Source: an optimization exercise on an open RTL-to-GDS flow (aim: small area). Production flows keep margins and buffers that such runs may drop. Only simulation tests tie the RTL to the original design; equivalence was not proved. The series may have gaps, and a smaller design here may also do less where the tests do not look.

==> flow/design.v <==
module BPC_DBX_ENC
(
    input wire	[62:0]		dbx_i,
    input wire			dbp_flag_i,
    output wire  		zeroflag_o,
    output wire [63:0]		codeword_o,
    output wire [6:0]		size_o
);
    reg				zeroflag_out;
    reg		[63:0]		codeword_out;
    reg		[6:0]		size_out;
    assign zeroflag_o = zeroflag_out;
    assign codeword_o = codeword_out;
    assign size_o = size_out;
    always @(*) begin
	    if ((| dbx_i) == 0) begin
		zeroflag_out = 1;
		codeword_out = 0;
		size_out = 0;
	    end else if ((& dbx_i) == 1) begin
		zeroflag_out = 0;
		codeword_out = {64'b0};
		size_out = 5;
	    end else if (dbp_flag_i) begin
		zeroflag_out = 0;
		codeword_out = {5'b00001, 59'b0};
		size_out = 5;
	    end else begin
		zeroflag_out = 0;
		size_out = 11;
		case (dbx_i)
		    {61'b0, 2'b11} : codeword_out = {5'b00010, 6'b000000, 53'b0};  
                    {60'b0, 2'b11, 1'b0} : codeword_out = {5'b00010, 6'b000001, 53'b0};
		    {59'b0, 2'b11, 2'b0} : codeword_out = {5'b00010, 6'b000010, 53'b0};
		    {58'b0, 2'b11, 3'b0} : codeword_out = {5'b00010, 6'b000011, 53'b0};
		    {57'b0, 2'b11, 4'b0} : codeword_out = {5'b00010, 6'b000100, 53'b0};
		    {56'b0, 2'b11, 5'b0} : codeword_out = {5'b00010, 6'b000101, 53'b0};
		    {55'b0, 2'b11, 6'b0} : codeword_out = {5'b00010, 6'b000110, 53'b0};
		    {54'b0, 2'b11, 7'b0} : codeword_out = {5'b00010, 6'b000111, 53'b0};
		    {53'b0, 2'b11, 8'b0} : codeword_out = {5'b00010, 6'b001000, 53'b0};
		    {52'b0, 2'b11, 9'b0} : codeword_out = {5'b00010, 6'b001001, 53'b0};
		    {51'b0, 2'b11, 10'b0} : codeword_out = {5'b00010, 6'b001010, 53'b0};
		    {50'b0, 2'b11, 11'b0} : codeword_out = {5'b00010, 6'b001011, 53'b0};
		    {49'b0, 2'b11, 12'b0} : codeword_out = {5'b00010, 6'b001100, 53'b0};
		    {48'b0, 2'b11, 13'b0} : codeword_out = {5'b00010, 6'b001101, 53'b0};
		    {47'b0, 2'b11, 14'b0} : codeword_out = {5'b00010, 6'b001110, 53'b0};
		    {46'b0, 2'b11, 15'b0} : codeword_out = {5'b00010, 6'b001111, 53'b0};
		    {45'b0, 2'b11, 16'b0} : codeword_out = {5'b00010, 6'b010000, 53'b0};
		    {44'b0, 2'b11, 17'b0} : codeword_out = {5'b00010, 6'b010001, 53'b0};
		    {43'b0, 2'b11, 18'b0} : codeword_out = {5'b00010, 6'b010010, 53'b0};
		    {42'b0, 2'b11, 19'b0} : codeword_out = {5'b00010, 6'b010011, 53'b0};
		    {41'b0, 2'b11, 20'b0} : codeword_out = {5'b00010, 6'b010100, 53'b0};
		    {40'b0, 2'b11, 21'b0} : codeword_out = {5'b00010, 6'b010101, 53'b0};
		    {39'b0, 2'b11, 22'b0} : codeword_out = {5'b00010, 6'b010110, 53'b0};
		    {38'b0, 2'b11, 23'b0} : codeword_out = {5'b00010, 6'b010111, 53'b0};
		    {37'b0, 2'b11, 24'b0} : codeword_out = {5'b00010, 6'b011000, 53'b0};
		    {36'b0, 2'b11, 25'b0} : codeword_out = {5'b00010, 6'b011001, 53'b0};
		    {35'b0, 2'b11, 26'b0} : codeword_out = {5'b00010, 6'b011010, 53'b0};
		    {34'b0, 2'b11, 27'b0} : codeword_out = {5'b00010, 6'b011011, 53'b0};
		    {33'b0, 2'b11, 28'b0} : codeword_out = {5'b00010, 6'b011100, 53'b0};
		    {32'b0, 2'b11, 29'b0} : codeword_out = {5'b00010, 6'b011101, 53'b0};
		    {31'b0, 2'b11, 30'b0} : codeword_out = {5'b00010, 6'b011110, 53'b0};
		    {30'b0, 2'b11, 31'b0} : codeword_out = {5'b00010, 6'b011111, 53'b0};
		    {29'b0, 2'b11, 32'b0} : codeword_out = {5'b00010, 6'b100000, 53'b0};
		    {28'b0, 2'b11, 33'b0} : codeword_out = {5'b00010, 6'b100001, 53'b0};
		    {27'b0, 2'b11, 34'b0} : codeword_out = {5'b00010, 6'b100010, 53'b0};
		    {26'b0, 2'b11, 35'b0} : codeword_out = {5'b00010, 6'b100011, 53'b0};
		    {25'b0, 2'b11, 36'b0} : codeword_out = {5'b00010, 6'b100100, 53'b0};
		    {24'b0, 2'b11, 37'b0} : codeword_out = {5'b00010, 6'b100101, 53'b0};
		    {23'b0, 2'b11, 38'b0} : codeword_out = {5'b00010, 6'b100110, 53'b0};
		    {22'b0, 2'b11, 39'b0} : codeword_out = {5'b00010, 6'b100111, 53'b0};
		    {21'b0, 2'b11, 40'b0} : codeword_out = {5'b00010, 6'b101000, 53'b0};
		    {20'b0, 2'b11, 41'b0} : codeword_out = {5'b00010, 6'b101001, 53'b0};
		    {19'b0, 2'b11, 42'b0} : codeword_out = {5'b00010, 6'b101010, 53'b0};
		    {18'b0, 2'b11, 43'b0} : codeword_out = {5'b00010, 6'b101011, 53'b0};
		    {17'b0, 2'b11, 44'b0} : codeword_out = {5'b00010, 6'b101100, 53'b0};
		    {16'b0, 2'b11, 45'b0} : codeword_out = {5'b00010, 6'b101101, 53'b0};
		    {15'b0, 2'b11, 46'b0} : codeword_out = {5'b00010, 6'b101110, 53'b0};
		    {14'b0, 2'b11, 47'b0} : codeword_out = {5'b00010, 6'b101111, 53'b0};
		    {13'b0, 2'b11, 48'b0} : codeword_out = {5'b00010, 6'b110000, 53'b0};
		    {12'b0, 2'b11, 49'b0} : codeword_out = {5'b00010, 6'b110001, 53'b0};
		    {11'b0, 2'b11, 50'b0} : codeword_out = {5'b00010, 6'b110010, 53'b0};
		    {10'b0, 2'b11, 51'b0} : codeword_out = {5'b00010, 6'b110011, 53'b0};
		    {9'b0, 2'b11, 52'b0} : codeword_out = {5'b00010, 6'b110100, 53'b0};
		    {8'b0, 2'b11, 53'b0} : codeword_out = {5'b00010, 6'b110101, 53'b0};
		    {7'b0, 2'b11, 54'b0} : codeword_out = {5'b00010, 6'b110110, 53'b0};
		    {6'b0, 2'b11, 55'b0} : codeword_out = {5'b00010, 6'b110111, 53'b0};
		    {5'b0, 2'b11, 56'b0} : codeword_out = {5'b00010, 6'b111000, 53'b0};
		    {4'b0, 2'b11, 57'b0} : codeword_out = {5'b00010, 6'b111001, 53'b0};
		    {3'b0, 2'b11, 58'b0} : codeword_out = {5'b00010, 6'b111010, 53'b0};
		    {2'b0, 2'b11, 59'b0} : codeword_out = {5'b00010, 6'b111011, 53'b0};
		    {1'b0, 2'b11, 60'b0} : codeword_out = {5'b00010, 6'b111100, 53'b0};
		    {2'b11, 61'b0} : codeword_out = {5'b00010, 6'b111101, 53'b0};  
		    {62'b0, 1'b1} : codeword_out = {5'b00011, 6'b000000, 53'b0};  
		    {61'b0, 1'b1, 1'b0} : codeword_out = {5'b00011, 6'b000001, 53'b0};
		    {60'b0, 1'b1, 2'b0} : codeword_out = {5'b00011, 6'b000010, 53'b0};
		    {59'b0, 1'b1, 3'b0} : codeword_out = {5'b00011, 6'b000011, 53'b0};
		    {58'b0, 1'b1, 4'b0} : codeword_out = {5'b00011, 6'b000100, 53'b0};
		    {57'b0, 1'b1, 5'b0} : codeword_out = {5'b00011, 6'b000101, 53'b0};
		    {56'b0, 1'b1, 6'b0} : codeword_out = {5'b00011, 6'b000110, 53'b0};
		    {55'b0, 1'b1, 7'b0} : codeword_out = {5'b00011, 6'b000111, 53'b0};
		    {54'b0, 1'b1, 8'b0} : codeword_out = {5'b00011, 6'b001000, 53'b0};
		    {53'b0, 1'b1, 9'b0} : codeword_out = {5'b00011, 6'b001001, 53'b0};
		    {52'b0, 1'b1, 10'b0} : codeword_out = {5'b00011, 6'b001010, 53'b0};
		    {51'b0, 1'b1, 11'b0} : codeword_out = {5'b00011, 6'b001011, 53'b0};
		    {50'b0, 1'b1, 12'b0} : codeword_out = {5'b00011, 6'b001100, 53'b0};
		    {49'b0, 1'b1, 13'b0} : codeword_out = {5'b00011, 6'b001101, 53'b0};
		    {48'b0, 1'b1, 14'b0} : codeword_out = {5'b00011, 6'b001110, 53'b0};
		    {47'b0, 1'b1, 15'b0} : codeword_out = {5'b00011, 6'b001111, 53'b0};
		    {46'b0, 1'b1, 16'b0} : codeword_out = {5'b00011, 6'b010000, 53'b0};
		    {45'b0, 1'b1, 17'b0} : codeword_out = {5'b00011, 6'b010001, 53'b0};
		    {44'b0, 1'b1, 18'b0} : codeword_out = {5'b00011, 6'b010010, 53'b0};
		    {43'b0, 1'b1, 19'b0} : codeword_out = {5'b00011, 6'b010011, 53'b0};
		    {42'b0, 1'b1, 20'b0} : codeword_out = {5'b00011, 6'b010100, 53'b0};
		    {41'b0, 1'b1, 21'b0} : codeword_out = {5'b00011, 6'b010101, 53'b0};
		    {40'b0, 1'b1, 22'b0} : codeword_out = {5'b00011, 6'b010110, 53'b0};
		    {39'b0, 1'b1, 23'b0} : codeword_out = {5'b00011, 6'b010111, 53'b0};
		    {38'b0, 1'b1, 24'b0} : codeword_out = {5'b00011, 6'b011000, 53'b0};
		    {37'b0, 1'b1, 25'b0} : codeword_out = {5'b00011, 6'b011001, 53'b0};
		    {36'b0, 1'b1, 26'b0} : codeword_out = {5'b00011, 6'b011010, 53'b0};
		    {35'b0, 1'b1, 27'b0} : codeword_out = {5'b00011, 6'b011011, 53'b0};
		    {34'b0, 1'b1, 28'b0} : codeword_out = {5'b00011, 6'b011100, 53'b0};
		    {33'b0, 1'b1, 29'b0} : codeword_out = {5'b00011, 6'b011101, 53'b0};
		    {32'b0, 1'b1, 30'b0} : codeword_out = {5'b00011, 6'b011110, 53'b0};
		    {31'b0, 1'b1, 31'b0} : codeword_out = {5'b00011, 6'b011111, 53'b0};
		    {30'b0, 1'b1, 32'b0} : codeword_out = {5'b00011, 6'b100000, 53'b0};
		    {29'b0, 1'b1, 33'b0} : codeword_out = {5'b00011, 6'b100001, 53'b0};
		    {28'b0, 1'b1, 34'b0} : codeword_out = {5'b00011, 6'b100010, 53'b0};
		    {27'b0, 1'b1, 35'b0} : codeword_out = {5'b00011, 6'b100011, 53'b0};
		    {26'b0, 1'b1, 36'b0} : codeword_out = {5'b00011, 6'b100100, 53'b0};
		    {25'b0, 1'b1, 37'b0} : codeword_out = {5'b00011, 6'b100101, 53'b0};
		    {24'b0, 1'b1, 38'b0} : codeword_out = {5'b00011, 6'b100110, 53'b0};
		    {23'b0, 1'b1, 39'b0} : codeword_out = {5'b00011, 6'b100111, 53'b0};
		    {22'b0, 1'b1, 40'b0} : codeword_out = {5'b00011, 6'b101000, 53'b0};
		    {21'b0, 1'b1, 41'b0} : codeword_out = {5'b00011, 6'b101001, 53'b0};
		    {20'b0, 1'b1, 42'b0} : codeword_out = {5'b00011, 6'b101010, 53'b0};
		    {19'b0, 1'b1, 43'b0} : codeword_out = {5'b00011, 6'b101011, 53'b0};
		    {18'b0, 1'b1, 44'b0} : codeword_out = {5'b00011, 6'b101100, 53'b0};
		    {17'b0, 1'b1, 45'b0} : codeword_out = {5'b00011, 6'b101101, 53'b0};
		    {16'b0, 1'b1, 46'b0} : codeword_out = {5'b00011, 6'b101110, 53'b0};
		    {15'b0, 1'b1, 47'b0} : codeword_out = {5'b00011, 6'b101111, 53'b0};
		    {14'b0, 1'b1, 48'b0} : codeword_out = {5'b00011, 6'b110000, 53'b0};
		    {13'b0, 1'b1, 49'b0} : codeword_out = {5'b00011, 6'b110001, 53'b0};
		    {12'b0, 1'b1, 50'b0} : codeword_out = {5'b00011, 6'b110010, 53'b0};
		    {11'b0, 1'b1, 51'b0} : codeword_out = {5'b00011, 6'b110011, 53'b0};
		    {10'b0, 1'b1, 52'b0} : codeword_out = {5'b00011, 6'b110100, 53'b0};
		    {9'b0, 1'b1, 53'b0} : codeword_out = {5'b00011, 6'b110101, 53'b0};
		    {8'b0, 1'b1, 54'b0} : codeword_out = {5'b00011, 6'b110110, 53'b0};
		    {7'b0, 1'b1, 55'b0} : codeword_out = {5'b00011, 6'b110111, 53'b0};
		    {6'b0, 1'b1, 56'b0} : codeword_out = {5'b00011, 6'b111000, 53'b0};
		    {5'b0, 1'b1, 57'b0} : codeword_out = {5'b00011, 6'b111001, 53'b0};
		    {4'b0, 1'b1, 58'b0} : codeword_out = {5'b00011, 6'b111010, 53'b0};
		    {3'b0, 1'b1, 59'b0} : codeword_out = {5'b00011, 6'b111011, 53'b0};
		    {2'b0, 1'b1, 60'b0} : codeword_out = {5'b00011, 6'b111100, 53'b0};
		    {1'b0, 1'b1, 61'b0} : codeword_out = {5'b00011, 6'b111101, 53'b0};
		    {1'b1, 62'b0} : codeword_out = {5'b00011, 6'b111110, 53'b0};  
		    default : begin
			codeword_out = {1'b1, dbx_i};
			size_out = 64;
		    end
	        endcase
	    end
    end
endmodule
module BPC_COMP
(
    input   wire  [63:0] 	data_i,
    input   wire              valid_i,
    input   wire  			sop_i,
    input   wire			eop_i,
    input   wire              rst_n,
    input   wire              clk,
    output  wire   [151:0] 	data_o,
    output  wire   [7:0]		size_o,
    output  wire			sop_o,
    output  wire 			eop_o,
    output  wire			valid_o
);
    reg		[15:0]		delta [0:62];
    reg		[15:0]		baseword_1;
    reg		[3:0]		bcnt_1, bcnt_1_n;
    reg 					valid_mid, valid_mid_n;
    reg 		[62:0]         mid_buf [0:15];
    reg        [62:0]         mid_buf_n [0:15];
    reg		[15:0]		baseword_buf, baseword_buf_n;
    reg					stage_2, stage_2_n;
    reg		[62:0]		dbp [0:15];
    reg		[62:0]		dbx [0:15];
    reg		[15:0]		baseword_2;
    reg		[3:0]		bcnt_2, bcnt_2_n;
    reg		[62:0]		de_input_1, de_input_2;
    reg					de_flag_1, de_flag_2;
    wire					de_zero_1, de_zero_2;
    wire		[63:0]		de_output_1, de_output_2;
    wire		[6:0]		de_size_1, de_size_2;
    reg		[4:0]		len_cnt, len_cnt_n;
    reg		[3:0]		send_cnt, send_cnt_n;
    reg		[151:0]		data_out, data_out_n;
    reg		[7:0]		size_out, size_out_n;
    reg					sop_out, sop_out_n;
    reg					eop_out, eop_out_n;
    reg					valid_out, valid_out_n;
    integer i;
    integer j;
    BPC_DBX_ENC DE0
    (
        .dbx_i		(de_input_1),
	.dbp_flag_i	(de_flag_1),
	.zeroflag_o	(de_zero_1),
	.codeword_o	(de_output_1),
	.size_o		(de_size_1)
    );
    BPC_DBX_ENC DE1
    (
	.dbx_i		(de_input_2),
	.dbp_flag_i	(de_flag_2),
	.zeroflag_o	(de_zero_2),
	.codeword_o	(de_output_2),
	.size_o		(de_size_2)
    );
    reg		[3:0]		idx_1;
    reg		[15:0]		base_1;
    reg		[15:0]		delta_cur [0:62];
    always @(*) begin
	idx_1 = sop_i ? 4'd0 : bcnt_1;
	base_1 = sop_i ? data_i[63:48] : baseword_1;
	for (i = 0; i < 63; i = i + 1) begin
	    delta_cur[i] = delta[i];
	end
	if (!sop_i && idx_1 != 0) begin
	    delta_cur[(idx_1*4)-1] = data_i[63:48] - base_1;
	end
	delta_cur[idx_1*4] = data_i[47:32] - base_1;
	delta_cur[(idx_1*4)+1] = data_i[31:16] - base_1;
	delta_cur[(idx_1*4)+2] = data_i[15:0] - base_1;
    end
    always @(*) begin
	bcnt_1_n = bcnt_1;
	valid_mid_n = 0;
	for (i = 0; i < 16; i = i + 1) begin
	    mid_buf_n[i] = mid_buf[i];
	end
	baseword_buf_n = baseword_buf;
	if (valid_i) begin
		bcnt_1_n = idx_1 + 1;
		if (eop_i) begin
			for (i = 0; i < 63; i = i + 1) begin
				for (j = 0; j < 16; j = j + 1) begin
					mid_buf_n[15-j][62-i] = delta_cur[i][j];
				end
			end
			baseword_buf_n = base_1;
			valid_mid_n = 1;
		end
	end
    end
    always @(posedge clk) begin
	if (valid_i) begin
	    for (i = 0; i < 63; i = i + 1) begin
		delta[i] <= delta_cur[i];
	    end
	    baseword_1 <= base_1;
	end
	if (valid_mid) begin
	    for (i = 0; i < 16; i = i + 1) begin
		dbp[i] <= mid_buf[i];
	    end
	    baseword_2 <= baseword_buf;
	end
    end
    always @(*) begin
	dbx[0] = dbp[0];
	for (i = 1; i < 16; i = i + 1) begin
	    dbx[i] = dbp[i-1] ^ dbp[i];
	end
    end
    always @(*) begin
	bcnt_2_n = bcnt_2;
	len_cnt_n = len_cnt;
	send_cnt_n = send_cnt;
	stage_2_n = stage_2;
	sop_out_n = 0;
	eop_out_n = 0;
	valid_out_n = 0;
	data_out_n = 'b0;
	size_out_n = 0;
	de_input_1 = dbx[bcnt_2*2];
	de_input_2 = dbx[(bcnt_2*2)+1];
	de_flag_1 = ~(| dbp[bcnt_2*2]);
	de_flag_2 = ~(| dbp[(bcnt_2*2)+1]);
	if (valid_mid) begin
	    len_cnt_n = 0;
	    bcnt_2_n = 0;
	    stage_2_n = 1;
        end
	if (stage_2) begin														 
	        size_out_n = de_size_1 + de_size_2;
            	case ({de_zero_1, de_zero_2})
		    2'b11 : begin
		        if (bcnt_2 == 7) begin
		            data_out_n = {2'b01, len_cnt_n[3:0], 146'b0};
			        size_out_n = 6;
			        valid_out_n = 1;
		        end 
                else begin
		 	        len_cnt_n = len_cnt_n + 2;
			        valid_out_n = 0;
	            end
	        end
		    2'b10 : begin
	                if (len_cnt_n == 0) begin
			    data_out_n = {3'b001, de_output_2, 85'b0};
			    size_out_n = size_out_n + 3;
		        end else begin
			    len_cnt_n = len_cnt_n - 1;
			    data_out_n = {2'b01, len_cnt_n[3:0], de_output_2, 82'b0};
			    size_out_n = size_out_n + 6;
		        end
		        len_cnt_n = 0;
		        valid_out_n = 1;
	            end
		    2'b01 : begin
		        if (len_cnt_n == 0) begin
			    data_out_n = {de_output_1, 88'b0};
		        end else if (len_cnt_n == 1) begin
			    data_out_n = {3'b001, de_output_1, 85'b0};
			    size_out_n = size_out_n + 3;
		        end else begin
			    len_cnt_n = len_cnt_n - 2;
			    data_out_n = {2'b01, len_cnt_n[3:0], de_output_1, 82'b0};
			    size_out_n = size_out_n + 6;
	                end
		        len_cnt_n = 1;
		        valid_out_n = 1;
		        if (bcnt_2 == 7) begin
			    data_out_n = data_out_n | ({3'b001} << (149 - size_out_n));
			    size_out_n = size_out_n + 3;
		        end
	            end
		    2'b00 : begin
		        if (len_cnt_n == 0) begin
			    data_out_n = {de_output_1, 88'b0};
			    data_out_n = data_out_n | (de_output_2 << (88 - de_size_1));
		        end else if (len_cnt_n == 1) begin
			    data_out_n = {3'b001, de_output_1, 85'b0};
			    data_out_n = data_out_n | (de_output_2 << (85 - de_size_1));
			    size_out_n = size_out_n + 3;
		        end else begin
			    len_cnt_n = len_cnt_n - 2;
			    data_out_n = {2'b01, len_cnt_n[3:0], de_output_1, 82'b0};
			    data_out_n = data_out_n | (de_output_2 << (82 - de_size_1));
		            size_out_n = size_out_n + 6;
		        end
		        len_cnt_n = 0;
		        valid_out_n = 1;
		    end
                endcase
	        if (valid_out_n) begin
		    send_cnt_n = send_cnt + 1;
		    if (send_cnt == 0) begin
	                sop_out_n = 1;
		        data_out_n = {2'b00, baseword_2, data_out_n[151:18]};
			size_out_n = size_out_n + 18;
	            end
		    if (bcnt_2 == 7) begin
	                eop_out_n = 1;
		        len_cnt_n = 0;
		        send_cnt_n = 0;
		        stage_2_n = 0;
	            end
	        end
	    bcnt_2_n = bcnt_2 + 1;
	    if (bcnt_2 == 7) begin
		bcnt_2_n = 0;
		send_cnt_n = 0;
	    end
	end
    end
    always @(posedge clk or negedge rst_n) begin
        if (!rst_n) begin
	    for (i = 0; i < 16; i = i + 1) begin
	        mid_buf[i] <= 'b0;
	    end
	    baseword_buf <= 'b0;
	    bcnt_1 <= 'b0;
	    valid_mid <= 'b0;
	    bcnt_2 <= 'b0;
	    len_cnt <= 'b0;
	    send_cnt <= 'b0;
	    data_out <= 'b0;
	    size_out <= 'b0;
	    sop_out <= 'b0;
	    eop_out <= 'b0;
	    valid_out <= 'b0;
	    stage_2 <= 'b0;
        end else begin
	    for (i = 0; i < 16; i = i + 1) begin
	        mid_buf[i] <= mid_buf_n[i];
	    end
	    baseword_buf <= baseword_buf_n;
	    bcnt_1 <= bcnt_1_n;
	    valid_mid <= valid_mid_n;
	    bcnt_2 <= bcnt_2_n;
	    len_cnt <= len_cnt_n;
	    send_cnt <= send_cnt_n;
	    data_out <= data_out_n;
	    size_out <= size_out_n;
	    sop_out <= sop_out_n;
	    eop_out <= eop_out_n;
	    valid_out <= valid_out_n;
	    stage_2 <= stage_2_n;
        end
    end
    assign data_o = data_out;
    assign size_o = size_out;
    assign sop_o = sop_out;
    assign eop_o = eop_out;
    assign valid_o = valid_out;
endmodule
module BPC_CODEBUF
(
    input wire [151:0]       data_i,             
    input wire [7:0]         size_i,             
    input wire             valid_i,
    input wire            sop_i,    
    input wire             eop_i,
    input wire               rst_n,
    input wire            clk,
    output wire [63:0]         data_o,             
    output wire [10:0]        size_o,             
    output wire             d_valid,
    output wire            s_valid
);
    reg [63:0]             data_out, data_out_n;         
    reg [10:0]             size_out, size_out_n;         
    reg [447:0]             code_buf, code_buf_n;         
    reg [8:0]             buf_size, buf_size_n;         
    reg [10:0]            total_size, total_size_n;
    reg                data_valid, data_valid_n;
    reg                 size_valid, size_valid_n;
    reg                flush, flush_n;
    reg [3:0]            output_cnt, output_cnt_n;
    reg [3:0]           send_cnt_n, send_cnt;
    always @(posedge clk or negedge rst_n) begin
        if (!rst_n) begin
            data_out <= 'b0;
            size_out <= 'b0;
            code_buf <= 'b0;
            buf_size <= 'b0;
            total_size <= 'b0;
            data_valid <= 'b0;
            size_valid <= 'b0;
            flush <= 'b0;
            send_cnt <= 'b0;
            output_cnt <= 'b0;
        end
        else begin
            data_out <= data_out_n;
            size_out <= size_out_n;
            code_buf <= code_buf_n;
            buf_size <= buf_size_n;
            total_size <= total_size_n;
            data_valid <= data_valid_n;
            size_valid <= size_valid_n;
            flush <= flush_n;
            send_cnt <= send_cnt_n;
            output_cnt <= output_cnt_n;
        end
    end
always @(*) begin
		buf_size_n = buf_size;
		total_size_n = total_size;
		code_buf_n = code_buf;
		flush_n = flush;
		send_cnt_n = send_cnt;
		data_valid_n = 1'b0;
		size_valid_n = 1'b0;
		data_out_n = 'b0;
		size_out_n = 'b0;
		if (valid_i) begin
			if (total_size < 512) begin
				code_buf_n = code_buf | (data_i << (296 - buf_size));
				buf_size_n = buf_size + size_i;
				total_size_n = total_size + size_i;
			end
			if (buf_size_n >= 64) begin
				data_valid_n = 1'b1;
				data_out_n = code_buf_n[447:384];
				code_buf_n = code_buf_n << 64;
				buf_size_n = buf_size_n - 64;
				send_cnt_n = send_cnt + 1;
			end
			if (eop_i) begin
				if (send_cnt_n == 8) begin
					flush_n = 0;
					size_valid_n = 1'b1;
					size_out_n = total_size_n;
					total_size_n = 0;
					code_buf_n = 'b0;
					buf_size_n = 0;
					send_cnt_n = 0;
				end else begin
					flush_n = 1;
					if (buf_size_n == 0) begin
						flush_n = 0;
						size_valid_n = 1'b1;
						size_out_n = total_size_n;
						total_size_n = 0;
						send_cnt_n = 0;
					end else if (buf_size_n <= 64) begin
						buf_size_n = 64;
					end else if (buf_size_n <= 128) begin
						buf_size_n = 128;
					end else if (buf_size_n <= 192) begin
						buf_size_n = 192;
					end else if (buf_size_n <= 256) begin
						buf_size_n = 256;
					end else if (buf_size_n <= 320) begin
						buf_size_n = 320;
					end else if (buf_size_n <= 384) begin
						buf_size_n = 384;
					end else begin
						buf_size_n = 448;
					end
				end
			end
		end
		if (flush) begin
			data_valid_n = 1'b1;
			data_out_n = code_buf_n[447:384];
			code_buf_n = code_buf_n << 64;
			buf_size_n = buf_size_n - 64;
			send_cnt_n = send_cnt + 1;
			if ((send_cnt_n == 8) | (buf_size_n == 0)) begin
				flush_n = 0;
				size_valid_n = 1'b1;
				size_out_n = total_size_n;
				total_size_n = 0;
				code_buf_n = 'b0;
				buf_size_n = 0;
				send_cnt_n = 0;
			end
		end
	end
    assign data_o = data_out;
    assign size_o = size_out;
    assign d_valid = data_valid;
    assign s_valid = size_valid;
endmodule
module BPC_TOP
(
    input   wire            clk,
    input   wire            rst_n,
    input   wire  [63:0]    data_i,
    input   wire            valid_i,
    input   wire            sop_i,
    input   wire            eop_i,
    output  wire  [63:0]    data_o,
    output  wire  [10:0]    size_o,
    output  wire            d_valid,
    output  wire            s_valid
);
    wire  [151:0] bpc_data_mid;
    wire  [7:0]   bpc_size_mid;
    wire          bpc_sop_mid;
    wire          bpc_eop_mid;
    wire          bpc_valid_mid;
    BPC_COMP BE0
    (
    .data_i           (data_i),
    .valid_i          (valid_i),
    .sop_i            (sop_i),
    .eop_i            (eop_i),
    .rst_n            (rst_n),
    .clk              (clk),
    .data_o           (bpc_data_mid),
    .size_o           (bpc_size_mid),
    .sop_o            (bpc_sop_mid),
    .eop_o            (bpc_eop_mid),
    .valid_o          (bpc_valid_mid)
    );
    BPC_CODEBUF BEBUF
    (
    .data_i           (bpc_data_mid),
    .size_i           (bpc_size_mid),
    .valid_i          (bpc_valid_mid),
    .sop_i            (bpc_sop_mid),
    .eop_i            (bpc_eop_mid),
    .rst_n            (rst_n),
    .clk              (clk),
    .data_o           (data_o),
    .size_o           (size_o),
    .d_valid          (d_valid),
    .s_valid          (s_valid)
    );
endmodule
==> flow/run.sh <==
#!/bin/bash
# synth_recipe.tcl (not shown) runs the flow's synth.tcl, then flattens the netlist and writes it again
# the make line also repeats each setting of config.mk as NAME=value (left out here)
make -C /OpenROAD-flow-scripts/flow DESIGN_CONFIG=/design/flow/config.mk WORK_HOME=/design/flow/orfs CLKGATE_MAP_FILE= SYNTH_SCRIPT=/design/flow/synth_recipe.tcl finish
==> flow/config.mk <==
export PLATFORM = sky130hd
export DESIGN_NAME = BPC_TOP
export DESIGN_NICKNAME = BPC_TOP
export VERILOG_FILES = /design/flow/design.v
export SDC_FILE = /design/flow/constraint.sdc
export NUM_CORES = 4
export LEC_CHECK = 0
export CAP_MARGIN = 20
export CELL_PAD_IN_SITES_DETAIL_PLACEMENT = 1
export CELL_PAD_IN_SITES_GLOBAL_PLACEMENT = 2
export CORE_MARGIN = 2
export CORE_UTILIZATION = 22
export SLEW_MARGIN = 20
==> flow/constraint.sdc <==
create_clock -name core_clock -period 14.0 [get_ports {clk}]
set_input_delay 2.8000 -clock core_clock [delete_from_list [all_inputs] [get_ports {clk}]]
set_output_delay 2.8000 -clock core_clock [all_outputs]
set_load 0.01 [all_outputs]
**Run 1: sequential cells grouped by signal name**

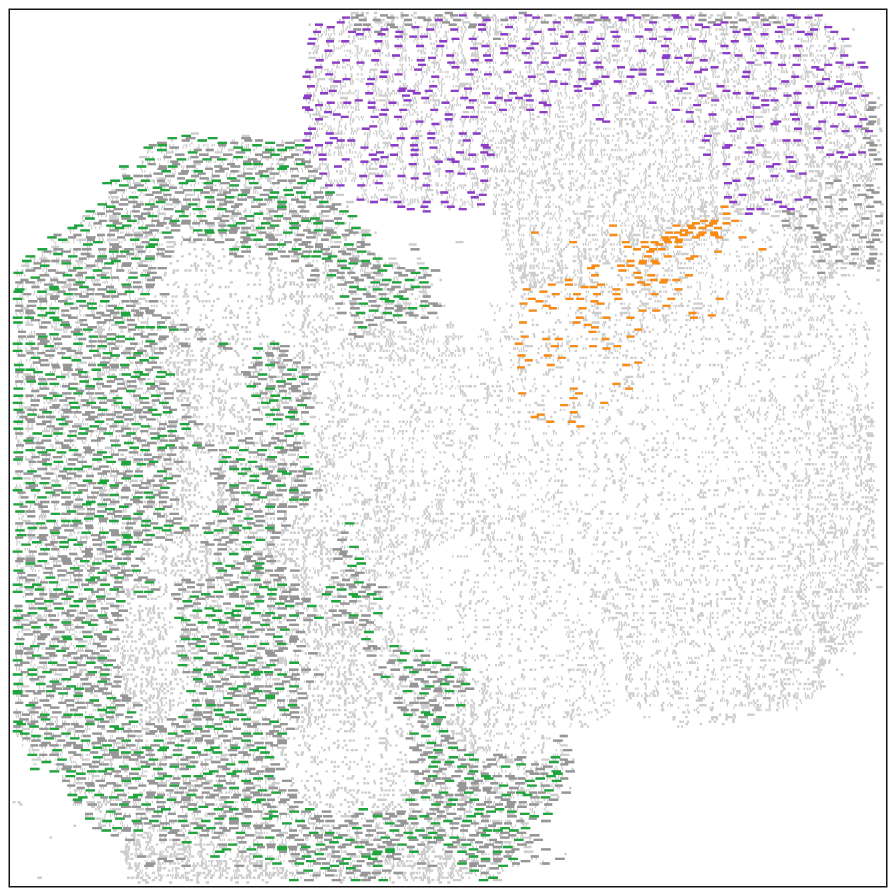
BE0.data_out: in orange, sequential cells 152. BE0.delta: in green, sequential cells 1008. BEBUF.code_buf: in purple, sequential cells 448.
Another 2195 sequential cells are not coloured.
register area: 105000 um^2
fraction of area in registers: 0.403

**Run 1: clock routing**

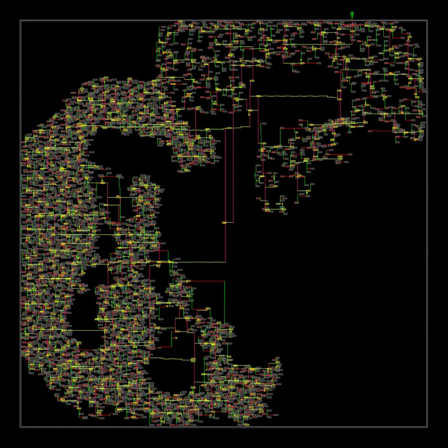
CTS buffer count: 464
clock buffers: 652
final clock skew: 0.239 ns

**Run 1: the whole layout, all layers**

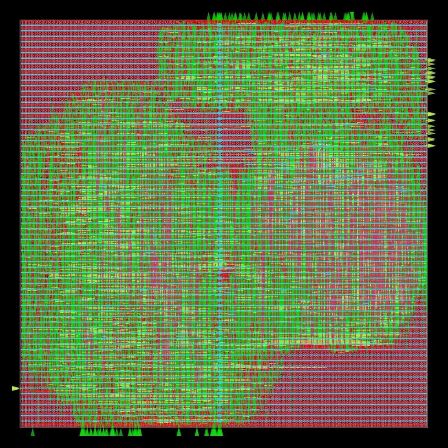
# rows: 369
die height: 1.01 mm

-- run 1: synth_stat cells, types with 115 or more instances --
| master | instances | area, um^2 |
|---|---|---|
| a211oi_1 | 263 | 1970 |
| a21o_1 | 146 | 1100 |
| a21oi_1 | 1694 | 8480 |
| a221oi_1 | 117 | 1020 |
| a22o_1 | 115 | 1010 |
| a22oi_1 | 315 | 2360 |
| a31oi_1 | 170 | 1060 |
| and3_1 | 165 | 1030 |
| buf_1 | 323 | 1210 |
| buf_2 | 170 | 851 |
| clkbuf_1 | 1414 | 5310 |
| dfrtp_1 | 1755 | 43900 |
| edfxtp_1 | 2048 | 61500 |
| ha_1 | 122 | 1530 |
| inv_1 | 120 | 450 |
| mux2_2 | 429 | 4830 |
| mux2i_1 | 385 | 3850 |
| nand2_1 | 5380 | 20200 |
| nand3_1 | 628 | 3140 |
| nand4_1 | 160 | 1000 |
| nor2_1 | 1688 | 6340 |
| nor3_1 | 385 | 1930 |
| nor4_1 | 286 | 1790 |
| o211ai_1 | 214 | 1610 |
| o21ai_0 | 2032 | 10200 |
| o22ai_1 | 934 | 5840 |
| xnor2_1 | 536 | 4690 |
| xor2_1 | 613 | 5370 |
-- run 1: metal layers --
metal,wire length [um],track usage
met4,98300,0.161
met2,722000,0.476
met3,133000,0.0642
met1,754000,0.448
met5,637,0
-- run 1: state kept, by name (all words and copies together) (netlist names), 4 cells and up --
register / flops
BEBUF.size_out: 11
BE0.dbp: 1008
BE0.baseword_1: 16
BE0.bcnt_1: 4
BEBUF.send_cnt: 4
BEBUF.code_buf: 448
BE0.len_cnt: 5
BE0.baseword_2: 16
BE0.send_cnt: 4
BEBUF.data_out: 64
BE0.mid_buf: 1008
BE0.bcnt_2: 4
BE0.size_out: 8
BE0.baseword_buf: 16
BE0.data_out: 152
BE0.delta: 1008
BEBUF.total_size: 11
BEBUF.buf_size: 9
-- run 1: critical path, delay by kind of cell, from the launching register on --
family,cells,cell delay (ns)
and+or+nand+nor,16,5.14
adders and majority gates,4,1.71
xor gates and xnor gates,2,0.35
DFF,1,0.87
AOI/OAI and AO/OA,9,2.93
buffers and inverters,8,2.30
-- run 1: worst paths after layout --
path                                     from                  to  slack, ns  depth (start not counted)
max                             BE0.bcnt_2[2]   BE0.data_out[123]       0.42                         39
min                        BE0.mid_buf[9][28]      BE0.dbp[9][28]       0.34                          0
max reg2reg                     BE0.bcnt_2[2]   BE0.data_out[123]       0.42                         39
min reg2reg                BE0.mid_buf[9][28]      BE0.dbp[9][28]       0.34                          0
max in group asynchronous               rst_n  BE0.mid_buf[4][26]       9.34                          4
min in group asynchronous               rst_n  BEBUF.data_out[18]       1.56                          1
-- run 1: cell type report --
class	count	share of cell area
clock buffer	652	0.0500
multi-input combinational	18700	0.421
inverter	134	0.00202
sequential	3803	0.403
antenna	292	0.00279
tap	13400	0.0638
clock inverter	195	0.00935
timing repair buffer	1516	0.0485
-- run 1: cells by family (layout without fill, tap and decap cells) --
kind of cell | after synthesis | count (layout) | share of synthesized area
AND/OR/NAND/NOR | 9357 | 9357 | 0.182
AO/OA/AOI/OAI | 7196 | 7196 | 0.204
flip-flops | 3803 | 3803 | 0.475
buffers and inverters | 2141 | 2497 | 0.0397
XOR/XNOR | 1150 | 1150 | 0.0454
multiplexers | 892 | 892 | 0.0469
adder cells (fa/ha/maj) | 130 | 130 | 0.00755
other | 0 | 292 | 0
-- run 1: per-stage QoR --
step,hold slack (ns),instance area [um^2],setup WS [ns],std cells
2_1_floorplan,0.421,222000,2.30,24700
3_3_place_gp,0.423,245000,0.501,37500
3_5_place_dp,0.430,245000,0.694,37500
4_1_cts,0.329,261000,0.578,38400
5_1_grt,0.340,261000,0.215,38500
6_report,0.336,262000,0.416,38700
==> metrics.csv, run 1 <==
metric,value,unit
f_max,73.6,MHz
Sink Count,3803,
DRC,0,
WL per Instance,44.2,um
number of synthesized flops with an enable pin,2048,
gr ovfl total,0,
worst endpoint required time,14.90,ns
remaining antenna violation count,0,
IO buf count,145,
DRT iter0 DRCs,29500,
max-cap violations,0,
Synth async-reset ratio,0.461,
Mean Syn Cell Area,9.00,um^2
final setup fails,0,
fin. max-slew vios,0,
relative slew slack,0.0761,
Worst path max stage delay,0.87,ns
synth unique cells,135,
vias,222000,
syn_nets,24900,
Cells after Synth,24700,
footprint of the multi-input gates,110000,um^2
startpoint types,register,
CP Capture Type,register,
"commonest non-fill, non-tap cells in the layout","5342 x nand2_1, 2048 x edfxtp_1, 1988 x o21ai_0",
pin count of the biggest net entering global routing,190,
final net count,24800,
number of fill cells,116000,
# hold bufs at CTS,0,
outcome,no timing/DRC/antenna violations,
worst skew pair latency,1.20,ns
"Cell Area, Synth",222000,um^2
share of cells above drive strength 1,0.127,
final WL,1710,mm
total negative slack,0,ns
# Post-CTS Setup Buffers,0,
"most common cell after layout, fill and taps aside",nand2_1,
initial core utilization,0.220,
Worst Hold Class,register to register,
Post-CTS Resized,0,
==> run 2: a larger rewrite; changed files in full <==
==> flow/design.v <==
module BPC_DBX_ENC
(
    input  wire [62:0]  dbx_i,
    input  wire         dbp_flag_i,
    output wire         zeroflag_o,
    output wire [63:0]  codeword_o,
    output wire [6:0]   size_o
);
    wire [62:0] adj = dbx_i & {1'b0, dbx_i[62:1]};    
    wire        zero = ~(|dbx_i);
    wire        ones = &dbx_i;
    function automatic onehot63(input [62:0] v);
        integer k;
        reg any, many;
        begin
            any = 1'b0; many = 1'b0;
            for (k = 0; k < 63; k = k + 1) begin
                many = many | (any & v[k]);
                any = any | v[k];
            end
            onehot63 = any & ~many;
        end
    endfunction
    function automatic [5:0] enc63(input [62:0] v);
        integer k;
        reg [5:0] r;
        begin
            r = 6'd0;
            for (k = 0; k < 63; k = k + 1)
                if (v[k]) r = r | k[5:0];
            enc63 = r;
        end
    endfunction
    wire single = onehot63(dbx_i);
    wire consec = onehot63(adj) & ~(|(dbx_i & ~(adj | {adj[61:0], 1'b0})));
    wire [5:0] pos = enc63(dbx_i & ~{dbx_i[61:0], 1'b0});    
    reg [63:0] cw;
    reg [6:0]  sz;
    always @(*) begin
        if (zero) begin
            cw = 64'd0;              sz = 7'd0;
        end else if (ones) begin
            cw = 64'd0;              sz = 7'd5;
        end else if (dbp_flag_i) begin
            cw = {5'b00001, 59'd0};  sz = 7'd5;
        end else if (single | consec) begin
            cw = {4'b0001, single, pos, 53'd0}; sz = 7'd11;
        end else begin
            cw = {1'b1, dbx_i};      sz = 7'd64;
        end
    end
    assign zeroflag_o = zero;
    assign codeword_o = cw;
    assign size_o = sz;
endmodule
module BPC_COMP
(
    input   wire            clk,
    input   wire            rst_n,
    input   wire  [63:0]    data_i,
    input   wire            valid_i,
    input   wire            sop_i,
    input   wire            eop_i,
    output  reg   [151:0]   data_o,
    output  reg   [7:0]     size_o,
    output  wire            valid_o,
    output  wire            eop_o
);
    integer i;
    reg  [3:0]  bcnt;
    reg  [15:0] base;
    wire [3:0]  idx    = sop_i ? 4'd0 : bcnt;
    wire [15:0] base_c = sop_i ? data_i[63:48] : base;
    wire [15:0] dw [0:3];
    assign dw[0] = data_i[63:48] - base;
    assign dw[1] = data_i[47:32] - base_c;
    assign dw[2] = data_i[31:16] - base_c;
    assign dw[3] = data_i[15:0]  - base_c;
    reg  [15:0] delta [0:38];
    always @(posedge clk) begin
        if (valid_i & sop_i)
            base <= data_i[63:48];
        for (i = 0; i < 39; i = i + 1)
            if (valid_i && idx == (i + 1) / 4)
                delta[i] <= dw[(i + 1) % 4];
    end
    always @(posedge clk or negedge rst_n) begin
        if (!rst_n)
            bcnt <= 4'd0;
        else if (valid_i)
            bcnt <= idx + 4'd1;
    end
    reg       vm1, vm2, act;
    reg [2:0] b;
    reg [4:0] len;
    reg       first;
    wire      last = (b == 3'd7);
    function automatic [15:0] ld(input [15:0] d);
        integer r;
        begin
            for (r = 0; r < 16; r = r + 1)
                ld[r] = d[(17 - r) % 16];
        end
    endfunction
    function automatic [15:0] rot(input [15:0] c);
        integer r;
        begin
            for (r = 0; r < 16; r = r + 1)
                rot[r] = c[(r + 2) % 16];
        end
    endfunction
    reg  [15:0] col [0:62];
    reg  [15:0] base2;
    wire        rot_en = vm2 | (act & ~last);
    always @(posedge clk) begin
        for (i = 0; i < 39; i = i + 1)
            col[i] <= vm1 ? ld(delta[i]) : rot(col[i]);
        for (i = 39; i < 63; i = i + 1) begin
            if (valid_i && idx == (i + 1) / 4)
                col[i] <= ld(dw[(i + 1) % 4]);
            else if (rot_en)
                col[i] <= rot(col[i]);
        end
        if (vm1)
            base2 <= base;
    end
    reg  [62:0] p0, p1, pp;
    always @(*) begin
        for (i = 0; i < 63; i = i + 1) begin
            p0[62 - i] = col[i][0];
            p1[62 - i] = col[i][1];
            pp[62 - i] = col[i][15];
        end
    end
    wire        z1, z2;
    wire [63:0] c1, c2;
    wire [6:0]  s1, s2;
    BPC_DBX_ENC DE0 (.dbx_i(p0 ^ (pp & {63{b != 3'd0}})), .dbp_flag_i(~(|p0)),
                     .zeroflag_o(z1), .codeword_o(c1), .size_o(s1));
    BPC_DBX_ENC DE1 (.dbx_i(p0 ^ p1), .dbp_flag_i(~(|p1)),
                     .zeroflag_o(z2), .codeword_o(c2), .size_o(s2));
    wire [4:0]  nrun = len + {4'd0, z1} + {4'd0, z1 & z2};
    wire        tail = ~z1 & z2 & last;            
    wire        cval = act & (~(z1 & z2) | last);
    wire [3:0]  nm2  = nrun[3:0] - 4'd2;
    wire [63:0]  c2t = c2 | {tail, 63'd0} >> 2;     
    reg  [127:0] x;
    reg  [133:0] y;
    reg  [7:0]   rs;
    always @(*) begin
        case (s1)
            7'd5:    x = {c1, 64'd0} | ({c2t, 64'd0} >> 5);
            7'd11:   x = {c1, 64'd0} | ({c2t, 64'd0} >> 11);
            7'd64:   x = {c1, c2t};
            default: x = {c2t, 64'd0};
        endcase
        if (nrun == 5'd0) begin
            y = {x, 6'd0};          rs = 8'd0;
        end else if (nrun == 5'd1) begin
            y = {3'b001, x, 3'd0};  rs = 8'd3;
        end else begin
            y = {2'b01, nm2, x};    rs = 8'd6;
        end
        if (first) begin
            data_o = {2'b00, base2, y};
            size_o = rs + s1 + s2 + (tail ? 8'd3 : 8'd0) + 8'd18;
        end else begin
            data_o = {y, 18'd0};
            size_o = rs + s1 + s2 + (tail ? 8'd3 : 8'd0);
        end
    end
    always @(posedge clk or negedge rst_n) begin
        if (!rst_n) begin
            vm1 <= 1'b0; vm2 <= 1'b0; act <= 1'b0;
            b <= 3'd0; len <= 5'd0; first <= 1'b0;
        end else begin
            vm1 <= valid_i & eop_i;
            vm2 <= vm1;
            if (vm2) begin
                act <= 1'b1; b <= 3'd0; len <= 5'd0; first <= 1'b1;
            end else if (act) begin
                b <= b + 3'd1;
                if (last) begin
                    act <= 1'b0; len <= 5'd0;
                end else if (cval) begin
                    first <= 1'b0;
                    len <= {4'd0, ~z1 & z2};
                end else begin
                    len <= len + 5'd2;
                end
            end
        end
    end
    assign valid_o = cval;
    assign eop_o = act & last;
endmodule
module BPC_CODEBUF
(
    input  wire [151:0] data_i,
    input  wire [7:0]   size_i,
    input  wire         valid_i,
    input  wire         eop_i,
    input  wire         rst_n,
    input  wire         clk,
    output wire [63:0]  data_o,
    output wire [10:0]  size_o,
    output wire         d_valid,
    output wire         s_valid
);
    reg [447:0] sbuf, sbuf_n;
    reg [8:0]   buf_size, buf_size_n;
    reg [10:0]  total_r, total_n;
    reg         dv, dv_n, sv, sv_n;
    reg         flush, flush_n;
    reg [3:0]   send_cnt, send_cnt_n;
    reg         clr;
    wire [447:0] cb    = dv ? {sbuf[383:0], 64'd0} : sbuf;
    wire [10:0]  total = sv ? 11'd0 : total_r;
    always @(*) begin
        sbuf_n     = cb;
        buf_size_n = buf_size;
        total_n    = total;
        flush_n    = flush;
        send_cnt_n = send_cnt;
        dv_n       = 1'b0;
        sv_n       = 1'b0;
        clr        = 1'b0;
        if (valid_i) begin
            if (total < 11'd512) begin
                sbuf_n     = cb | ({296'd0, data_i} << (9'd296 - buf_size));
                buf_size_n = buf_size + {1'b0, size_i};
                total_n    = total + {3'd0, size_i};
            end
            if (buf_size_n >= 9'd64) begin
                dv_n       = 1'b1;
                buf_size_n = buf_size_n - 9'd64;
                send_cnt_n = send_cnt + 4'd1;
            end
            if (eop_i) begin
                if (send_cnt_n == 4'd8) begin
                    flush_n = 1'b0;
                    sv_n    = 1'b1;
                    clr     = 1'b1;
                end else begin
                    flush_n = 1'b1;
                    if (buf_size_n == 9'd0) begin
                        flush_n = 1'b0;
                        sv_n    = 1'b1;
                    end else if (buf_size_n <= 9'd64)  buf_size_n = 9'd64;
                    else if (buf_size_n <= 9'd128) buf_size_n = 9'd128;
                    else if (buf_size_n <= 9'd192) buf_size_n = 9'd192;
                    else if (buf_size_n <= 9'd256) buf_size_n = 9'd256;
                    else if (buf_size_n <= 9'd320) buf_size_n = 9'd320;
                    else if (buf_size_n <= 9'd384) buf_size_n = 9'd384;
                    else                            buf_size_n = 9'd448;
                end
            end
        end else if (flush) begin
            dv_n       = 1'b1;
            buf_size_n = buf_size - 9'd64;
            send_cnt_n = send_cnt + 4'd1;
            if ((send_cnt_n == 4'd8) | (buf_size_n == 9'd0)) begin
                flush_n = 1'b0;
                sv_n    = 1'b1;
                clr     = 1'b1;
            end
        end
        if (sv_n) begin
            send_cnt_n = 4'd0;
            if (clr)
                buf_size_n = 9'd0;
        end
        if (clr)
            sbuf_n = {sbuf_n[447:384] & {64{dv_n}}, 384'd0};
    end
    always @(posedge clk or negedge rst_n) begin
        if (!rst_n) begin
            sbuf     <= 448'd0;
            buf_size <= 9'd0;
            total_r  <= 11'd0;
            dv       <= 1'b0;
            sv       <= 1'b0;
            flush    <= 1'b0;
            send_cnt <= 4'd0;
        end else begin
            sbuf     <= sbuf_n;
            buf_size <= buf_size_n;
            total_r  <= total_n;
            dv       <= dv_n;
            sv       <= sv_n;
            flush    <= flush_n;
            send_cnt <= send_cnt_n;
        end
    end
    assign data_o  = sbuf[447:384];
    assign size_o  = total_r;
    assign d_valid = dv;
    assign s_valid = sv;
endmodule
module BPC_TOP
(
    input   wire            clk,
    input   wire            rst_n,
    input   wire  [63:0]    data_i,
    input   wire            valid_i,
    input   wire            sop_i,
    input   wire            eop_i,
    output  wire  [63:0]    data_o,
    output  wire  [10:0]    size_o,
    output  wire            d_valid,
    output  wire            s_valid
);
    wire  [151:0] chunk;
    wire  [7:0]   chunk_size;
    wire          chunk_valid;
    wire          chunk_eop;
    BPC_COMP BE0
    (
    .clk              (clk),
    .rst_n            (rst_n),
    .data_i           (data_i),
    .valid_i          (valid_i),
    .sop_i            (sop_i),
    .eop_i            (eop_i),
    .data_o           (chunk),
    .size_o           (chunk_size),
    .valid_o          (chunk_valid),
    .eop_o            (chunk_eop)
    );
    BPC_CODEBUF BEBUF
    (
    .data_i           (chunk),
    .size_i           (chunk_size),
    .valid_i          (chunk_valid),
    .eop_i            (chunk_eop),
    .rst_n            (rst_n),
    .clk              (clk),
    .data_o           (data_o),
    .size_o           (size_o),
    .d_valid          (d_valid),
    .s_valid          (s_valid)
    );
endmodule
**Run 2: met1 routing**

Scale: 1 px per um. Cells faint in the background.
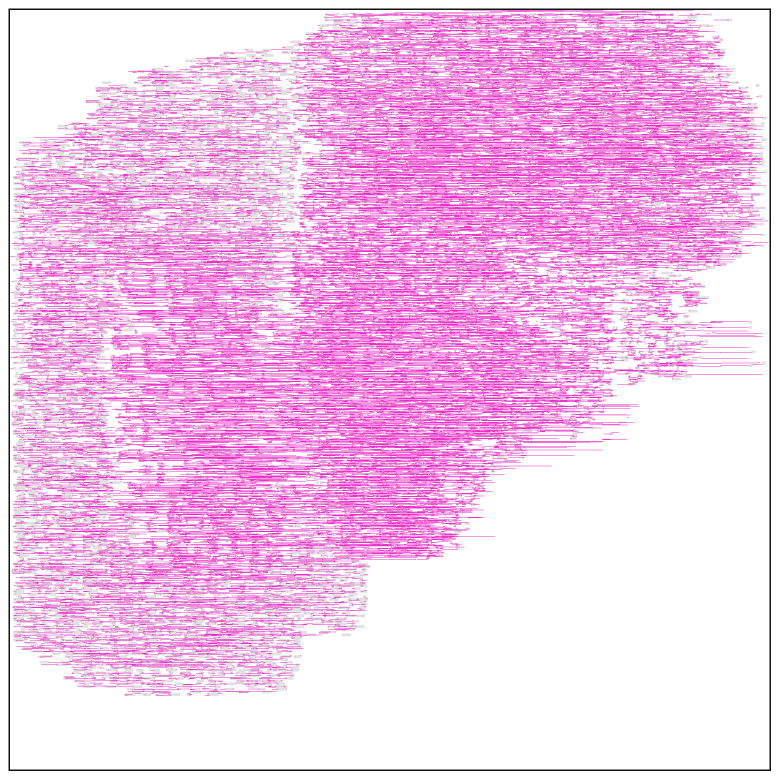
12403 nets have wire on it. The wires run mostly horizontal. The longest straight run is 181 um.
final WL: 773 mm
M1 GR Usage: 0.335
vias: 117k

**Run 2: sequential cells grouped by signal name**

Scale: 1 px per um.
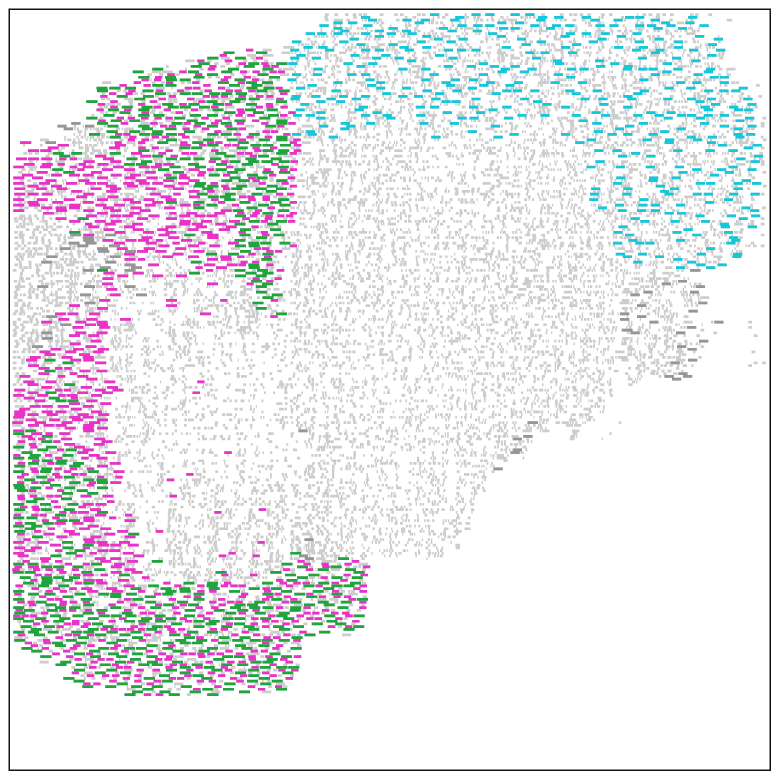
BEBUF.sbuf: in cyan, sequential cells 448. BE0.delta: in green, sequential cells 624. BE0.col: in magenta, sequential cells 1008.
register area: 56000 um^2
fraction of area in registers: 0.382

==> metrics.csv, run 2 <==
metric,value,unit
DRC,0,
worst hold path stage count,2,
post-synth top area cell,edfxtp_1,
WL per Instance,37.8,um
max-cap violations,0,
outcome,no timing/DRC/antenna violations,
Synth async-reset ratio,0.228,
final net count,12900,
relative slew slack,0.0736,
# Post-CTS Setup Buffers,0,
R2R depth,37,
Mean Syn Cell Area,9.90,um^2
pin count of the biggest net entering global routing,138,
number of fill cells,64500,
Cells after Synth,12700,
Reg with most FFs,BE0.col,
flop2flop setup slack,0.95,ns
# rows,277,
Hold Crit Endpoint,BE0.col[13][13],
max reg flops,1008,
CTS buffer count,237,
syn_nets,12900,
first-pass GRT wire length,1040,mm
Yosys warnings,5,
hold_ws,0.386,ns
top flop regs,"BE0.col x1008, BE0.delta x624, BEBUF.sbuf x448",
f_max,76.6,MHz
gr ovfl total,0,
final setup fails,0,
Synth area leaders,"edfxtp_1 25%, dfxtp_1 9.9%, dfrtp_1 9.8%",
area share of the largest cell type after synthesis,0.249,
total negative slack,0,ns
DRT iter0 DRCs,14700,
die height,759,um
final instance area,147000,um^2
fin. max-slew vios,0,
"Cell Area, Synth",126000,um^2
final worst slack,0.952,ns
"most common cell after layout, fill and taps aside",nand2_1,
most frequent cells after synthesis,"1074 x nand2_1, 1040 x edfxtp_1, 1028 x nor2_1",
worst skew pair latency,1.07,ns
worst r2r src,BE0.col[58][0],
CP Capture Type,register,
most numerous cell in the Yosys netlist,nand2_1,
H-Tree Depth,4,
area post-placement,139000,um^2
Sink Count,2155,
number of synthesized flops with an enable pin,1040,
Worst Hold Class,register to register,
**Run 2: nets reached from selected ports**

Scale: 1 px per um.
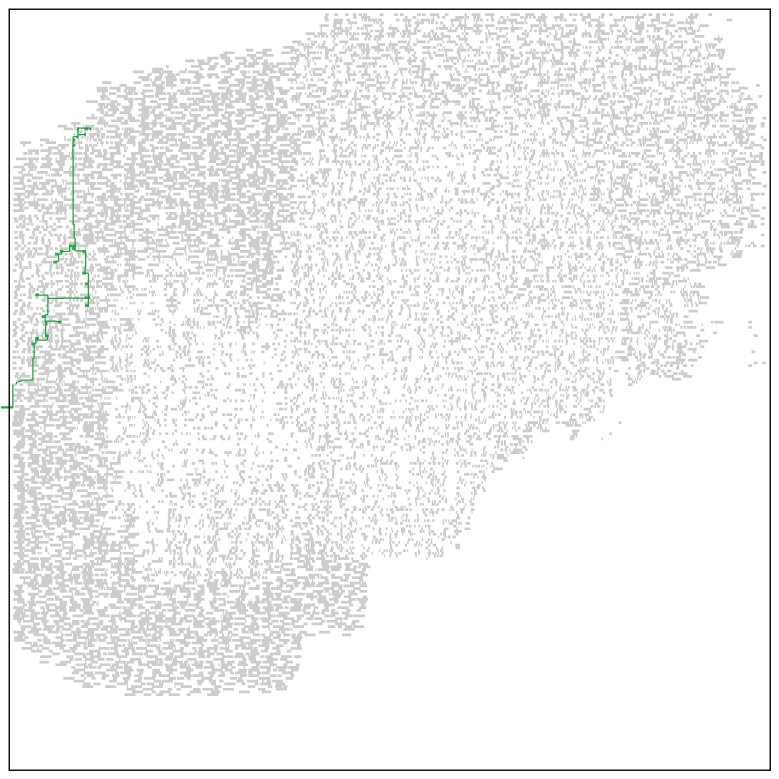
sop_i: in green, bits 1, direction input, end cells 25, buffers 2, wire 481 um.
# IOs: 146
IO buf count: 145

**Run 2: the whole layout, all layers**

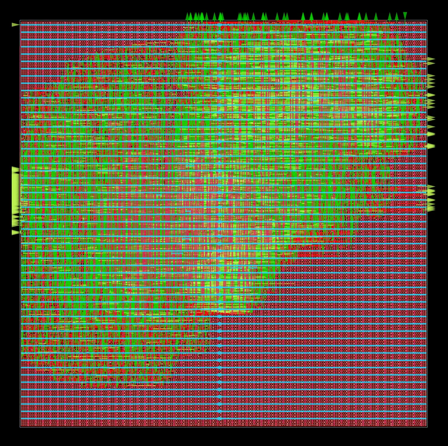
non-filler cells, final: 20.4k
die area: 577000 um^2
Final Core Density: 0.258

-- run 2: changes by cell type in the layout (fill, tap and decap cells not counted), moves of 455 or more --
cell      before   now
mux2_2       429   960
xor2_1       593   138
buf_4       1287   688
dfrtp_1     1748   487
o21ai_0     1988   791
nand2_1     5342  1056
a21oi_1     1675   641
o22ai_1      926   187
dfxtp_1        0   624
edfxtp_1    2048  1040
nor2_1      1636   998
-- run 2: worst max-delay path by stage --
stage              startpoint               to  depth (start not counted)
2_1_floorplan        BE0.b[0]  BEBUF.sbuf[107]                         58
3_3_place_gp   BE0.col[58][0]  BEBUF.sbuf[242]                         37
3_5_place_dp   BE0.col[58][0]  BEBUF.sbuf[236]                         37
4_1_cts        BE0.col[58][0]  BEBUF.sbuf[314]                         37
5_1_grt        BE0.col[58][0]  BEBUF.sbuf[219]                         38
6_report       BE0.col[58][0]  BEBUF.sbuf[314]                         37
-- run 2: cell families after synthesis --
kind of cell	share of synthesized area
buf+inv	0.0425
flops	0.446
xor+xnor	0.0254
fa+ha+maj	0.0129
compound gates	0.206
mux	0.130
simple gates	0.137
-- run 2: final cells by class --
cell class / count / area (um^2) / share of cell area
Sequential cell: 2155 / 56000 / 0.382
Clock buffer: 344 / 6680 / 0.0456
Tap cell: 7533 / 9430 / 0.0643
Inverter: 170 / 648 / 0.00442
Timing Repair Buffer: 863 / 7210 / 0.0492
Antenna cell: 27 / 67.6 / 0.000461
Clock inverter: 88 / 1010 / 0.00688
Multi-Input combinational cell: 9262 / 65500 / 0.447
-- run 2: critical path, delay by kind of cell (launching register included) --
kind | cells | cell delay (ns)
AOI/OAI and AO/OA | 12 | 3.40
and+or+nand+nor | 8 | 2.63
xor gates and xnor gates | 2 | 1.19
buffers and inverters | 6 | 1.38
adders and majority gates | 7 | 2.74
DFF | 1 | 0.78
muxes | 2 | 0.69
-- run 2: metal layers --
| layer | share of wire | up-vias | track usage | wire length, um |
|---|---|---|---|---|
| li1 | - | 48200 | - | - |
| met1 | 0.42 | 61600 | 0.335 | 322000 |
| met2 | 0.43 | 6075 | 0.395 | 336000 |
| met3 | 0.087 | 1550 | 0.0602 | 67600 |
| met4 | 0.062 | 16 | 0.131 | 47900 |
| met5 | 0.00014 | - | 0 | 110 |
==> run 3, diff against run 2 <==
--- a/flow/design.v
+++ b/flow/design.v
@@ -61,7 +61,10 @@
     input   wire            valid_i,
     input   wire            sop_i,
     input   wire            eop_i,
-    output  reg   [151:0]   data_o,
+    output  reg   [133:0]   data_o,      
+    output  reg   [2:0]     rlen_o,      
+    output  wire  [15:0]    base_o,
+    output  wire            first_o,     
     output  reg   [7:0]     size_o,
     output  wire            valid_o,
     output  wire            eop_o
@@ -145,8 +148,6 @@
     wire [3:0]  nm2  = nrun[3:0] - 4'd2;
     wire [63:0]  c2t = c2 | {tail, 63'd0} >> 2;     
     reg  [127:0] x;
-    reg  [133:0] y;
-    reg  [7:0]   rs;
     always @(*) begin
         case (s1)
             7'd5:    x = {c1, 64'd0} | ({c2t, 64'd0} >> 5);
@@ -155,19 +156,13 @@
             default: x = {c2t, 64'd0};
         endcase
         if (nrun == 5'd0) begin
-            y = {x, 6'd0};          rs = 8'd0;
+            data_o = {6'd0, x};            rlen_o = 3'd0;
         end else if (nrun == 5'd1) begin
-            y = {3'b001, x, 3'd0};  rs = 8'd3;
+            data_o = {3'd0, 3'b001, x};    rlen_o = 3'd3;
         end else begin
-            y = {2'b01, nm2, x};    rs = 8'd6;
-        end
-        if (first) begin
-            data_o = {2'b00, base2, y};
-            size_o = rs + s1 + s2 + (tail ? 8'd3 : 8'd0) + 8'd18;
-        end else begin
-            data_o = {y, 18'd0};
-            size_o = rs + s1 + s2 + (tail ? 8'd3 : 8'd0);
+            data_o = {2'b01, nm2, x};      rlen_o = 3'd6;
         end
+        size_o = {5'd0, rlen_o} + {1'b0, s1} + {1'b0, s2} + (tail ? 8'd3 : 8'd0) + (first ? 8'd18 : 8'd0);
     end
     always @(posedge clk or negedge rst_n) begin
         if (!rst_n) begin
@@ -192,11 +187,16 @@
         end
     end
     assign valid_o = cval;
+    assign first_o = first;
+    assign base_o = base2;
     assign eop_o = act & last;
 endmodule
 module BPC_CODEBUF
 (
-    input  wire [151:0] data_i,
+    input  wire [133:0] data_i,         
+    input  wire [2:0]   rlen_i,
+    input  wire [15:0]  base_i,
+    input  wire         first_i,        
     input  wire [7:0]   size_i,
     input  wire         valid_i,
     input  wire         eop_i,
@@ -207,14 +207,16 @@
     output wire         d_valid,
     output wire         s_valid
 );
-    reg [447:0] sbuf, sbuf_n;
+    reg [447:40] sbuf, sbuf_n;
     reg [8:0]   buf_size, buf_size_n;
     reg [10:0]  total_r, total_n;
     reg         dv, dv_n, sv, sv_n;
     reg         flush, flush_n;
     reg [3:0]   send_cnt, send_cnt_n;
     reg         clr;
-    wire [447:0] cb    = dv ? {sbuf[383:0], 64'd0} : sbuf;
+    wire [447:40] cb   = dv ? {sbuf[383:40], 64'd0} : sbuf;
+    wire [8:0]   amt   = buf_size + (first_i ? 9'd18 : 9'd0) + {6'd0, rlen_i};
+    wire [453:0] field = {data_i, 320'd0} >> amt;
     wire [10:0]  total = sv ? 11'd0 : total_r;
     always @(*) begin
         sbuf_n     = cb;
@@ -227,7 +229,7 @@
         clr        = 1'b0;
         if (valid_i) begin
             if (total < 11'd512) begin
-                sbuf_n     = cb | ({296'd0, data_i} << (9'd296 - buf_size));
+                sbuf_n     = (first_i ? {2'b00, base_i, 390'd0} : cb) | field[447:40];
                 buf_size_n = buf_size + {1'b0, size_i};
                 total_n    = total + {3'd0, size_i};
             end
@@ -270,12 +272,11 @@
             if (clr)
                 buf_size_n = 9'd0;
         end
-        if (clr)
-            sbuf_n = {sbuf_n[447:384] & {64{dv_n}}, 384'd0};
     end
+    always @(posedge clk)
+        sbuf <= sbuf_n;
     always @(posedge clk or negedge rst_n) begin
         if (!rst_n) begin
-            sbuf     <= 448'd0;
             buf_size <= 9'd0;
             total_r  <= 11'd0;
             dv       <= 1'b0;
@@ -283,7 +284,6 @@
             flush    <= 1'b0;
             send_cnt <= 4'd0;
         end else begin
-            sbuf     <= sbuf_n;
             buf_size <= buf_size_n;
             total_r  <= total_n;
             dv       <= dv_n;
@@ -310,7 +310,10 @@
     output  wire            d_valid,
     output  wire            s_valid
 );
-    wire  [151:0] chunk;
+    wire  [133:0] chunk;
+    wire  [2:0]   chunk_rlen;
+    wire  [15:0]  chunk_base;
+    wire          chunk_first;
     wire  [7:0]   chunk_size;
     wire          chunk_valid;
     wire          chunk_eop;
@@ -323,6 +326,9 @@
     .sop_i            (sop_i),
     .eop_i            (eop_i),
     .data_o           (chunk),
+    .rlen_o           (chunk_rlen),
+    .base_o           (chunk_base),
+    .first_o          (chunk_first),
     .size_o           (chunk_size),
     .valid_o          (chunk_valid),
     .eop_o            (chunk_eop)
@@ -330,6 +336,9 @@
     BPC_CODEBUF BEBUF
     (
     .data_i           (chunk),
+    .rlen_i           (chunk_rlen),
+    .base_i           (chunk_base),
+    .first_i          (chunk_first),
     .size_i           (chunk_size),
     .valid_i          (chunk_valid),
     .eop_i            (chunk_eop),
--- a/flow/config.mk
+++ b/flow/config.mk
@@ -5,9 +5,10 @@
 export SDC_FILE = /design/flow/constraint.sdc
 export NUM_CORES = 4
 export LEC_CHECK = 0
+export ABC_AREA = 1
 export CAP_MARGIN = 20
 export CELL_PAD_IN_SITES_DETAIL_PLACEMENT = 1
 export CELL_PAD_IN_SITES_GLOBAL_PLACEMENT = 2
 export CORE_MARGIN = 2
-export CORE_UTILIZATION = 22
+export CORE_UTILIZATION = 50
 export SLEW_MARGIN = 20
==> metrics.csv, run 3 <==
metric,value,unit
# IOs,146,
Sink Count,2115,
initial core utilization,0.504,
IO buf count,145,
# Post-CTS Setup Buffers,0,
sequential share of the synthesized area,0.478,
error msg,"[ERROR GRT-0228] Horizontal edge usage exceeds the maximum allowed. (7, 28) usage=65535 limit=3200",
number of synthesized flops with an enable pin,1040,
Synth Area in Adders,0.0154,
Yosys reg bits,2115,
# rows,172,
Mean Syn Cell Area,9.10,um^2
Yosys warnings,5,
dpl ws,1.21,ns
largest family of logic cells by synthesized area,simple AND/OR/NAND/NOR gates,
root buf cell,clkbuf_16,
Cells after Synth,12200,
"Cell Area, Synth",111000,um^2
Synth Area in Compound Gates,0.0738,
Inst Count DP,14700,
xor-xnor portion of the synthesized cell area,0.0168,
# hold bufs at CTS,0,
Synth area leaders,"edfxtp_1 28%, dfxtp_1 19%, nand2_1 8.8%",
most frequent cells after synthesis,"2600 x nand2_1, 1741 x nand3_1, 1040 x edfxtp_1",
Post-CTS Resized,0,
Die Wd,475,um
Most used DFF post-synth,edfxtp_1,
most numerous cell in the Yosys netlist,nand2_1,
outcome,did not finish,
post-synthesis mux area share,0.0682,
simple-gate portion of the synthesized area,0.267,
post-DP HPWL,392,mm
pin count of the biggest net entering global routing,187,
die height,475,um
area share of the largest cell type after synthesis,0.282,
syn_nets,12400,
Failed at,global routing (5_1_grt),
CTS buffer count,211,
H-Tree Depth,4,
synth unique cells,88,
post-synth top area cell,edfxtp_1,
GPL Wtd Cong,1.06,
CTS max path bufs,3,
Synth async-reset ratio,0.0203,
[run 3: logic make-up after synthesis]
kind of cell,count (synthesis)
compound gates,1349
buf+inv,1521
xor+xnor,203
flops,2115
simple gates,6191
fa+ha+maj,127
mux,677
[run 3: worst max-delay path by stage]
stage                                    to  slack, ns  cells after the start
after CTS                 BEBUF.buf_size[8]       0.54                     82
after detailed placement  BEBUF.buf_size[8]       1.21                     82
after global placement    BEBUF.buf_size[8]       1.17                     57
after floorplan           BEBUF.buf_size[6]       3.83                     86
[run 3: metrics by stage]
step / cell area [um^2] / utilization
after floorplan: 111000 / -
after global placement: 112000 / 0.511
after detailed placement: 113000 / 0.512
after CTS: 120000 / 0.545
==> run 4, diff against run 3 <==
--- a/flow/design.v
+++ b/flow/design.v
@@ -31,9 +31,11 @@
             enc63 = r;
         end
     endfunction
-    wire single = onehot63(dbx_i);
-    wire consec = onehot63(adj) & ~(|(dbx_i & ~(adj | {adj[61:0], 1'b0})));
-    wire [5:0] pos = enc63(dbx_i & ~{dbx_i[61:0], 1'b0});    
+    wire [62:0] st = dbx_i & ~{dbx_i[61:0], 1'b0};    
+    wire one_run = onehot63(st);
+    wire single = one_run & ~(|adj);
+    wire consec = one_run & (|adj) & ~(|(adj & {1'b0, adj[62:1]}));
+    wire [5:0] pos = enc63(st);
     reg [63:0] cw;
     reg [6:0]  sz;
     always @(*) begin
@@ -79,11 +81,11 @@
     assign dw[1] = data_i[47:32] - base_c;
     assign dw[2] = data_i[31:16] - base_c;
     assign dw[3] = data_i[15:0]  - base_c;
-    reg  [15:0] delta [0:38];
+    reg  [15:0] delta [0:34];
     always @(posedge clk) begin
         if (valid_i & sop_i)
             base <= data_i[63:48];
-        for (i = 0; i < 39; i = i + 1)
+        for (i = 0; i < 35; i = i + 1)
             if (valid_i && idx == (i + 1) / 4)
                 delta[i] <= dw[(i + 1) % 4];
     end
@@ -116,9 +118,9 @@
     reg  [15:0] base2;
     wire        rot_en = vm2 | (act & ~last);
     always @(posedge clk) begin
-        for (i = 0; i < 39; i = i + 1)
+        for (i = 0; i < 35; i = i + 1)
             col[i] <= vm1 ? ld(delta[i]) : rot(col[i]);
-        for (i = 39; i < 63; i = i + 1) begin
+        for (i = 35; i < 63; i = i + 1) begin
             if (valid_i && idx == (i + 1) / 4)
                 col[i] <= ld(dw[(i + 1) % 4]);
             else if (rot_en)
@@ -214,9 +216,25 @@
     reg         flush, flush_n;
     reg [3:0]   send_cnt, send_cnt_n;
     reg         clr;
-    wire [447:40] cb   = dv ? {sbuf[383:40], 64'd0} : sbuf;
+    wire [447:40] cb   = (dv | (buf_size == 9'd0)) ? {sbuf[383:40], 64'd0} : sbuf;
     wire [8:0]   amt   = buf_size + (first_i ? 9'd18 : 9'd0) + {6'd0, rlen_i};
-    wire [453:0] field = {data_i, 320'd0} >> amt;
+    reg  [138:0] fa;
+    reg  [149:0] fb;
+    reg  [196:0] fr;
+    reg  [453:0] field;
+    integer k;
+    always @(*) begin
+        fa = 139'd0;
+        for (k = 0; k < 4; k = k + 1)
+            fa = fa | (({data_i, 5'd0} >> k) & {139{amt[1:0] == k}});
+        fb = 150'd0;
+        for (k = 0; k < 4; k = k + 1)
+            fb = fb | (({fa, 11'd0} >> (4 * k)) & {150{amt[3:2] == k}});
+        fr = {fb, 47'd0} >> {amt[5:4], 4'd0};
+        field = 454'd0;
+        for (k = 0; k < 5; k = k + 1)
+            field = field | (({fr, 257'd0} >> (64 * k)) & {454{amt[8:6] == k}});
+    end
     wire [10:0]  total = sv ? 11'd0 : total_r;
     always @(*) begin
         sbuf_n     = cb;
@@ -229,7 +247,7 @@
         clr        = 1'b0;
         if (valid_i) begin
             if (total < 11'd512) begin
-                sbuf_n     = (first_i ? {2'b00, base_i, 390'd0} : cb) | field[447:40];
+                sbuf_n     = cb | field[447:40] | {2'b00, base_i & {16{first_i}}, 390'd0};
                 buf_size_n = buf_size + {1'b0, size_i};
                 total_n    = total + {3'd0, size_i};
             end
--- a/flow/config.mk
+++ b/flow/config.mk
@@ -10,5 +10,5 @@
 export CELL_PAD_IN_SITES_DETAIL_PLACEMENT = 1
 export CELL_PAD_IN_SITES_GLOBAL_PLACEMENT = 2
 export CORE_MARGIN = 2
-export CORE_UTILIZATION = 50
+export CORE_UTILIZATION = 40
 export SLEW_MARGIN = 20
**Run 4: nets reached from selected ports**

Scale: 1 px per um.
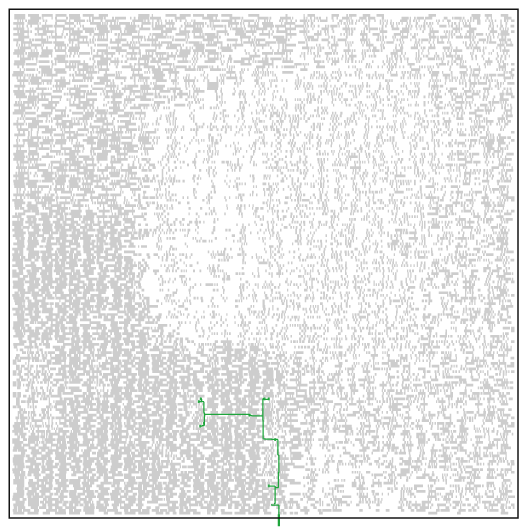
sop_i: in green, bits 1, direction input, end cells 9, buffers 1, wire 256 um.

**Run 4: met1 routing**

Scale: 1 px per um. Cells faint in the background.
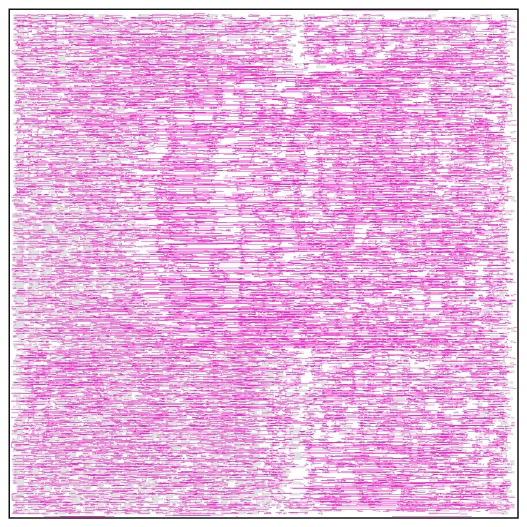
The layer carries 185 mm of wire. The longest straight run is 139 um.
vias: 85.9k
final WL: 446 mm
M1 GR Usage: 0.428

==> metrics.csv, run 4 <==
metric,value,unit
H-Tree Depth,4,
max-cap violations,0,
# IOs,146,
worst endpoint required time,14.78,ns
fin. max-slew vios,0,
most numerous cell in the Yosys netlist,nand2_1,
sequential share of the synthesized area,0.510,
top flop regs,"BE0.col x1008, BE0.delta x560, BEBUF.sbuf x408",
met3 usage,0.0335,
"commonest non-fill, non-tap cells in the layout","2993 x nand2_1, 1105 x nand3_1, 1063 x nor2_1",
f_max,89.3,MHz
share of cells above drive strength 1,0.114,
GPL Wtd Cong,0.974,
"Cell Area, Synth",101000,um^2
outcome,no timing/DRC/antenna violations,
initial core utilization,0.402,
IO buf count,145,
max reg flops,1008,
gr ovfl total,0,
most frequent cells after synthesis,"3001 x nand2_1, 1105 x nand3_1, 1083 x nor2_1",
CTS max path bufs,3,
Cells after Synth,11800,
DRC,0,
Worst path max stage delay,0.55,ns
Yosys warnings,5,
relative slew slack,0.188,
post-DP HPWL,331,mm
synth unique cells,77,
worst skew pair latency,0.94,ns
final setup fails,0,
Synth area leaders,"edfxtp_1 31%, dfxtp_1 19%, nand2_1 11%",
CP Capture Type,register,
Die Wd,507,um
RSZ-0062 raised after global routing,no,
area post-placement,106000,um^2
Reg with most FFs,BE0.col,
startpoint types,register,
number of synthesized flops with an enable pin,1040,
DRT iter0 DRCs,7102,
final clock skew,0.119,ns
CTS buffer count,215,
Synth async-reset ratio,0.0210,
Yosys reg bits,2051,
die height,507,um
remaining antenna violation count,0,
post-synth top area cell,edfxtp_1,
total negative slack,0,ns
root buf cell,clkbuf_16,
Post-CTS Resized,0,
Most used DFF post-synth,edfxtp_1,
# hold bufs at CTS,0,
pin count of the biggest net entering global routing,166,
Mean Syn Cell Area,8.60,um^2
syn_nets,12000,
final net count,11800,
**Run 4: the whole layout, all layers**

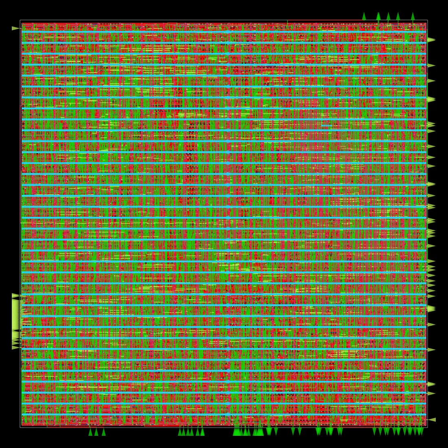
# rows: 184
final instance area: 113000 um^2
die area: 257000 um^2

**Run 4: sequential cells grouped by signal name**

Scale: 1 px per um.
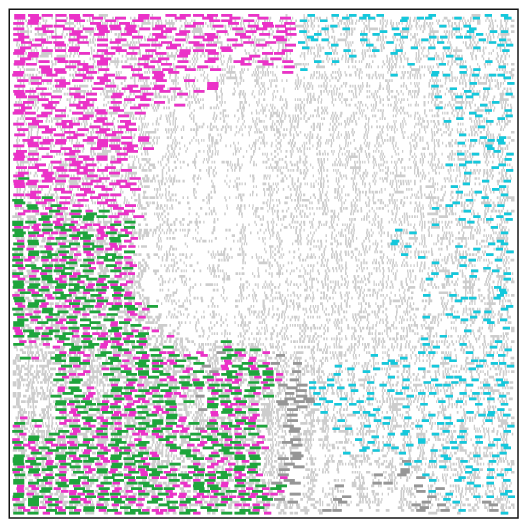
BE0.delta: in green, sequential cells 560. BEBUF.sbuf: in cyan, sequential cells 408. BE0.col: in magenta, sequential cells 1008.
Another 75 sequential cells are not coloured.
register area: 51700 um^2
fraction of area in registers: 0.457
Final Core Density: 0.450

run 4: cell type report:
type	count	area, um^2
Fill cell	29100	139000
Sequential cell	2051	51700
Multi-Input combinational cell	8236	43900
Clock buffer	296	6020
Tap cell	3348	4190
Inverter	815	3100
Timing Repair Buffer	332	2960
Clock inverter	111	1250
Antenna cell	3	7.51
run 4: per-layer routing:
metal | share of wire | wire (um)
met1 | 0.41 | 185000
met4 | 0.068 | 30400
met3 | 0.040 | 17700
met5 | 0.000025 | 11
met2 | 0.48 | 213000
run 4: cells by family after synthesis:
logic type / count (synthesis) / share of synthesized area
and+or+nand+nor: 5728 / 0.242
DFF: 2051 / 0.510
AOI/OAI and AO/OA: 1610 / 0.0880
buffers and inverters: 1486 / 0.0602
muxes: 578 / 0.0641
xor gates and xnor gates: 192 / 0.0183
adders and majority gates: 128 / 0.0169
run 4: worst paths after layout:
kind	startpoint	to	slack, ns	cells past startpoint
setup / recovery	BE0.b[0]	BEBUF.send_cnt[1]	2.80	48
hold / removal	BE0.col[7][7]	BE0.col[7][5]	0.40	1
setup reg to reg	BE0.b[0]	BEBUF.send_cnt[1]	2.80	48
hold reg to reg	BE0.col[7][7]	BE0.col[7][5]	0.40	1
max in group asynchronous	rst_n	BE0.vm1	11.36	2
min in group asynchronous	rst_n	BEBUF.total_r[8]	2.02	2
run 4: through the flow:
step	cells	setup WS [ns]	util	hold slack (ns)
detailed placement	14800	2.57	0.421	0.439
global route	15200	1.85	0.450	0.408
global placement	14800	2.84	0.420	0.434
finish	15200	2.80	0.450	0.399
floorplan	11800	5.65	-	0.426
CTS	15200	2.48	0.449	0.387
run 4: critical path: cells and delay by family (launching register included):
family	cells	cell delay [ns]
AOI/OAI and AO/OA	4	0.78
buffers and inverters	10	1.62
adders and majority gates	7	2.23
DFF	1	0.38
and+or+nand+nor	23	4.94
xor gates and xnor gates	4	1.01
==> run 5, diff against run 4 <==
--- a/flow/config.mk
+++ b/flow/config.mk
@@ -11,4 +11,6 @@
 export CELL_PAD_IN_SITES_GLOBAL_PLACEMENT = 2
 export CORE_MARGIN = 2
 export CORE_UTILIZATION = 40
+export CTS_CLUSTER_DIAMETER = 60
+export CTS_CLUSTER_SIZE = 20
 export SLEW_MARGIN = 20
**Run 5: nets reached from selected ports**

Scale: 1 px per um.
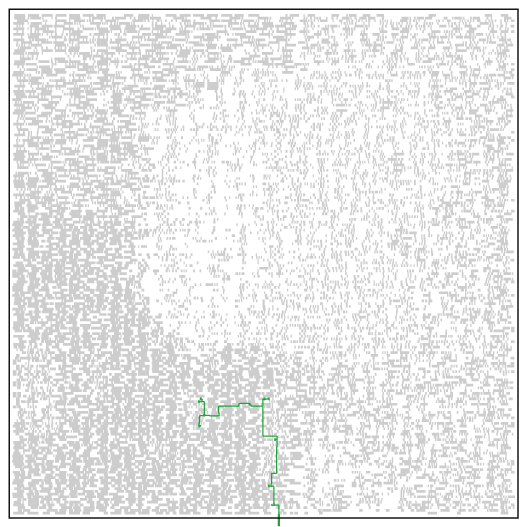
sop_i: in green, bits 1, direction input, end cells 9, buffers 1, wire 276 um.

**Run 5: clock routing**

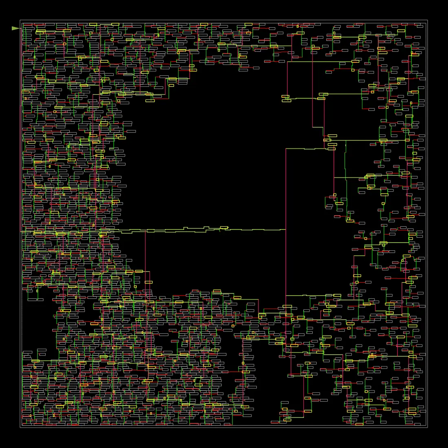
CTS buffer count: 162
FFs & Latches: 2051

==> metrics.csv, run 5 <==
metric,value,unit
max reg flops,1008,
final worst slack,2.87,ns
Mean Syn Cell Area,8.60,um^2
Synth async-reset ratio,0.0210,
synth unique cells,77,
"Cell Area, Synth",101000,um^2
max-cap violations,0,
most frequent cells after synthesis,"3001 x nand2_1, 1105 x nand3_1, 1083 x nor2_1",
syn_nets,12000,
worst endpoint required time,14.74,ns
pin count of the biggest net entering global routing,166,
WL per Instance,29.2,um
CTS max path bufs,3,
outcome,no timing/DRC/antenna violations,
dpl ws,2.57,ns
remaining antenna violation count,0,
# hold bufs at CTS,0,
Die Wd,507,um
Worst Hold Class,register to register,
GPL Wtd Cong,0.974,
CP Capture Type,register,
# rows,184,
Post-CTS Resized,0,
number of synthesized flops with an enable pin,1040,
IO buf count,145,
sequential share of the synthesized area,0.510,
top flop regs,"BE0.col x1008, BE0.delta x560, BEBUF.sbuf x408",
Yosys reg bits,2051,
initial core utilization,0.402,
final net count,11800,
Reg with most FFs,BE0.col,
startpoint types,register,
root buf cell,clkbuf_16,
post-synthesis mux area share,0.0641,
largest family of logic cells by synthesized area,simple AND/OR/NAND/NOR gates,
relative slew slack,0.151,
fin. max-slew vios,0,
post-synth top area cell,edfxtp_1,
Synth Area in Compound Gates,0.0880,
most numerous cell in the Yosys netlist,nand2_1,
"commonest non-fill, non-tap cells in the layout","2993 x nand2_1, 1105 x nand3_1, 1063 x nor2_1",
H-Tree Depth,4,
**Run 5: the whole layout, all layers**

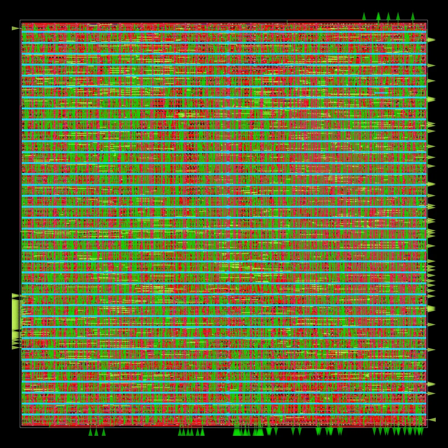
final instance area: 111000 um^2
die height: 507 um
Final Core Density: 0.443
final WL: 441 mm
non-filler cells, final: 15.1k

**Run 5: met1 routing**

Scale: 1 px per um. Cells faint in the background.
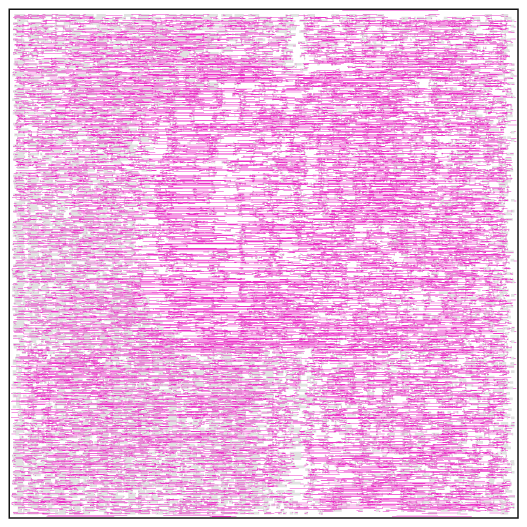
The longest straight run is 123 um. The wires run mostly horizontal. 11330 nets have wire on it. The layer holds 41% of the routed length.
vias: 85.7k
M1 GR Usage: 0.425

run 5: changes by cell type in the layout (fill, tap and decap cells not counted), sizes merged:
cell / delta
bufinv: -8
clkbuf: -70
inv: +19
clkinv: -45
clkinvlp: +1
run 5: metal layers:
layer,wire length (um),share of wire,global-route usage,vias up
met1,183000,0.41,0.425,43200
met3,17600,0.040,0.0310,660
li1,-,-,-,39400
met2,211000,0.48,0.565,2374
met4,29800,0.068,0.196,2
met5,13,0.000029,0,-
run 5: cell families after synthesis:
logic type | Yosys count
adders and majority gates | 128
AOI/OAI and AO/OA | 1610
xor gates and xnor gates | 192
muxes | 578
DFF | 2051
buffers and inverters | 1486
and+or+nand+nor | 5728
run 5: stage by stage:
step | area, um^2 | instances | utilization | hold slack, ns
3_5_place_dp | 106000 | 14800 | 0.421 | 0.439
4_1_cts | 111000 | 15100 | 0.443 | 0.412
6_report | 111000 | 15100 | 0.443 | 0.410
3_3_place_gp | 106000 | 14800 | 0.420 | 0.434
2_1_floorplan | 101000 | 11800 | - | 0.426
5_1_grt | 111000 | 15100 | 0.443 | 0.432
run 5: final timing paths:
kind                           startpoint           endpoint  slack [ns]  cells past startpoint
setup / recovery                 BE0.b[0]  BEBUF.buf_size[6]        2.87                     49
hold / removal             BE0.col[12][4]     BE0.col[12][2]        0.41                      1
setup reg to reg                 BE0.b[0]  BEBUF.buf_size[6]        2.87                     49
hold reg to reg            BE0.col[12][4]     BE0.col[12][2]        0.41                      1
max in group asynchronous           rst_n            BE0.vm1       11.38                      2
min in group asynchronous           rst_n   BEBUF.total_r[8]        2.01                      2
run 5: area by class of cell:
cell class                 count  area (um^2)
fill                       29100       140000
sequential                  2051        51700
multi-input combinational   8236        43900
clock buffer                 226         4490
tap                         3348         4190
inverter                     815         3100
timing repair buffer         332         2960
clock inverter                78         1110
antenna                        3         7.51
==> run 6, diff against run 5 <==
--- a/flow/config.mk
+++ b/flow/config.mk
@@ -11,6 +11,6 @@
 export CELL_PAD_IN_SITES_GLOBAL_PLACEMENT = 2
 export CORE_MARGIN = 2
 export CORE_UTILIZATION = 40
-export CTS_CLUSTER_DIAMETER = 60
+export CTS_CLUSTER_DIAMETER = 120
 export CTS_CLUSTER_SIZE = 20
 export SLEW_MARGIN = 20
**Run 6: the whole layout, all layers**

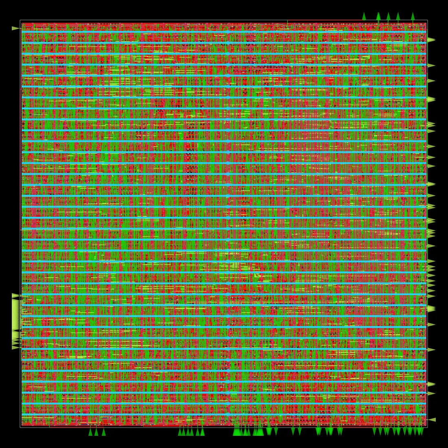
final WL: 439 mm
Final Core Density: 0.434
non-filler cells, final: 15.0k
Die Wd: 507 um

**Run 6: clock routing**

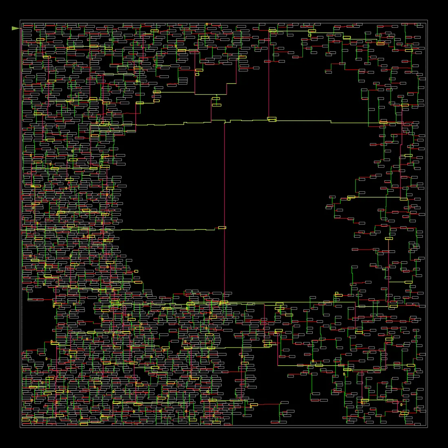
worst skew pair latency: 0.88 ns
CTS buffer count: 115

==> metrics.csv, run 6 <==
metric,value,unit
top flop regs,"BE0.col x1008, BE0.delta x560, BEBUF.sbuf x408",
# Post-CTS Setup Buffers,0,
worst r2r src,BE0.b[0],
area post-placement,106000,um^2
WP buf/inv,10,
IO buf count,145,
Max Used Layer,met4,
outcome,no timing/DRC/antenna violations,
DRT iter0 DRCs,6938,
Hold Crit Endpoint,BE0.col[12][2],
reg2reg end,BEBUF.send_cnt[1],
number of synthesized flops with an enable pin,1040,
flop2flop setup slack,3.00,ns
pin count of the biggest net entering global routing,166,
max-cap violations,0,
DRC,0,
most frequent cells after synthesis,"3001 x nand2_1, 1105 x nand3_1, 1083 x nor2_1",
share of cells above drive strength 1,0.0986,
final instance area,109000,um^2
Reg with most FFs,BE0.col,
root buf cell,clkbuf_16,
initial core utilization,0.402,
Cells after Synth,11800,
footprint of the multi-input gates,43900,um^2
Yosys reg bits,2051,
syn_nets,12000,
dpl ws,2.57,ns
final worst slack,3.00,ns
CTS max path bufs,3,
# hold bufs at CTS,0,
Inst Count DP,14800,
# IOs,146,
met3 WL post-DR,15.8,mm
max reg flops,1008,
# rows,184,
GPL Wtd Cong,0.974,
CP Capture Type,register,
**Run 6: sequential cells grouped by signal name**

Scale: 1 px per um.
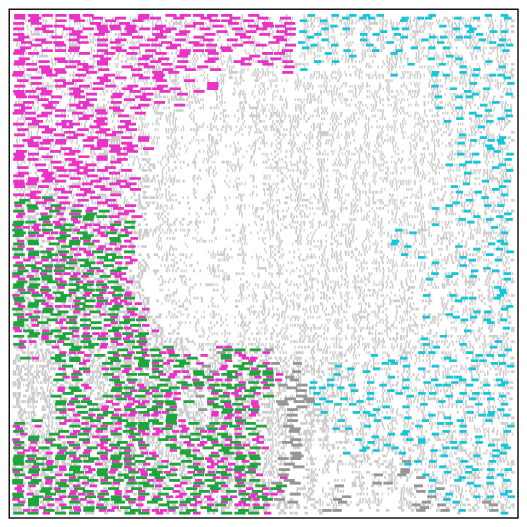
BEBUF.sbuf: in cyan, sequential cells 408. BE0.delta: in green, sequential cells 560. BE0.col: in magenta, sequential cells 1008.
Another 75 sequential cells are not coloured.
fraction of area in registers: 0.473

**Run 6: met1 routing**

Scale: 1 px per um. Cells faint in the background.
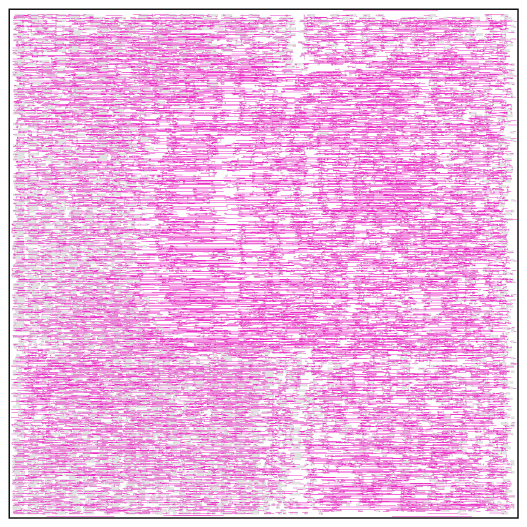
The wires run mostly horizontal. 11287 nets have wire on it. The longest straight run is 121 um.
M1 GR Usage: 0.425
vias: 84.8k

[run 6: worst register-to-register path: cells and delay by family, from the launching register on]
kind | cells | cell delay [ns]
AO/OA/AOI/OAI | 4 | 0.79
XOR/XNOR | 4 | 0.98
adder cells (fa/ha/maj) | 7 | 2.22
buffers and inverters | 10 | 1.63
flip-flops | 1 | 0.36
AND/OR/NAND/NOR | 23 | 4.97
[run 6: layout make-up]
cell class | count | share of cell area
Sequential cell | 2051 | 0.473
Timing Repair Buffer | 333 | 0.0274
Antenna cell | 3 | 0.0000687
Clock buffer | 182 | 0.0286
Inverter | 815 | 0.0283
Multi-Input combinational cell | 8236 | 0.402
Tap cell | 3348 | 0.0383
Clock inverter | 14 | 0.00266
[run 6: routing by layer]
layer  track usage  up-vias
met5             0        -
met4         0.189        0
met3        0.0279      600
met2         0.562     2081
met1         0.425    42900
li1              -    39200
[run 6: stage by stage]
step | hold slack, ns
after floorplan | 0.426
after global placement | 0.434
after detailed placement | 0.439
after CTS | 0.413
after global routing | 0.433
final | 0.422
[run 6: cell families after synthesis]
kind of cell | count (synthesis) | share of synthesized area
AOI/OAI and AO/OA | 1610 | 0.0880
and+or+nand+nor | 5728 | 0.242
xor gates and xnor gates | 192 | 0.0183
DFF | 2051 | 0.510
muxes | 578 | 0.0641
buffers and inverters | 1486 | 0.0602
adders and majority gates | 128 | 0.0169
[run 6: how the worst max path moves through the flow]
stage | from | endpoint | slack [ns] | cells past startpoint
after floorplan | BE0.b[0] | BEBUF.buf_size[0] | 5.65 | 54
after CTS | BE0.b[0] | BEBUF.send_cnt[1] | 2.66 | 48
after global placement | BE0.b[0] | BEBUF.send_cnt[1] | 2.84 | 48
after global routing | BE0.b[0] | BEBUF.send_cnt[1] | 1.99 | 48
after detailed placement | BE0.b[0] | BEBUF.send_cnt[1] | 2.57 | 48
final | BE0.b[0] | BEBUF.send_cnt[1] | 3.00 | 48
==> run 7, diff against run 6 <==
==> flow/flow/run.sh (new file) <==
#!/bin/bash
# The standard layout, with clock tree synthesis clustering up to 24 sinks within
# 90 um per leaf buffer and without dummy loads (the tree is not padded to balance
# load; hold and setup are still repaired by the standard flow).
set -euo pipefail
export CTS_ARGS="-sink_clustering_enable -repair_clock_nets -sink_clustering_size 24 -sink_clustering_max_diameter 90 -dont_use_dummy_load"
bash standard.sh > standard.log 2>&1
==> flow/standard.sh (new file) <==
#!/bin/bash
# synth_recipe.tcl (not shown) runs the flow's synth.tcl, then flattens the netlist and writes it again
# the make line also repeats each setting of config.mk as NAME=value (left out here)
make -C /OpenROAD-flow-scripts/flow DESIGN_CONFIG=/design/flow/config.mk WORK_HOME=/design/flow/orfs CLKGATE_MAP_FILE= SYNTH_SCRIPT=/design/flow/synth_recipe.tcl "${@:-finish}"
--- a/flow/config.mk
+++ b/flow/config.mk
@@ -11,6 +11,4 @@
 export CELL_PAD_IN_SITES_GLOBAL_PLACEMENT = 2
 export CORE_MARGIN = 2
 export CORE_UTILIZATION = 40
-export CTS_CLUSTER_DIAMETER = 120
-export CTS_CLUSTER_SIZE = 20
 export SLEW_MARGIN = 20
removed: flow/run.sh
**Run 7: the whole layout, all layers**

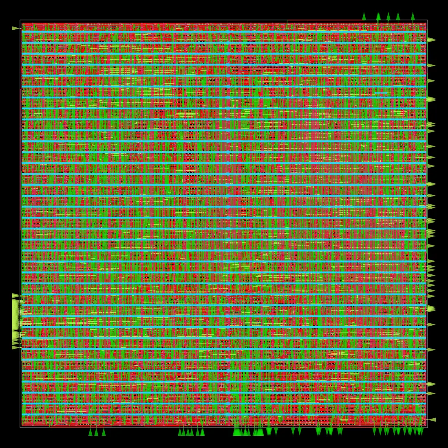
Final Core Density: 0.432
final WL: 438 mm
non-filler cells, final: 14.9k

**Run 7: clock routing**

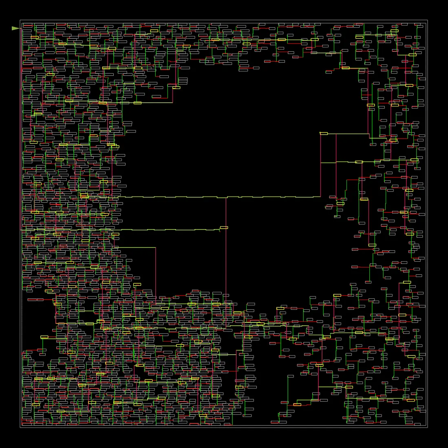
final clock skew: 0.154 ns
CTS buffer count: 111

==> metrics.csv, run 7 <==
metric,value,unit
share of cells above drive strength 1,0.0977,
Reg with most FFs,BE0.col,
Die Wd,507,um
Post-CTS Resized,0,
DRC,0,
worst endpoint required time,14.62,ns
Cells after Synth,11800,
RSZ-0062 raised after global routing,no,
max-cap violations,0,
# rows,184,
Sink Count,2051,
Synth area leaders,"edfxtp_1 31%, dfxtp_1 19%, nand2_1 11%",
most frequent cells after synthesis,"3001 x nand2_1, 1105 x nand3_1, 1083 x nor2_1",
outcome,no timing/DRC/antenna violations,
"commonest non-fill, non-tap cells in the layout","2993 x nand2_1, 1105 x nand3_1, 1063 x nor2_1",
f_max,90.0,MHz
sequential share of the synthesized area,0.510,
DRT iter0 DRCs,7211,
dpl ws,2.57,ns
pin count of the biggest net entering global routing,166,
die area,257000,um^2
total negative slack,0,ns
most numerous cell in the Yosys netlist,nand2_1,
final worst slack,2.88,ns
Synth async-reset ratio,0.0210,
post-DP HPWL,331,mm
remaining antenna violation count,0,
number of fill cells,29200,
# Post-CTS Setup Buffers,0,
hold_ws,0.364,ns
Worst Hold Class,register to register,
GPL Wtd Cong,0.974,
root buf cell,clkbuf_16,
startpoint types,register,
"most common cell after layout, fill and taps aside",nand2_1,
Yosys warnings,5,
H-Tree Depth,3,
final net count,11700,
relative slew slack,0.179,
vias,84800,
Yosys reg bits,2051,
fin. max-slew vios,0,
die height,507,um
Worst path max stage delay,0.55,ns
initial core utilization,0.402,
syn_nets,12000,
Mean Syn Cell Area,8.60,um^2
**Run 7: nets reached from selected ports**

Scale: 1 px per um.
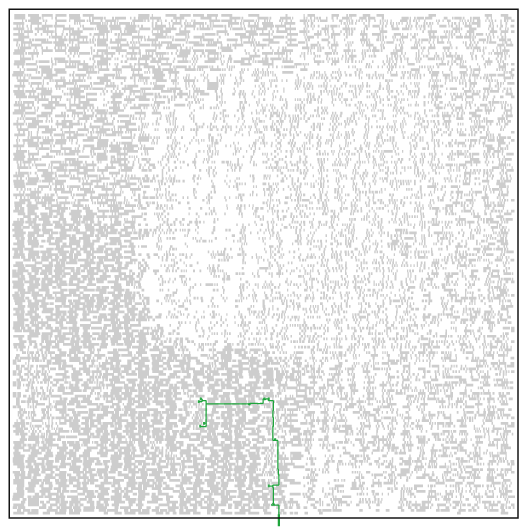
sop_i: in green, bits 1, direction input, end cells 9, buffers 1, wire 264 um.

**Run 7: sequential cells grouped by signal name**

Scale: 1 px per um.
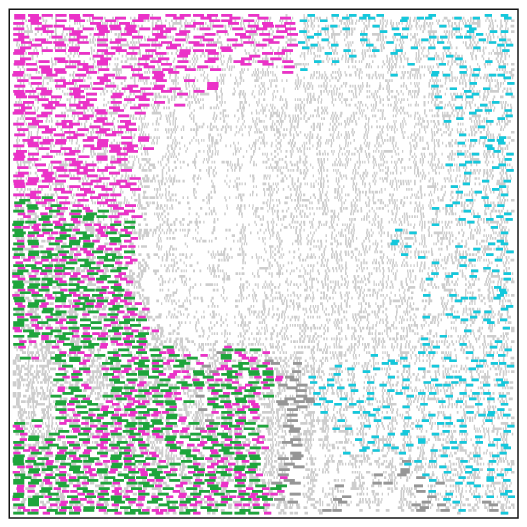
BE0.col: in magenta, sequential cells 1008. BEBUF.sbuf: in cyan, sequential cells 408. BE0.delta: in green, sequential cells 560.
fraction of area in registers: 0.476

-- run 7: changes by cell type in the layout (fill, tap and decap cells not counted), sizes merged --
| cell | before | now |
|---|---|---|
| buf | 189 | 188 |
| inv | 772 | 765 |
| diode | 3 | 7 |
| clkinv | 57 | 50 |
| clkbuf | 182 | 111 |
-- run 7: per-layer routing --
metal / vias to the layer above / routed length [um] / part of all wire / track usage
met5: - / 13 / 0.000030 / 0
met4: 2 / 31500 / 0.072 / 0.197
met3: 639 / 16600 / 0.038 / 0.0302
met2: 2099 / 207000 / 0.47 / 0.558
met1: 42900 / 182000 / 0.42 / 0.423
li1: 39200 / - / - / -
-- run 7: path summary, 6_finish.rpt --
path | startpoint | cells past startpoint | to | slack, ns
min in group asynchronous | rst_n | 2 | BEBUF.total_r[8] | 2.12
max reg2reg | BE0.b[0] | 51 | BEBUF.buf_size[6] | 2.88
max | BE0.b[0] | 51 | BEBUF.buf_size[6] | 2.88
max in group asynchronous | rst_n | 2 | BE0.vm1 | 11.28
min reg2reg | BE0.col[16][2] | 1 | BE0.col[16][0] | 0.36
min | BE0.col[16][2] | 1 | BE0.col[16][0] | 0.36
-- run 7: cells by family after synthesis --
kind of cell	synth area share
simple gates	0.242
flops	0.510
compound gates	0.0880
buf+inv	0.0602
mux	0.0641
xor+xnor	0.0183
fa+ha+maj	0.0169
-- run 7: layout make-up --
type,count,area [um^2],share of cell area
sequential,2051,51700,0.476
timing repair buffer,332,2960,0.0273
multi-input combinational,8236,43900,0.404
clock buffer,111,2780,0.0256
inverter,815,3100,0.0285
tap,3348,4190,0.0386
antenna,7,17.5,0.000161
-- run 7: critical path, delay by kind of cell, from the launching register on --
family | cells | cell delay [ns]
buffers and inverters | 10 | 1.60
DFF | 1 | 0.37
adders and majority gates | 7 | 2.22
xor gates and xnor gates | 3 | 0.61
AOI/OAI and AO/OA | 5 | 0.78
and+or+nand+nor | 26 | 5.22
-- run 7: per-stage QoR --
| step | instance area [um^2] |
|---|---|
| final | 109000 |
| after CTS | 109000 |
| after detailed placement | 106000 |
| after global routing | 109000 |
| after global placement | 106000 |
| after floorplan | 101000 |
==> run 8, diff against run 7 <==
--- a/flow/design.v
+++ b/flow/design.v
@@ -4,21 +4,29 @@
     input  wire         dbp_flag_i,
     output wire         zeroflag_o,
     output wire [63:0]  codeword_o,
-    output wire [6:0]   size_o
+    output wire         len5_o,      
+    output wire         len11_o,     
+    output wire         len64_o      
 );
     wire [62:0] adj = dbx_i & {1'b0, dbx_i[62:1]};    
     wire        zero = ~(|dbx_i);
     wire        ones = &dbx_i;
     function automatic onehot63(input [62:0] v);
-        integer k;
-        reg any, many;
+        integer k, l, w;
+        reg [63:0] a, m;
         begin
-            any = 1'b0; many = 1'b0;
-            for (k = 0; k < 63; k = k + 1) begin
-                many = many | (any & v[k]);
-                any = any | v[k];
+            a = {1'b0, v};
+            m = 64'd0;
+            w = 64;
+            for (l = 0; l < 6; l = l + 1) begin
+                w = w / 2;
+                for (k = 0; k < 32; k = k + 1)
+                    if (k < w) begin
+                        m[k] = m[2*k] | m[2*k+1] | (a[2*k] & a[2*k+1]);
+                        a[k] = a[2*k] | a[2*k+1];
+                    end
             end
-            onehot63 = any & ~many;
+            onehot63 = a[0] & ~m[0];
         end
     endfunction
     function automatic [5:0] enc63(input [62:0] v);
@@ -36,24 +44,13 @@
     wire single = one_run & ~(|adj);
     wire consec = one_run & (|adj) & ~(|(adj & {1'b0, adj[62:1]}));
     wire [5:0] pos = enc63(st);
-    reg [63:0] cw;
-    reg [6:0]  sz;
-    always @(*) begin
-        if (zero) begin
-            cw = 64'd0;              sz = 7'd0;
-        end else if (ones) begin
-            cw = 64'd0;              sz = 7'd5;
-        end else if (dbp_flag_i) begin
-            cw = {5'b00001, 59'd0};  sz = 7'd5;
-        end else if (single | consec) begin
-            cw = {4'b0001, single, pos, 53'd0}; sz = 7'd11;
-        end else begin
-            cw = {1'b1, dbx_i};      sz = 7'd64;
-        end
-    end
+    wire raw = ~zero & ~ones & ~dbp_flag_i & ~single & ~consec;
     assign zeroflag_o = zero;
-    assign codeword_o = cw;
-    assign size_o = sz;
+    assign len5_o  = ~zero & (ones | dbp_flag_i);
+    assign len11_o = ~zero & ~ones & ~dbp_flag_i & (single | consec);
+    assign len64_o = raw;
+    assign codeword_o = raw ? {1'b1, dbx_i}
+                      : {3'b000, len11_o, len11_o & single | len5_o & ~ones, len11_o ? pos : 6'd0, 53'd0};
 endmodule
 module BPC_COMP
 (
@@ -114,36 +111,58 @@
                 rot[r] = c[(r + 2) % 16];
         end
     endfunction
-    reg  [15:0] col [0:62];
+    reg  [15:0] col [0:34];
+    reg  [15:0] dcol [35:62];
+    reg  [62:35] dprev;
     reg  [15:0] base2;
-    wire        rot_en = vm2 | (act & ~last);
     always @(posedge clk) begin
         for (i = 0; i < 35; i = i + 1)
             col[i] <= vm1 ? ld(delta[i]) : rot(col[i]);
-        for (i = 35; i < 63; i = i + 1) begin
+        for (i = 35; i < 63; i = i + 1)
             if (valid_i && idx == (i + 1) / 4)
-                col[i] <= ld(dw[(i + 1) % 4]);
-            else if (rot_en)
-                col[i] <= rot(col[i]);
-        end
+                dcol[i] <= dw[(i + 1) % 4];
         if (vm1)
             base2 <= base;
     end
+    wire [7:0]  bsel = 8'd1 << b;
+    reg  [62:35] dp0, dp1;
+    integer j;
+    always @(*) begin
+        for (i = 35; i < 63; i = i + 1) begin
+            dp0[i] = 1'b0;
+            dp1[i] = 1'b0;
+            for (j = 0; j < 8; j = j + 1) begin
+                dp0[i] = dp0[i] | (bsel[j] & dcol[i][15 - 2 * j]);
+                dp1[i] = dp1[i] | (bsel[j] & dcol[i][14 - 2 * j]);
+            end
+        end
+    end
+    always @(posedge clk)
+        dprev <= dp1;
     reg  [62:0] p0, p1, pp;
     always @(*) begin
-        for (i = 0; i < 63; i = i + 1) begin
+        for (i = 0; i < 35; i = i + 1) begin
             p0[62 - i] = col[i][0];
             p1[62 - i] = col[i][1];
             pp[62 - i] = col[i][15];
         end
+        for (i = 35; i < 63; i = i + 1) begin
+            p0[62 - i] = dp0[i];
+            p1[62 - i] = dp1[i];
+            pp[62 - i] = dprev[i];
+        end
     end
     wire        z1, z2;
     wire [63:0] c1, c2;
-    wire [6:0]  s1, s2;
+    wire        k5a, k11a, k64a, k5b, k11b, k64b;
     BPC_DBX_ENC DE0 (.dbx_i(p0 ^ (pp & {63{b != 3'd0}})), .dbp_flag_i(~(|p0)),
-                     .zeroflag_o(z1), .codeword_o(c1), .size_o(s1));
+                     .zeroflag_o(z1), .codeword_o(c1),
+                     .len5_o(k5a), .len11_o(k11a), .len64_o(k64a));
     BPC_DBX_ENC DE1 (.dbx_i(p0 ^ p1), .dbp_flag_i(~(|p1)),
-                     .zeroflag_o(z2), .codeword_o(c2), .size_o(s2));
+                     .zeroflag_o(z2), .codeword_o(c2),
+                     .len5_o(k5b), .len11_o(k11b), .len64_o(k64b));
+    wire [6:0]  s1 = {k64a, 2'b00, k11a, k5a, k11a, k5a | k11a};
+    wire [6:0]  s2 = {k64b, 2'b00, k11b, k5b, k11b, k5b | k11b};
     wire [4:0]  nrun = len + {4'd0, z1} + {4'd0, z1 & z2};
     wire        tail = ~z1 & z2 & last;            
     wire        cval = act & (~(z1 & z2) | last);
@@ -151,12 +170,14 @@
     wire [63:0]  c2t = c2 | {tail, 63'd0} >> 2;     
     reg  [127:0] x;
     always @(*) begin
-        case (s1)
-            7'd5:    x = {c1, 64'd0} | ({c2t, 64'd0} >> 5);
-            7'd11:   x = {c1, 64'd0} | ({c2t, 64'd0} >> 11);
-            7'd64:   x = {c1, c2t};
-            default: x = {c2t, 64'd0};
-        endcase
+        if (k64a)
+            x = {c1, c2t};
+        else if (k11a)
+            x = {c1, 64'd0} | ({c2t, 64'd0} >> 11);
+        else if (k5a)
+            x = {c1, 64'd0} | ({c2t, 64'd0} >> 5);
+        else
+            x = {c2t, 64'd0};
         if (nrun == 5'd0) begin
             data_o = {6'd0, x};            rlen_o = 3'd0;
         end else if (nrun == 5'd1) begin
@@ -218,19 +239,10 @@
     reg         clr;
     wire [447:40] cb   = (dv | (buf_size == 9'd0)) ? {sbuf[383:40], 64'd0} : sbuf;
     wire [8:0]   amt   = buf_size + (first_i ? 9'd18 : 9'd0) + {6'd0, rlen_i};
-    reg  [138:0] fa;
-    reg  [149:0] fb;
-    reg  [196:0] fr;
+    wire [196:0] fr = {data_i, 63'd0} >> amt[5:0];
     reg  [453:0] field;
     integer k;
     always @(*) begin
-        fa = 139'd0;
-        for (k = 0; k < 4; k = k + 1)
-            fa = fa | (({data_i, 5'd0} >> k) & {139{amt[1:0] == k}});
-        fb = 150'd0;
-        for (k = 0; k < 4; k = k + 1)
-            fb = fb | (({fa, 11'd0} >> (4 * k)) & {150{amt[3:2] == k}});
-        fr = {fb, 47'd0} >> {amt[5:4], 4'd0};
         field = 454'd0;
         for (k = 0; k < 5; k = k + 1)
             field = field | (({fr, 257'd0} >> (64 * k)) & {454{amt[8:6] == k}});
--- a/flow/config.mk
+++ b/flow/config.mk
@@ -12,3 +12,4 @@
 export CORE_MARGIN = 2
 export CORE_UTILIZATION = 40
 export SLEW_MARGIN = 20
+export SYNTH_HIERARCHICAL = 1
**Run 8: the whole layout, all layers**

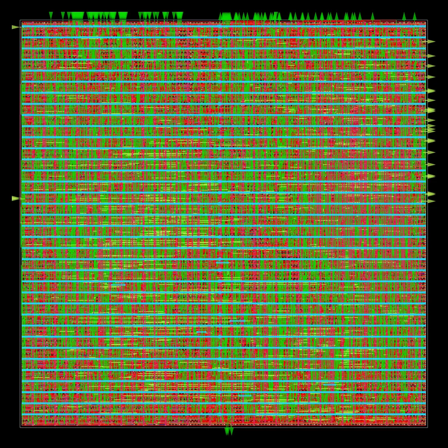
die area: 250000 um^2
# rows: 182
final instance area: 107000 um^2
final WL: 425 mm
die height: 500 um

**Run 8: sequential cells grouped by signal name**

Scale: 1 px per um.
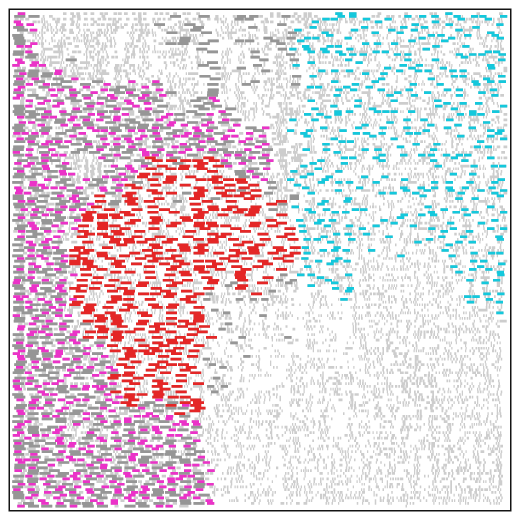
BEBUF.sbuf: in cyan, sequential cells 408. BE0.dcol: in red, sequential cells 448. BE0.col: in magenta, sequential cells 560.
Another 663 sequential cells are not coloured.
Final Core Density: 0.434
fraction of area in registers: 0.490
register area: 52300 um^2

==> metrics.csv, run 8 <==
metric,value,unit
# IOs,146,
final clock skew,0.200,ns
top flop regs,"BE0.col x560, BE0.delta x560, BE0.dcol x448",
post-DP HPWL,318,mm
initial core utilization,0.401,
H-Tree Depth,3,
sequential share of the synthesized area,0.531,
GR peak layer,met2,
Post-CTS Resized,0,
Yosys warnings,12,
area post-placement,104000,um^2
R2R depth,54,
Sink Count,2079,
pin count of the biggest net entering global routing,173,
Synth async-reset ratio,0.0207,
met2 global-route usage,0.574,
outcome,no timing/DRC/antenna violations,
Yosys reg bits,2079,
Mean Syn Cell Area,9.04,um^2
most numerous cell in the Yosys netlist,nand2_1,
first-pass GRT wire length,599,mm
"Cell Area, Synth",98400,um^2
f_max,84.1,MHz
"commonest non-fill, non-tap cells in the layout","2804 x nand2_1, 1040 x edfxtp_1, 996 x dfxtp_1",
# hold bufs at CTS,0,
gr ovfl total,0,
remaining antenna violation count,0,
Die Wd,500,um
post-synth top area cell,edfxtp_1,
RSZ-0062 raised after global routing,no,
DRT iter0 DRCs,6362,
area share of the largest cell type after synthesis,0.317,
Synth area leaders,"edfxtp_1 32%, dfxtp_1 20%, nand2_1 11%",
DRC,0,
total negative slack,0,ns
Worst path max stage delay,0.95,ns
Most used DFF post-synth,edfxtp_1,
IO buf count,145,
max-cap violations,0,
syn_nets,11100,
# Post-CTS Setup Buffers,0,
Cells after Synth,10900,
**Run 8: nets reached from selected ports**

Scale: 1 px per um.
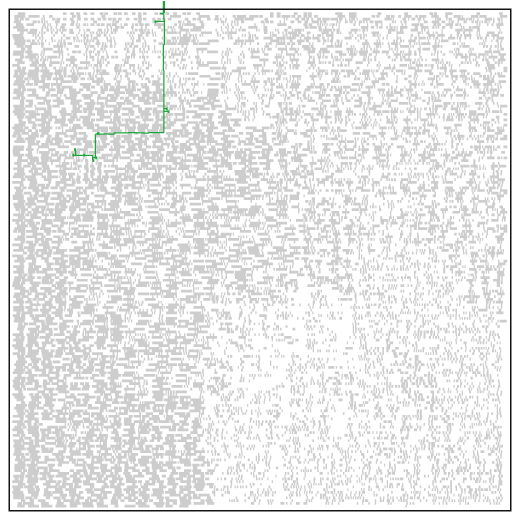
sop_i: in green, bits 1, direction input, end cells 9, buffers 2, wire 278 um.

**Run 8: met1 routing**

Scale: 1 px per um. Cells faint in the background.
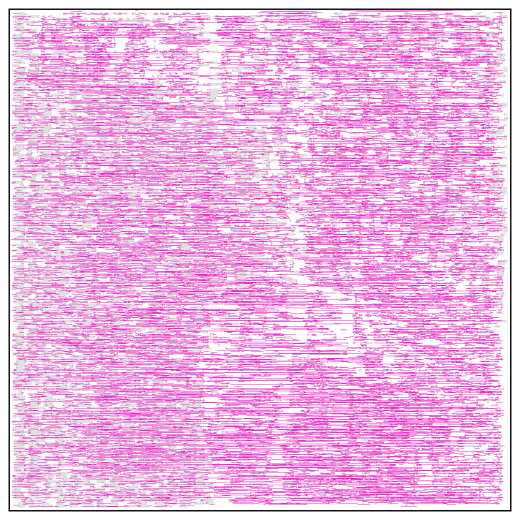
The wires run mostly horizontal. The longest straight run is 185 um. The layer carries 172 mm of wire. 10534 nets have wire on it.
vias: 78.7k
M1 GR Usage: 0.407

## run 8: changes by cell type in the layout (fill, tap and decap cells not counted), sizes merged, moves of 111 or more
cell / delta
inv: +119
nand4: -172
nand3: -646
o221ai: +210
nand2: -183
o21ai: -197
mux2i: +111
## run 8: through the flow
step	setup slack (ns)	hold WS [ns]	instances
2_1_floorplan	5.13	0.418	10900
3_3_place_gp	2.03	0.425	13900
3_5_place_dp	2.20	0.436	13900
4_1_cts	2.16	0.410	14000
5_1_grt	1.10	0.430	14000
6_report	2.11	0.412	14000
## run 8: modules after synthesis, one instance, submodules excluded, a selection
module	flip-flops and latches	times used	cells inside	area (um^2)
BPC_CODEBUF	435	1	4909	30900
BPC_COMP	1644	1	4750	61900
BPC_DBX_ENC	0	2	615	2810
## run 8: cell families (layout without fill, tap and decap cells)
logic type,Yosys count,in the layout,share of synthesized area
simple gates,4587,4587,0.190
flops,2079,2079,0.531
compound gates,1740,1740,0.108
buf+inv,1512,1402,0.0644
mux,638,638,0.0713
xor+xnor,201,201,0.0180
fa+ha+maj,131,131,0.0178
other cells,1,11,0.0000381
## run 8: critical path: cells and delay by family (launching register included)
kind	cells	cell delay, ns
buf+inv	9	1.69
flops	1	0.95
fa+ha+maj	8	3.04
xor+xnor	3	1.06
compound gates	5	0.97
simple gates	29	3.94
## run 8: final cells by class
type | count | share of cell area
sequential | 2079 | 0.490
multi-input combinational | 7298 | 0.381
tap | 3220 | 0.0378
timing repair buffer | 403 | 0.0329
inverter | 887 | 0.0315
clock buffer | 112 | 0.0263
antenna | 10 | 0.000235
## run 8: final timing paths
kind                                      start                end  slack [ns]
min in group asynchronous                 rst_n        BE0.bcnt[1]        2.16
worst min-delay path            BE0.col[11][11]     BE0.col[11][9]        0.41
worst min register to register  BE0.col[11][11]     BE0.col[11][9]        0.41
worst max register to register         BE0.b[2]  BEBUF.buf_size[0]        2.11
worst max-delay path                   BE0.b[2]  BEBUF.buf_size[0]        2.11
max in group asynchronous                 rst_n           BE0.b[2]       11.26
## run 8: layer usage
layer | routed length [um] | vias up
li1 | - | 36300
met1 | 172000 | 39700
met2 | 207000 | 1959
met3 | 17400 | 669
met4 | 29000 | 12
met5 | 84 | -
==> run 9, diff against run 8 <==
--- a/flow/design.v
+++ b/flow/design.v
@@ -10,7 +10,6 @@
 );
     wire [62:0] adj = dbx_i & {1'b0, dbx_i[62:1]};    
     wire        zero = ~(|dbx_i);
-    wire        ones = &dbx_i;
     function automatic onehot63(input [62:0] v);
         integer k, l, w;
         reg [63:0] a, m;
@@ -41,8 +40,10 @@
     endfunction
     wire [62:0] st = dbx_i & ~{dbx_i[61:0], 1'b0};    
     wire one_run = onehot63(st);
-    wire single = one_run & ~(|adj);
-    wire consec = one_run & (|adj) & ~(|(adj & {1'b0, adj[62:1]}));
+    wire ones   = one_run & st[0] & dbx_i[62];
+    wire no_adj = ~(|adj);
+    wire single = one_run & no_adj;
+    wire consec = one_run & ~no_adj & ~(|(adj & {1'b0, adj[62:1]}));
     wire [5:0] pos = enc63(st);
     wire raw = ~zero & ~ones & ~dbp_flag_i & ~single & ~consec;
     assign zeroflag_o = zero;
**Run 9: sequential cells grouped by signal name**

Scale: 1 px per um.
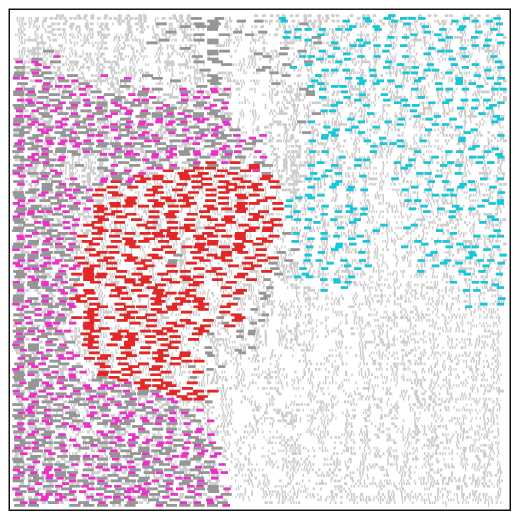
BE0.dcol: in red, sequential cells 448. BE0.col: in magenta, sequential cells 560. BEBUF.sbuf: in cyan, sequential cells 408.
Final Core Density: 0.435
fraction of area in registers: 0.493

**Run 9: the whole layout, all layers**

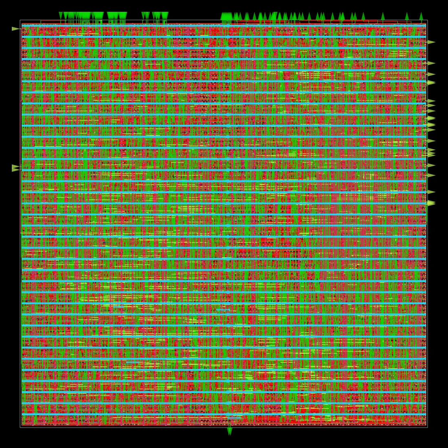
final WL: 418 mm
die height: 499 um

==> metrics.csv, run 9 <==
metric,value,unit
die area,249000,um^2
final clock skew,0.181,ns
R2R depth,39,
remaining antenna violation count,0,
Yosys warnings,12,
sequential share of the synthesized area,0.532,
synth unique cells,62,
root buf cell,clkbuf_16,
RSZ-0062 raised after global routing,no,
Worst path max stage delay,0.88,ns
total negative slack,0,ns
Max Used Layer,met5,
post-synth top area cell,edfxtp_1,
met3 WL post-DR,16.3,mm
# hold bufs at CTS,0,
final worst slack,1.85,ns
CP Launch Point,BE0.b[1],
Post-CTS Resized,0,
startpoint types,register,
HP Start,BE0.col[15][5],
# Post-CTS Setup Buffers,0,
worst endpoint required time,14.63,ns
initial core utilization,0.403,
outcome,no timing/DRC/antenna violations,
Synth async-reset ratio,0.0207,
share of cells above drive strength 1,0.118,
first-pass GRT wire length,590,mm
worst hold path stage count,1,
DRT iter0 DRCs,6693,
post-DP HPWL,313,mm
fin. max-slew vios,0,
GPL Wtd Cong,0.938,
# IOs,146,
Worst Hold Class,register to register,
gr ovfl total,0,
relative slew slack,0.149,
CP Capture Type,register,
hold_ws,0.395,ns
most frequent cells after synthesis,"2820 x nand2_1, 1040 x edfxtp_1, 996 x dfxtp_1",
"commonest non-fill, non-tap cells in the layout","2813 x nand2_1, 1040 x edfxtp_1, 996 x dfxtp_1",
pin count of the biggest net entering global routing,204,
area share of the largest cell type after synthesis,0.318,
final net count,10800,
worst r2r src,BE0.b[1],
Most used DFF post-synth,edfxtp_1,
Synth area leaders,"edfxtp_1 32%, dfxtp_1 20%, nand2_1 11%",
"Cell Area, Synth",98200,um^2
Die Wd,499,um
Mean Syn Cell Area,9.15,um^2
number of synthesized flops with an enable pin,1040,
max-cap violations,0,
f_max,82.3,MHz
**Run 9: clock routing**

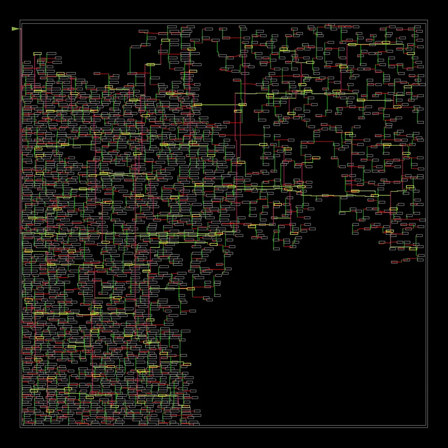
Sink Count: 2079
clock buffers: 112
worst skew pair latency: 0.89 ns
CTS buffer count: 112

**Run 9: nets reached from selected ports**

Scale: 1 px per um.
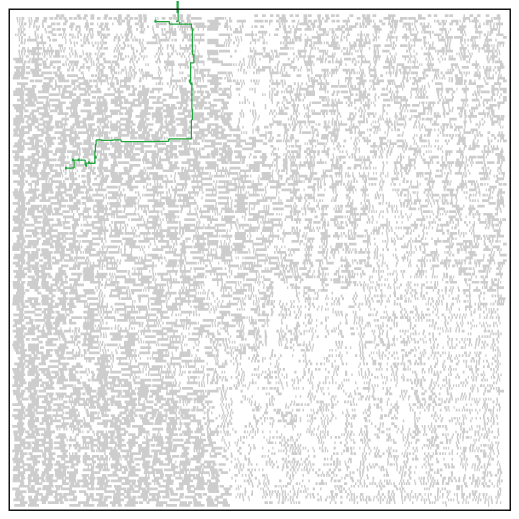
sop_i: in green, bits 1, direction input, end cells 9, buffers 2, wire 351 um.

-- run 9: Yosys stat by module, one instance, submodules excluded, excerpt --
module / cells inside / copies in the design
BPC_CODEBUF: 4909 / 1
BPC_DBX_ENC: 537 / 2
BPC_COMP: 4750 / 1
-- run 9: cell type report --
| class | instances | area, um^2 |
|---|---|---|
| clock buffers | 112 | 2800 |
| inverters | 835 | 3190 |
| well taps | 3202 | 4010 |
| repair buffers | 364 | 3260 |
| multi-input cells | 7200 | 40400 |
| diodes | 8 | 20.0 |
| fillers | 27800 | 138000 |
| flip-flops and latches | 2079 | 52300 |
-- run 9: kinds of logic (layout without fill, tap and decap cells) --
group / Yosys count / after routing / share of synthesized area
AOI/OAI and AO/OA: 1746 / 1746 / 0.108
other: 1 / 9 / 0.0000382
buffers and inverters: 1454 / 1311 / 0.0624
DFF: 2079 / 2079 / 0.532
xor gates and xnor gates: 201 / 201 / 0.0181
and+or+nand+nor: 4483 / 4483 / 0.190
adders and majority gates: 131 / 131 / 0.0178
muxes: 638 / 638 / 0.0715
-- run 9: path summary, 6_finish.rpt --
kind / end / slack, ns
worst max-delay path: BEBUF.sbuf[153] / 1.85
worst min-delay path: BE0.col[15][3] / 0.40
worst max register to register: BEBUF.sbuf[153] / 1.85
worst min register to register: BE0.col[15][3] / 0.40
max in group asynchronous: BE0.vm1 / 11.16
min in group asynchronous: BEBUF.total_r[10] / 2.17
-- run 9: worst max-delay path: cells and delay by family, from the launching register on --
| kind | cells | cell delay [ns] |
|---|---|---|
| flip-flops | 1 | 0.41 |
| buffers and inverters | 9 | 2.55 |
| XOR/XNOR | 2 | 0.61 |
| AO/OA/AOI/OAI | 4 | 1.91 |
| adder cells (fa/ha/maj) | 6 | 2.93 |
| multiplexers | 1 | 0.16 |
| AND/OR/NAND/NOR | 17 | 3.24 |
-- run 9: routing by layer --
metal / vias to the layer above / GRT usage
met5: - / 0
met2: 1951 / 0.557
met1: 39500 / 0.405
met4: 8 / 0.196
met3: 632 / 0.0309
li1: 35900 / -
-- run 9: metrics by stage --
step / area [um^2] / std cells
2_1_floorplan: 98200 / 10700
3_5_place_dp: 103000 / 13700
4_1_cts: 106000 / 13800
5_1_grt: 106000 / 13800
6_report: 106000 / 13800
3_3_place_gp: 103000 / 13700
==> run 10, diff against run 9 <==
--- a/flow/config.mk
+++ b/flow/config.mk
@@ -10,6 +10,7 @@
 export CELL_PAD_IN_SITES_DETAIL_PLACEMENT = 1
 export CELL_PAD_IN_SITES_GLOBAL_PLACEMENT = 2
 export CORE_MARGIN = 2
-export CORE_UTILIZATION = 40
+export CORE_UTILIZATION = 55
+export PLACE_DENSITY = 0.7
 export SLEW_MARGIN = 20
 export SYNTH_HIERARCHICAL = 1
**Run 10: nets reached from selected ports**

Scale: 1 px per um.
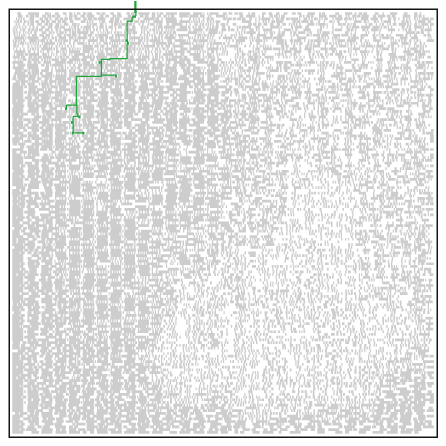
sop_i: in green, bits 1, direction input, end cells 9, buffers 2, wire 239 um.

**Run 10: clock routing**

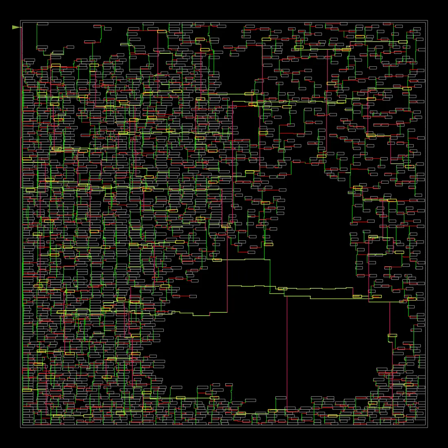
worst skew pair latency: 0.85 ns
CTS buffer count: 103

==> metrics.csv, run 10 <==
metric,value,unit
most frequent cells after synthesis,"2820 x nand2_1, 1040 x edfxtp_1, 996 x dfxtp_1",
total negative slack,0,ns
remaining antenna violation count,0,
syn_nets,10900,
outcome,no timing/DRC/antenna violations,
"non-filler cells, final",12900,
WP buf/inv,11,
root buf cell,clkbuf_16,
Sink Count,2079,
synth unique cells,62,
final clock skew,0.131,ns
gr ovfl total,0,
most numerous cell in the Yosys netlist,nand2_1,
DRT iter0 DRCs,10200,
"commonest non-fill, non-tap cells in the layout","2812 x nand2_1, 1040 x edfxtp_1, 996 x dfxtp_1",
H-Tree Depth,3,
post-DP HPWL,290,mm
share of cells above drive strength 1,0.111,
sequential share of the synthesized area,0.532,
Die Wd,426,um
post-synth top area cell,edfxtp_1,
die height,426,um
max-cap violations,0,
Cells after Synth,10700,
Most used DFF post-synth,edfxtp_1,
"Cell Area, Synth",98200,um^2
first-pass GRT wire length,590,mm
worst endpoint required time,14.68,ns
CTS max path bufs,3,
DRC,0,
# hold bufs at CTS,0,
fin. max-slew vios,0,
Worst path max stage delay,0.82,ns
area share of the largest cell type after synthesis,0.318,
IO buf count,145,
Inst Count DP,12800,
# rows,155,
Yosys reg bits,2079,
CP Capture Type,register,
WL per Instance,32.3,um
dpl ws,2.26,ns
"most common cell after layout, fill and taps aside",nand2_1,
final worst slack,1.55,ns
**Run 10: the whole layout, all layers**

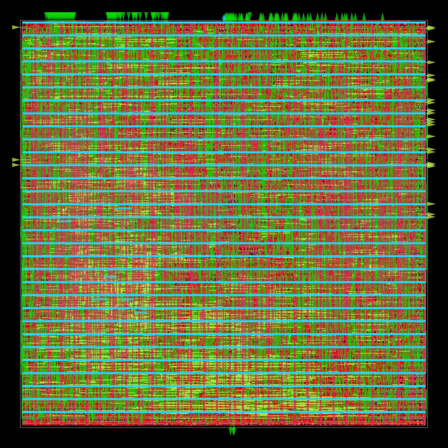
Final Core Density: 0.585
final instance area: 104000 um^2

**Run 10: met1 routing**

Scale: 1 px per um. Cells faint in the background.
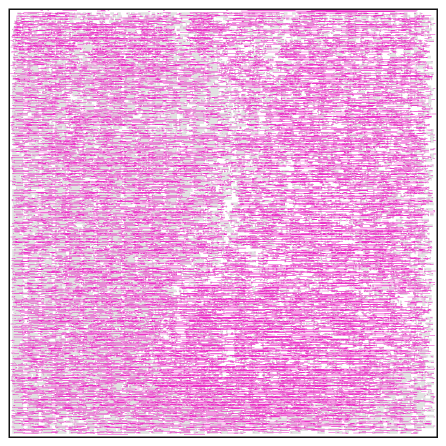
The longest straight run is 127 um. The layer holds 35% of the routed length. The wires run mostly horizontal. The layer carries 147 mm of wire. 10347 nets have wire on it.
final WL: 416 mm
M1 GR Usage: 0.522
vias: 82.8k

run 10: cell counts after synthesis:
Identical to the previous run, type by type.
run 10: path summary, 6_finish.rpt:
kind                            cells after the start                 to      startpoint  slack [ns]
min in group asynchronous                           2  BEBUF.total_r[10]           rst_n        2.15
worst min-delay path                                1     BE0.col[20][2]  BE0.col[20][4]        0.43
worst max-delay path                               55  BEBUF.buf_size[1]        BE0.b[2]        1.55
max in group asynchronous                           2            BE0.vm1           rst_n       11.25
worst max register to register                     55  BEBUF.buf_size[1]        BE0.b[2]        1.55
worst min register to register                      1     BE0.col[20][2]  BE0.col[20][4]        0.43
run 10: cells by family after synthesis:
family                   Yosys count  share of synthesized area
AND/OR/NAND/NOR                 4483                      0.190
flip-flops                      2079                      0.532
AO/OA/AOI/OAI                   1746                      0.108
buffers and inverters           1454                     0.0624
multiplexers                     638                     0.0715
XOR/XNOR                         201                     0.0181
adder cells (fa/ha/maj)          131                     0.0178
other                              1                  0.0000382
run 10: through the flow:
stage / instance area, um^2 / hold WS (ns) / util
2_1_floorplan: 98200 / 0.418 / -
3_3_place_gp: 101000 / 0.426 / 0.570
3_5_place_dp: 101000 / 0.439 / 0.570
4_1_cts: 104000 / 0.436 / 0.584
5_1_grt: 104000 / 0.443 / 0.585
6_report: 104000 / 0.433 / 0.585
run 10: worst reg2reg max path, delay by kind of cell, from the launching register on:
kind,cells,cell delay [ns]
adder cells (fa/ha/maj),7,2.64
AO/OA/AOI/OAI,3,0.78
XOR/XNOR,3,1.03
AND/OR/NAND/NOR,31,4.92
flip-flops,1,0.41
buffers and inverters,11,2.56
run 10: layout make-up:
type,count,area (um^2)
fillers,19900,73800
flip-flops and latches,2079,52300
multi-input cells,7200,40300
repair buffers,307,2760
clock buffers,103,2580
well taps,2355,2950
inverters,835,3190
diodes,13,32.5
run 10: modules after synthesis (local to each module, per instance), excerpt:
module / area [um^2] / times used
BPC_COMP: 61900 / 1
BPC_CODEBUF: 30900 / 1
BPC_DBX_ENC: 2660 / 2
run 10: metal layers:
| metal | GRT usage | wire (um) |
|---|---|---|
| met1 | 0.522 | 147000 |
| met2 | 0.704 | 188000 |
| met5 | 0 | 72 |
| met4 | 0.408 | 44900 |
| met3 | 0.0916 | 36200 |

## separate check: timing with driven ports
The flow's constraints put no driver on any port. The routed layouts listed below were extracted and timed again, unchanged, in two steps.
Step 1: set_driving_cell puts a clkbuf_16 on clk and a buf_2 on each other input, an assumption about the parent block.
Step 2 adds t to the input delays and takes it off the output delays; t is the mean of the earliest and latest rising clock arrival at the registers after step 1. Input paths then give back, and output paths get back, about the clock's delay inside the block.
Slacks: no drivers / after step 1 / after step 2; pairs: no drivers / after step 1.
| run | t (ns) | slack for setup (ns) | latest minus earliest clock arrival (ns) | worst slew at a driven data input, ns | pins driven straight from the clock port |
|---|---|---|---|---|---|
| run 1 | 1.238 | 0.416 / 0.416 / 0.416 | 0.242 / 0.242 | 0.08 | 1 |
| run 2 | 1.128 | 0.952 / 0.952 / 0.952 | 0.154 / 0.154 | 0.11 | 1 |
| run 4 | 0.980 | 2.796 / 2.796 / 2.796 | 0.119 / 0.118 | 0.08 | 1 |
| run 5 | 0.985 | 2.870 / 2.870 / 2.870 | 0.134 / 0.134 | 0.08 | 1 |
| run 6 | 0.905 | 3.000 / 3.000 / 3.000 | 0.158 / 0.158 | 0.08 | 1 |
| run 7 | 0.900 | 2.883 / 2.883 / 2.883 | 0.154 / 0.154 | 0.08 | 1 |
| run 8 | 0.880 | 2.111 / 2.111 / 2.111 | 0.200 / 0.200 | 0.06 | 1 |
| run 9 | 0.903 | 1.846 / 1.846 / 1.846 | 0.182 / 0.182 | 0.06 | 1 |
| run 10 | 0.886 | 1.549 / 1.549 / 1.549 | 0.130 / 0.131 | 0.06 | 1 |
After both steps setup and hold are still met in every run listed.
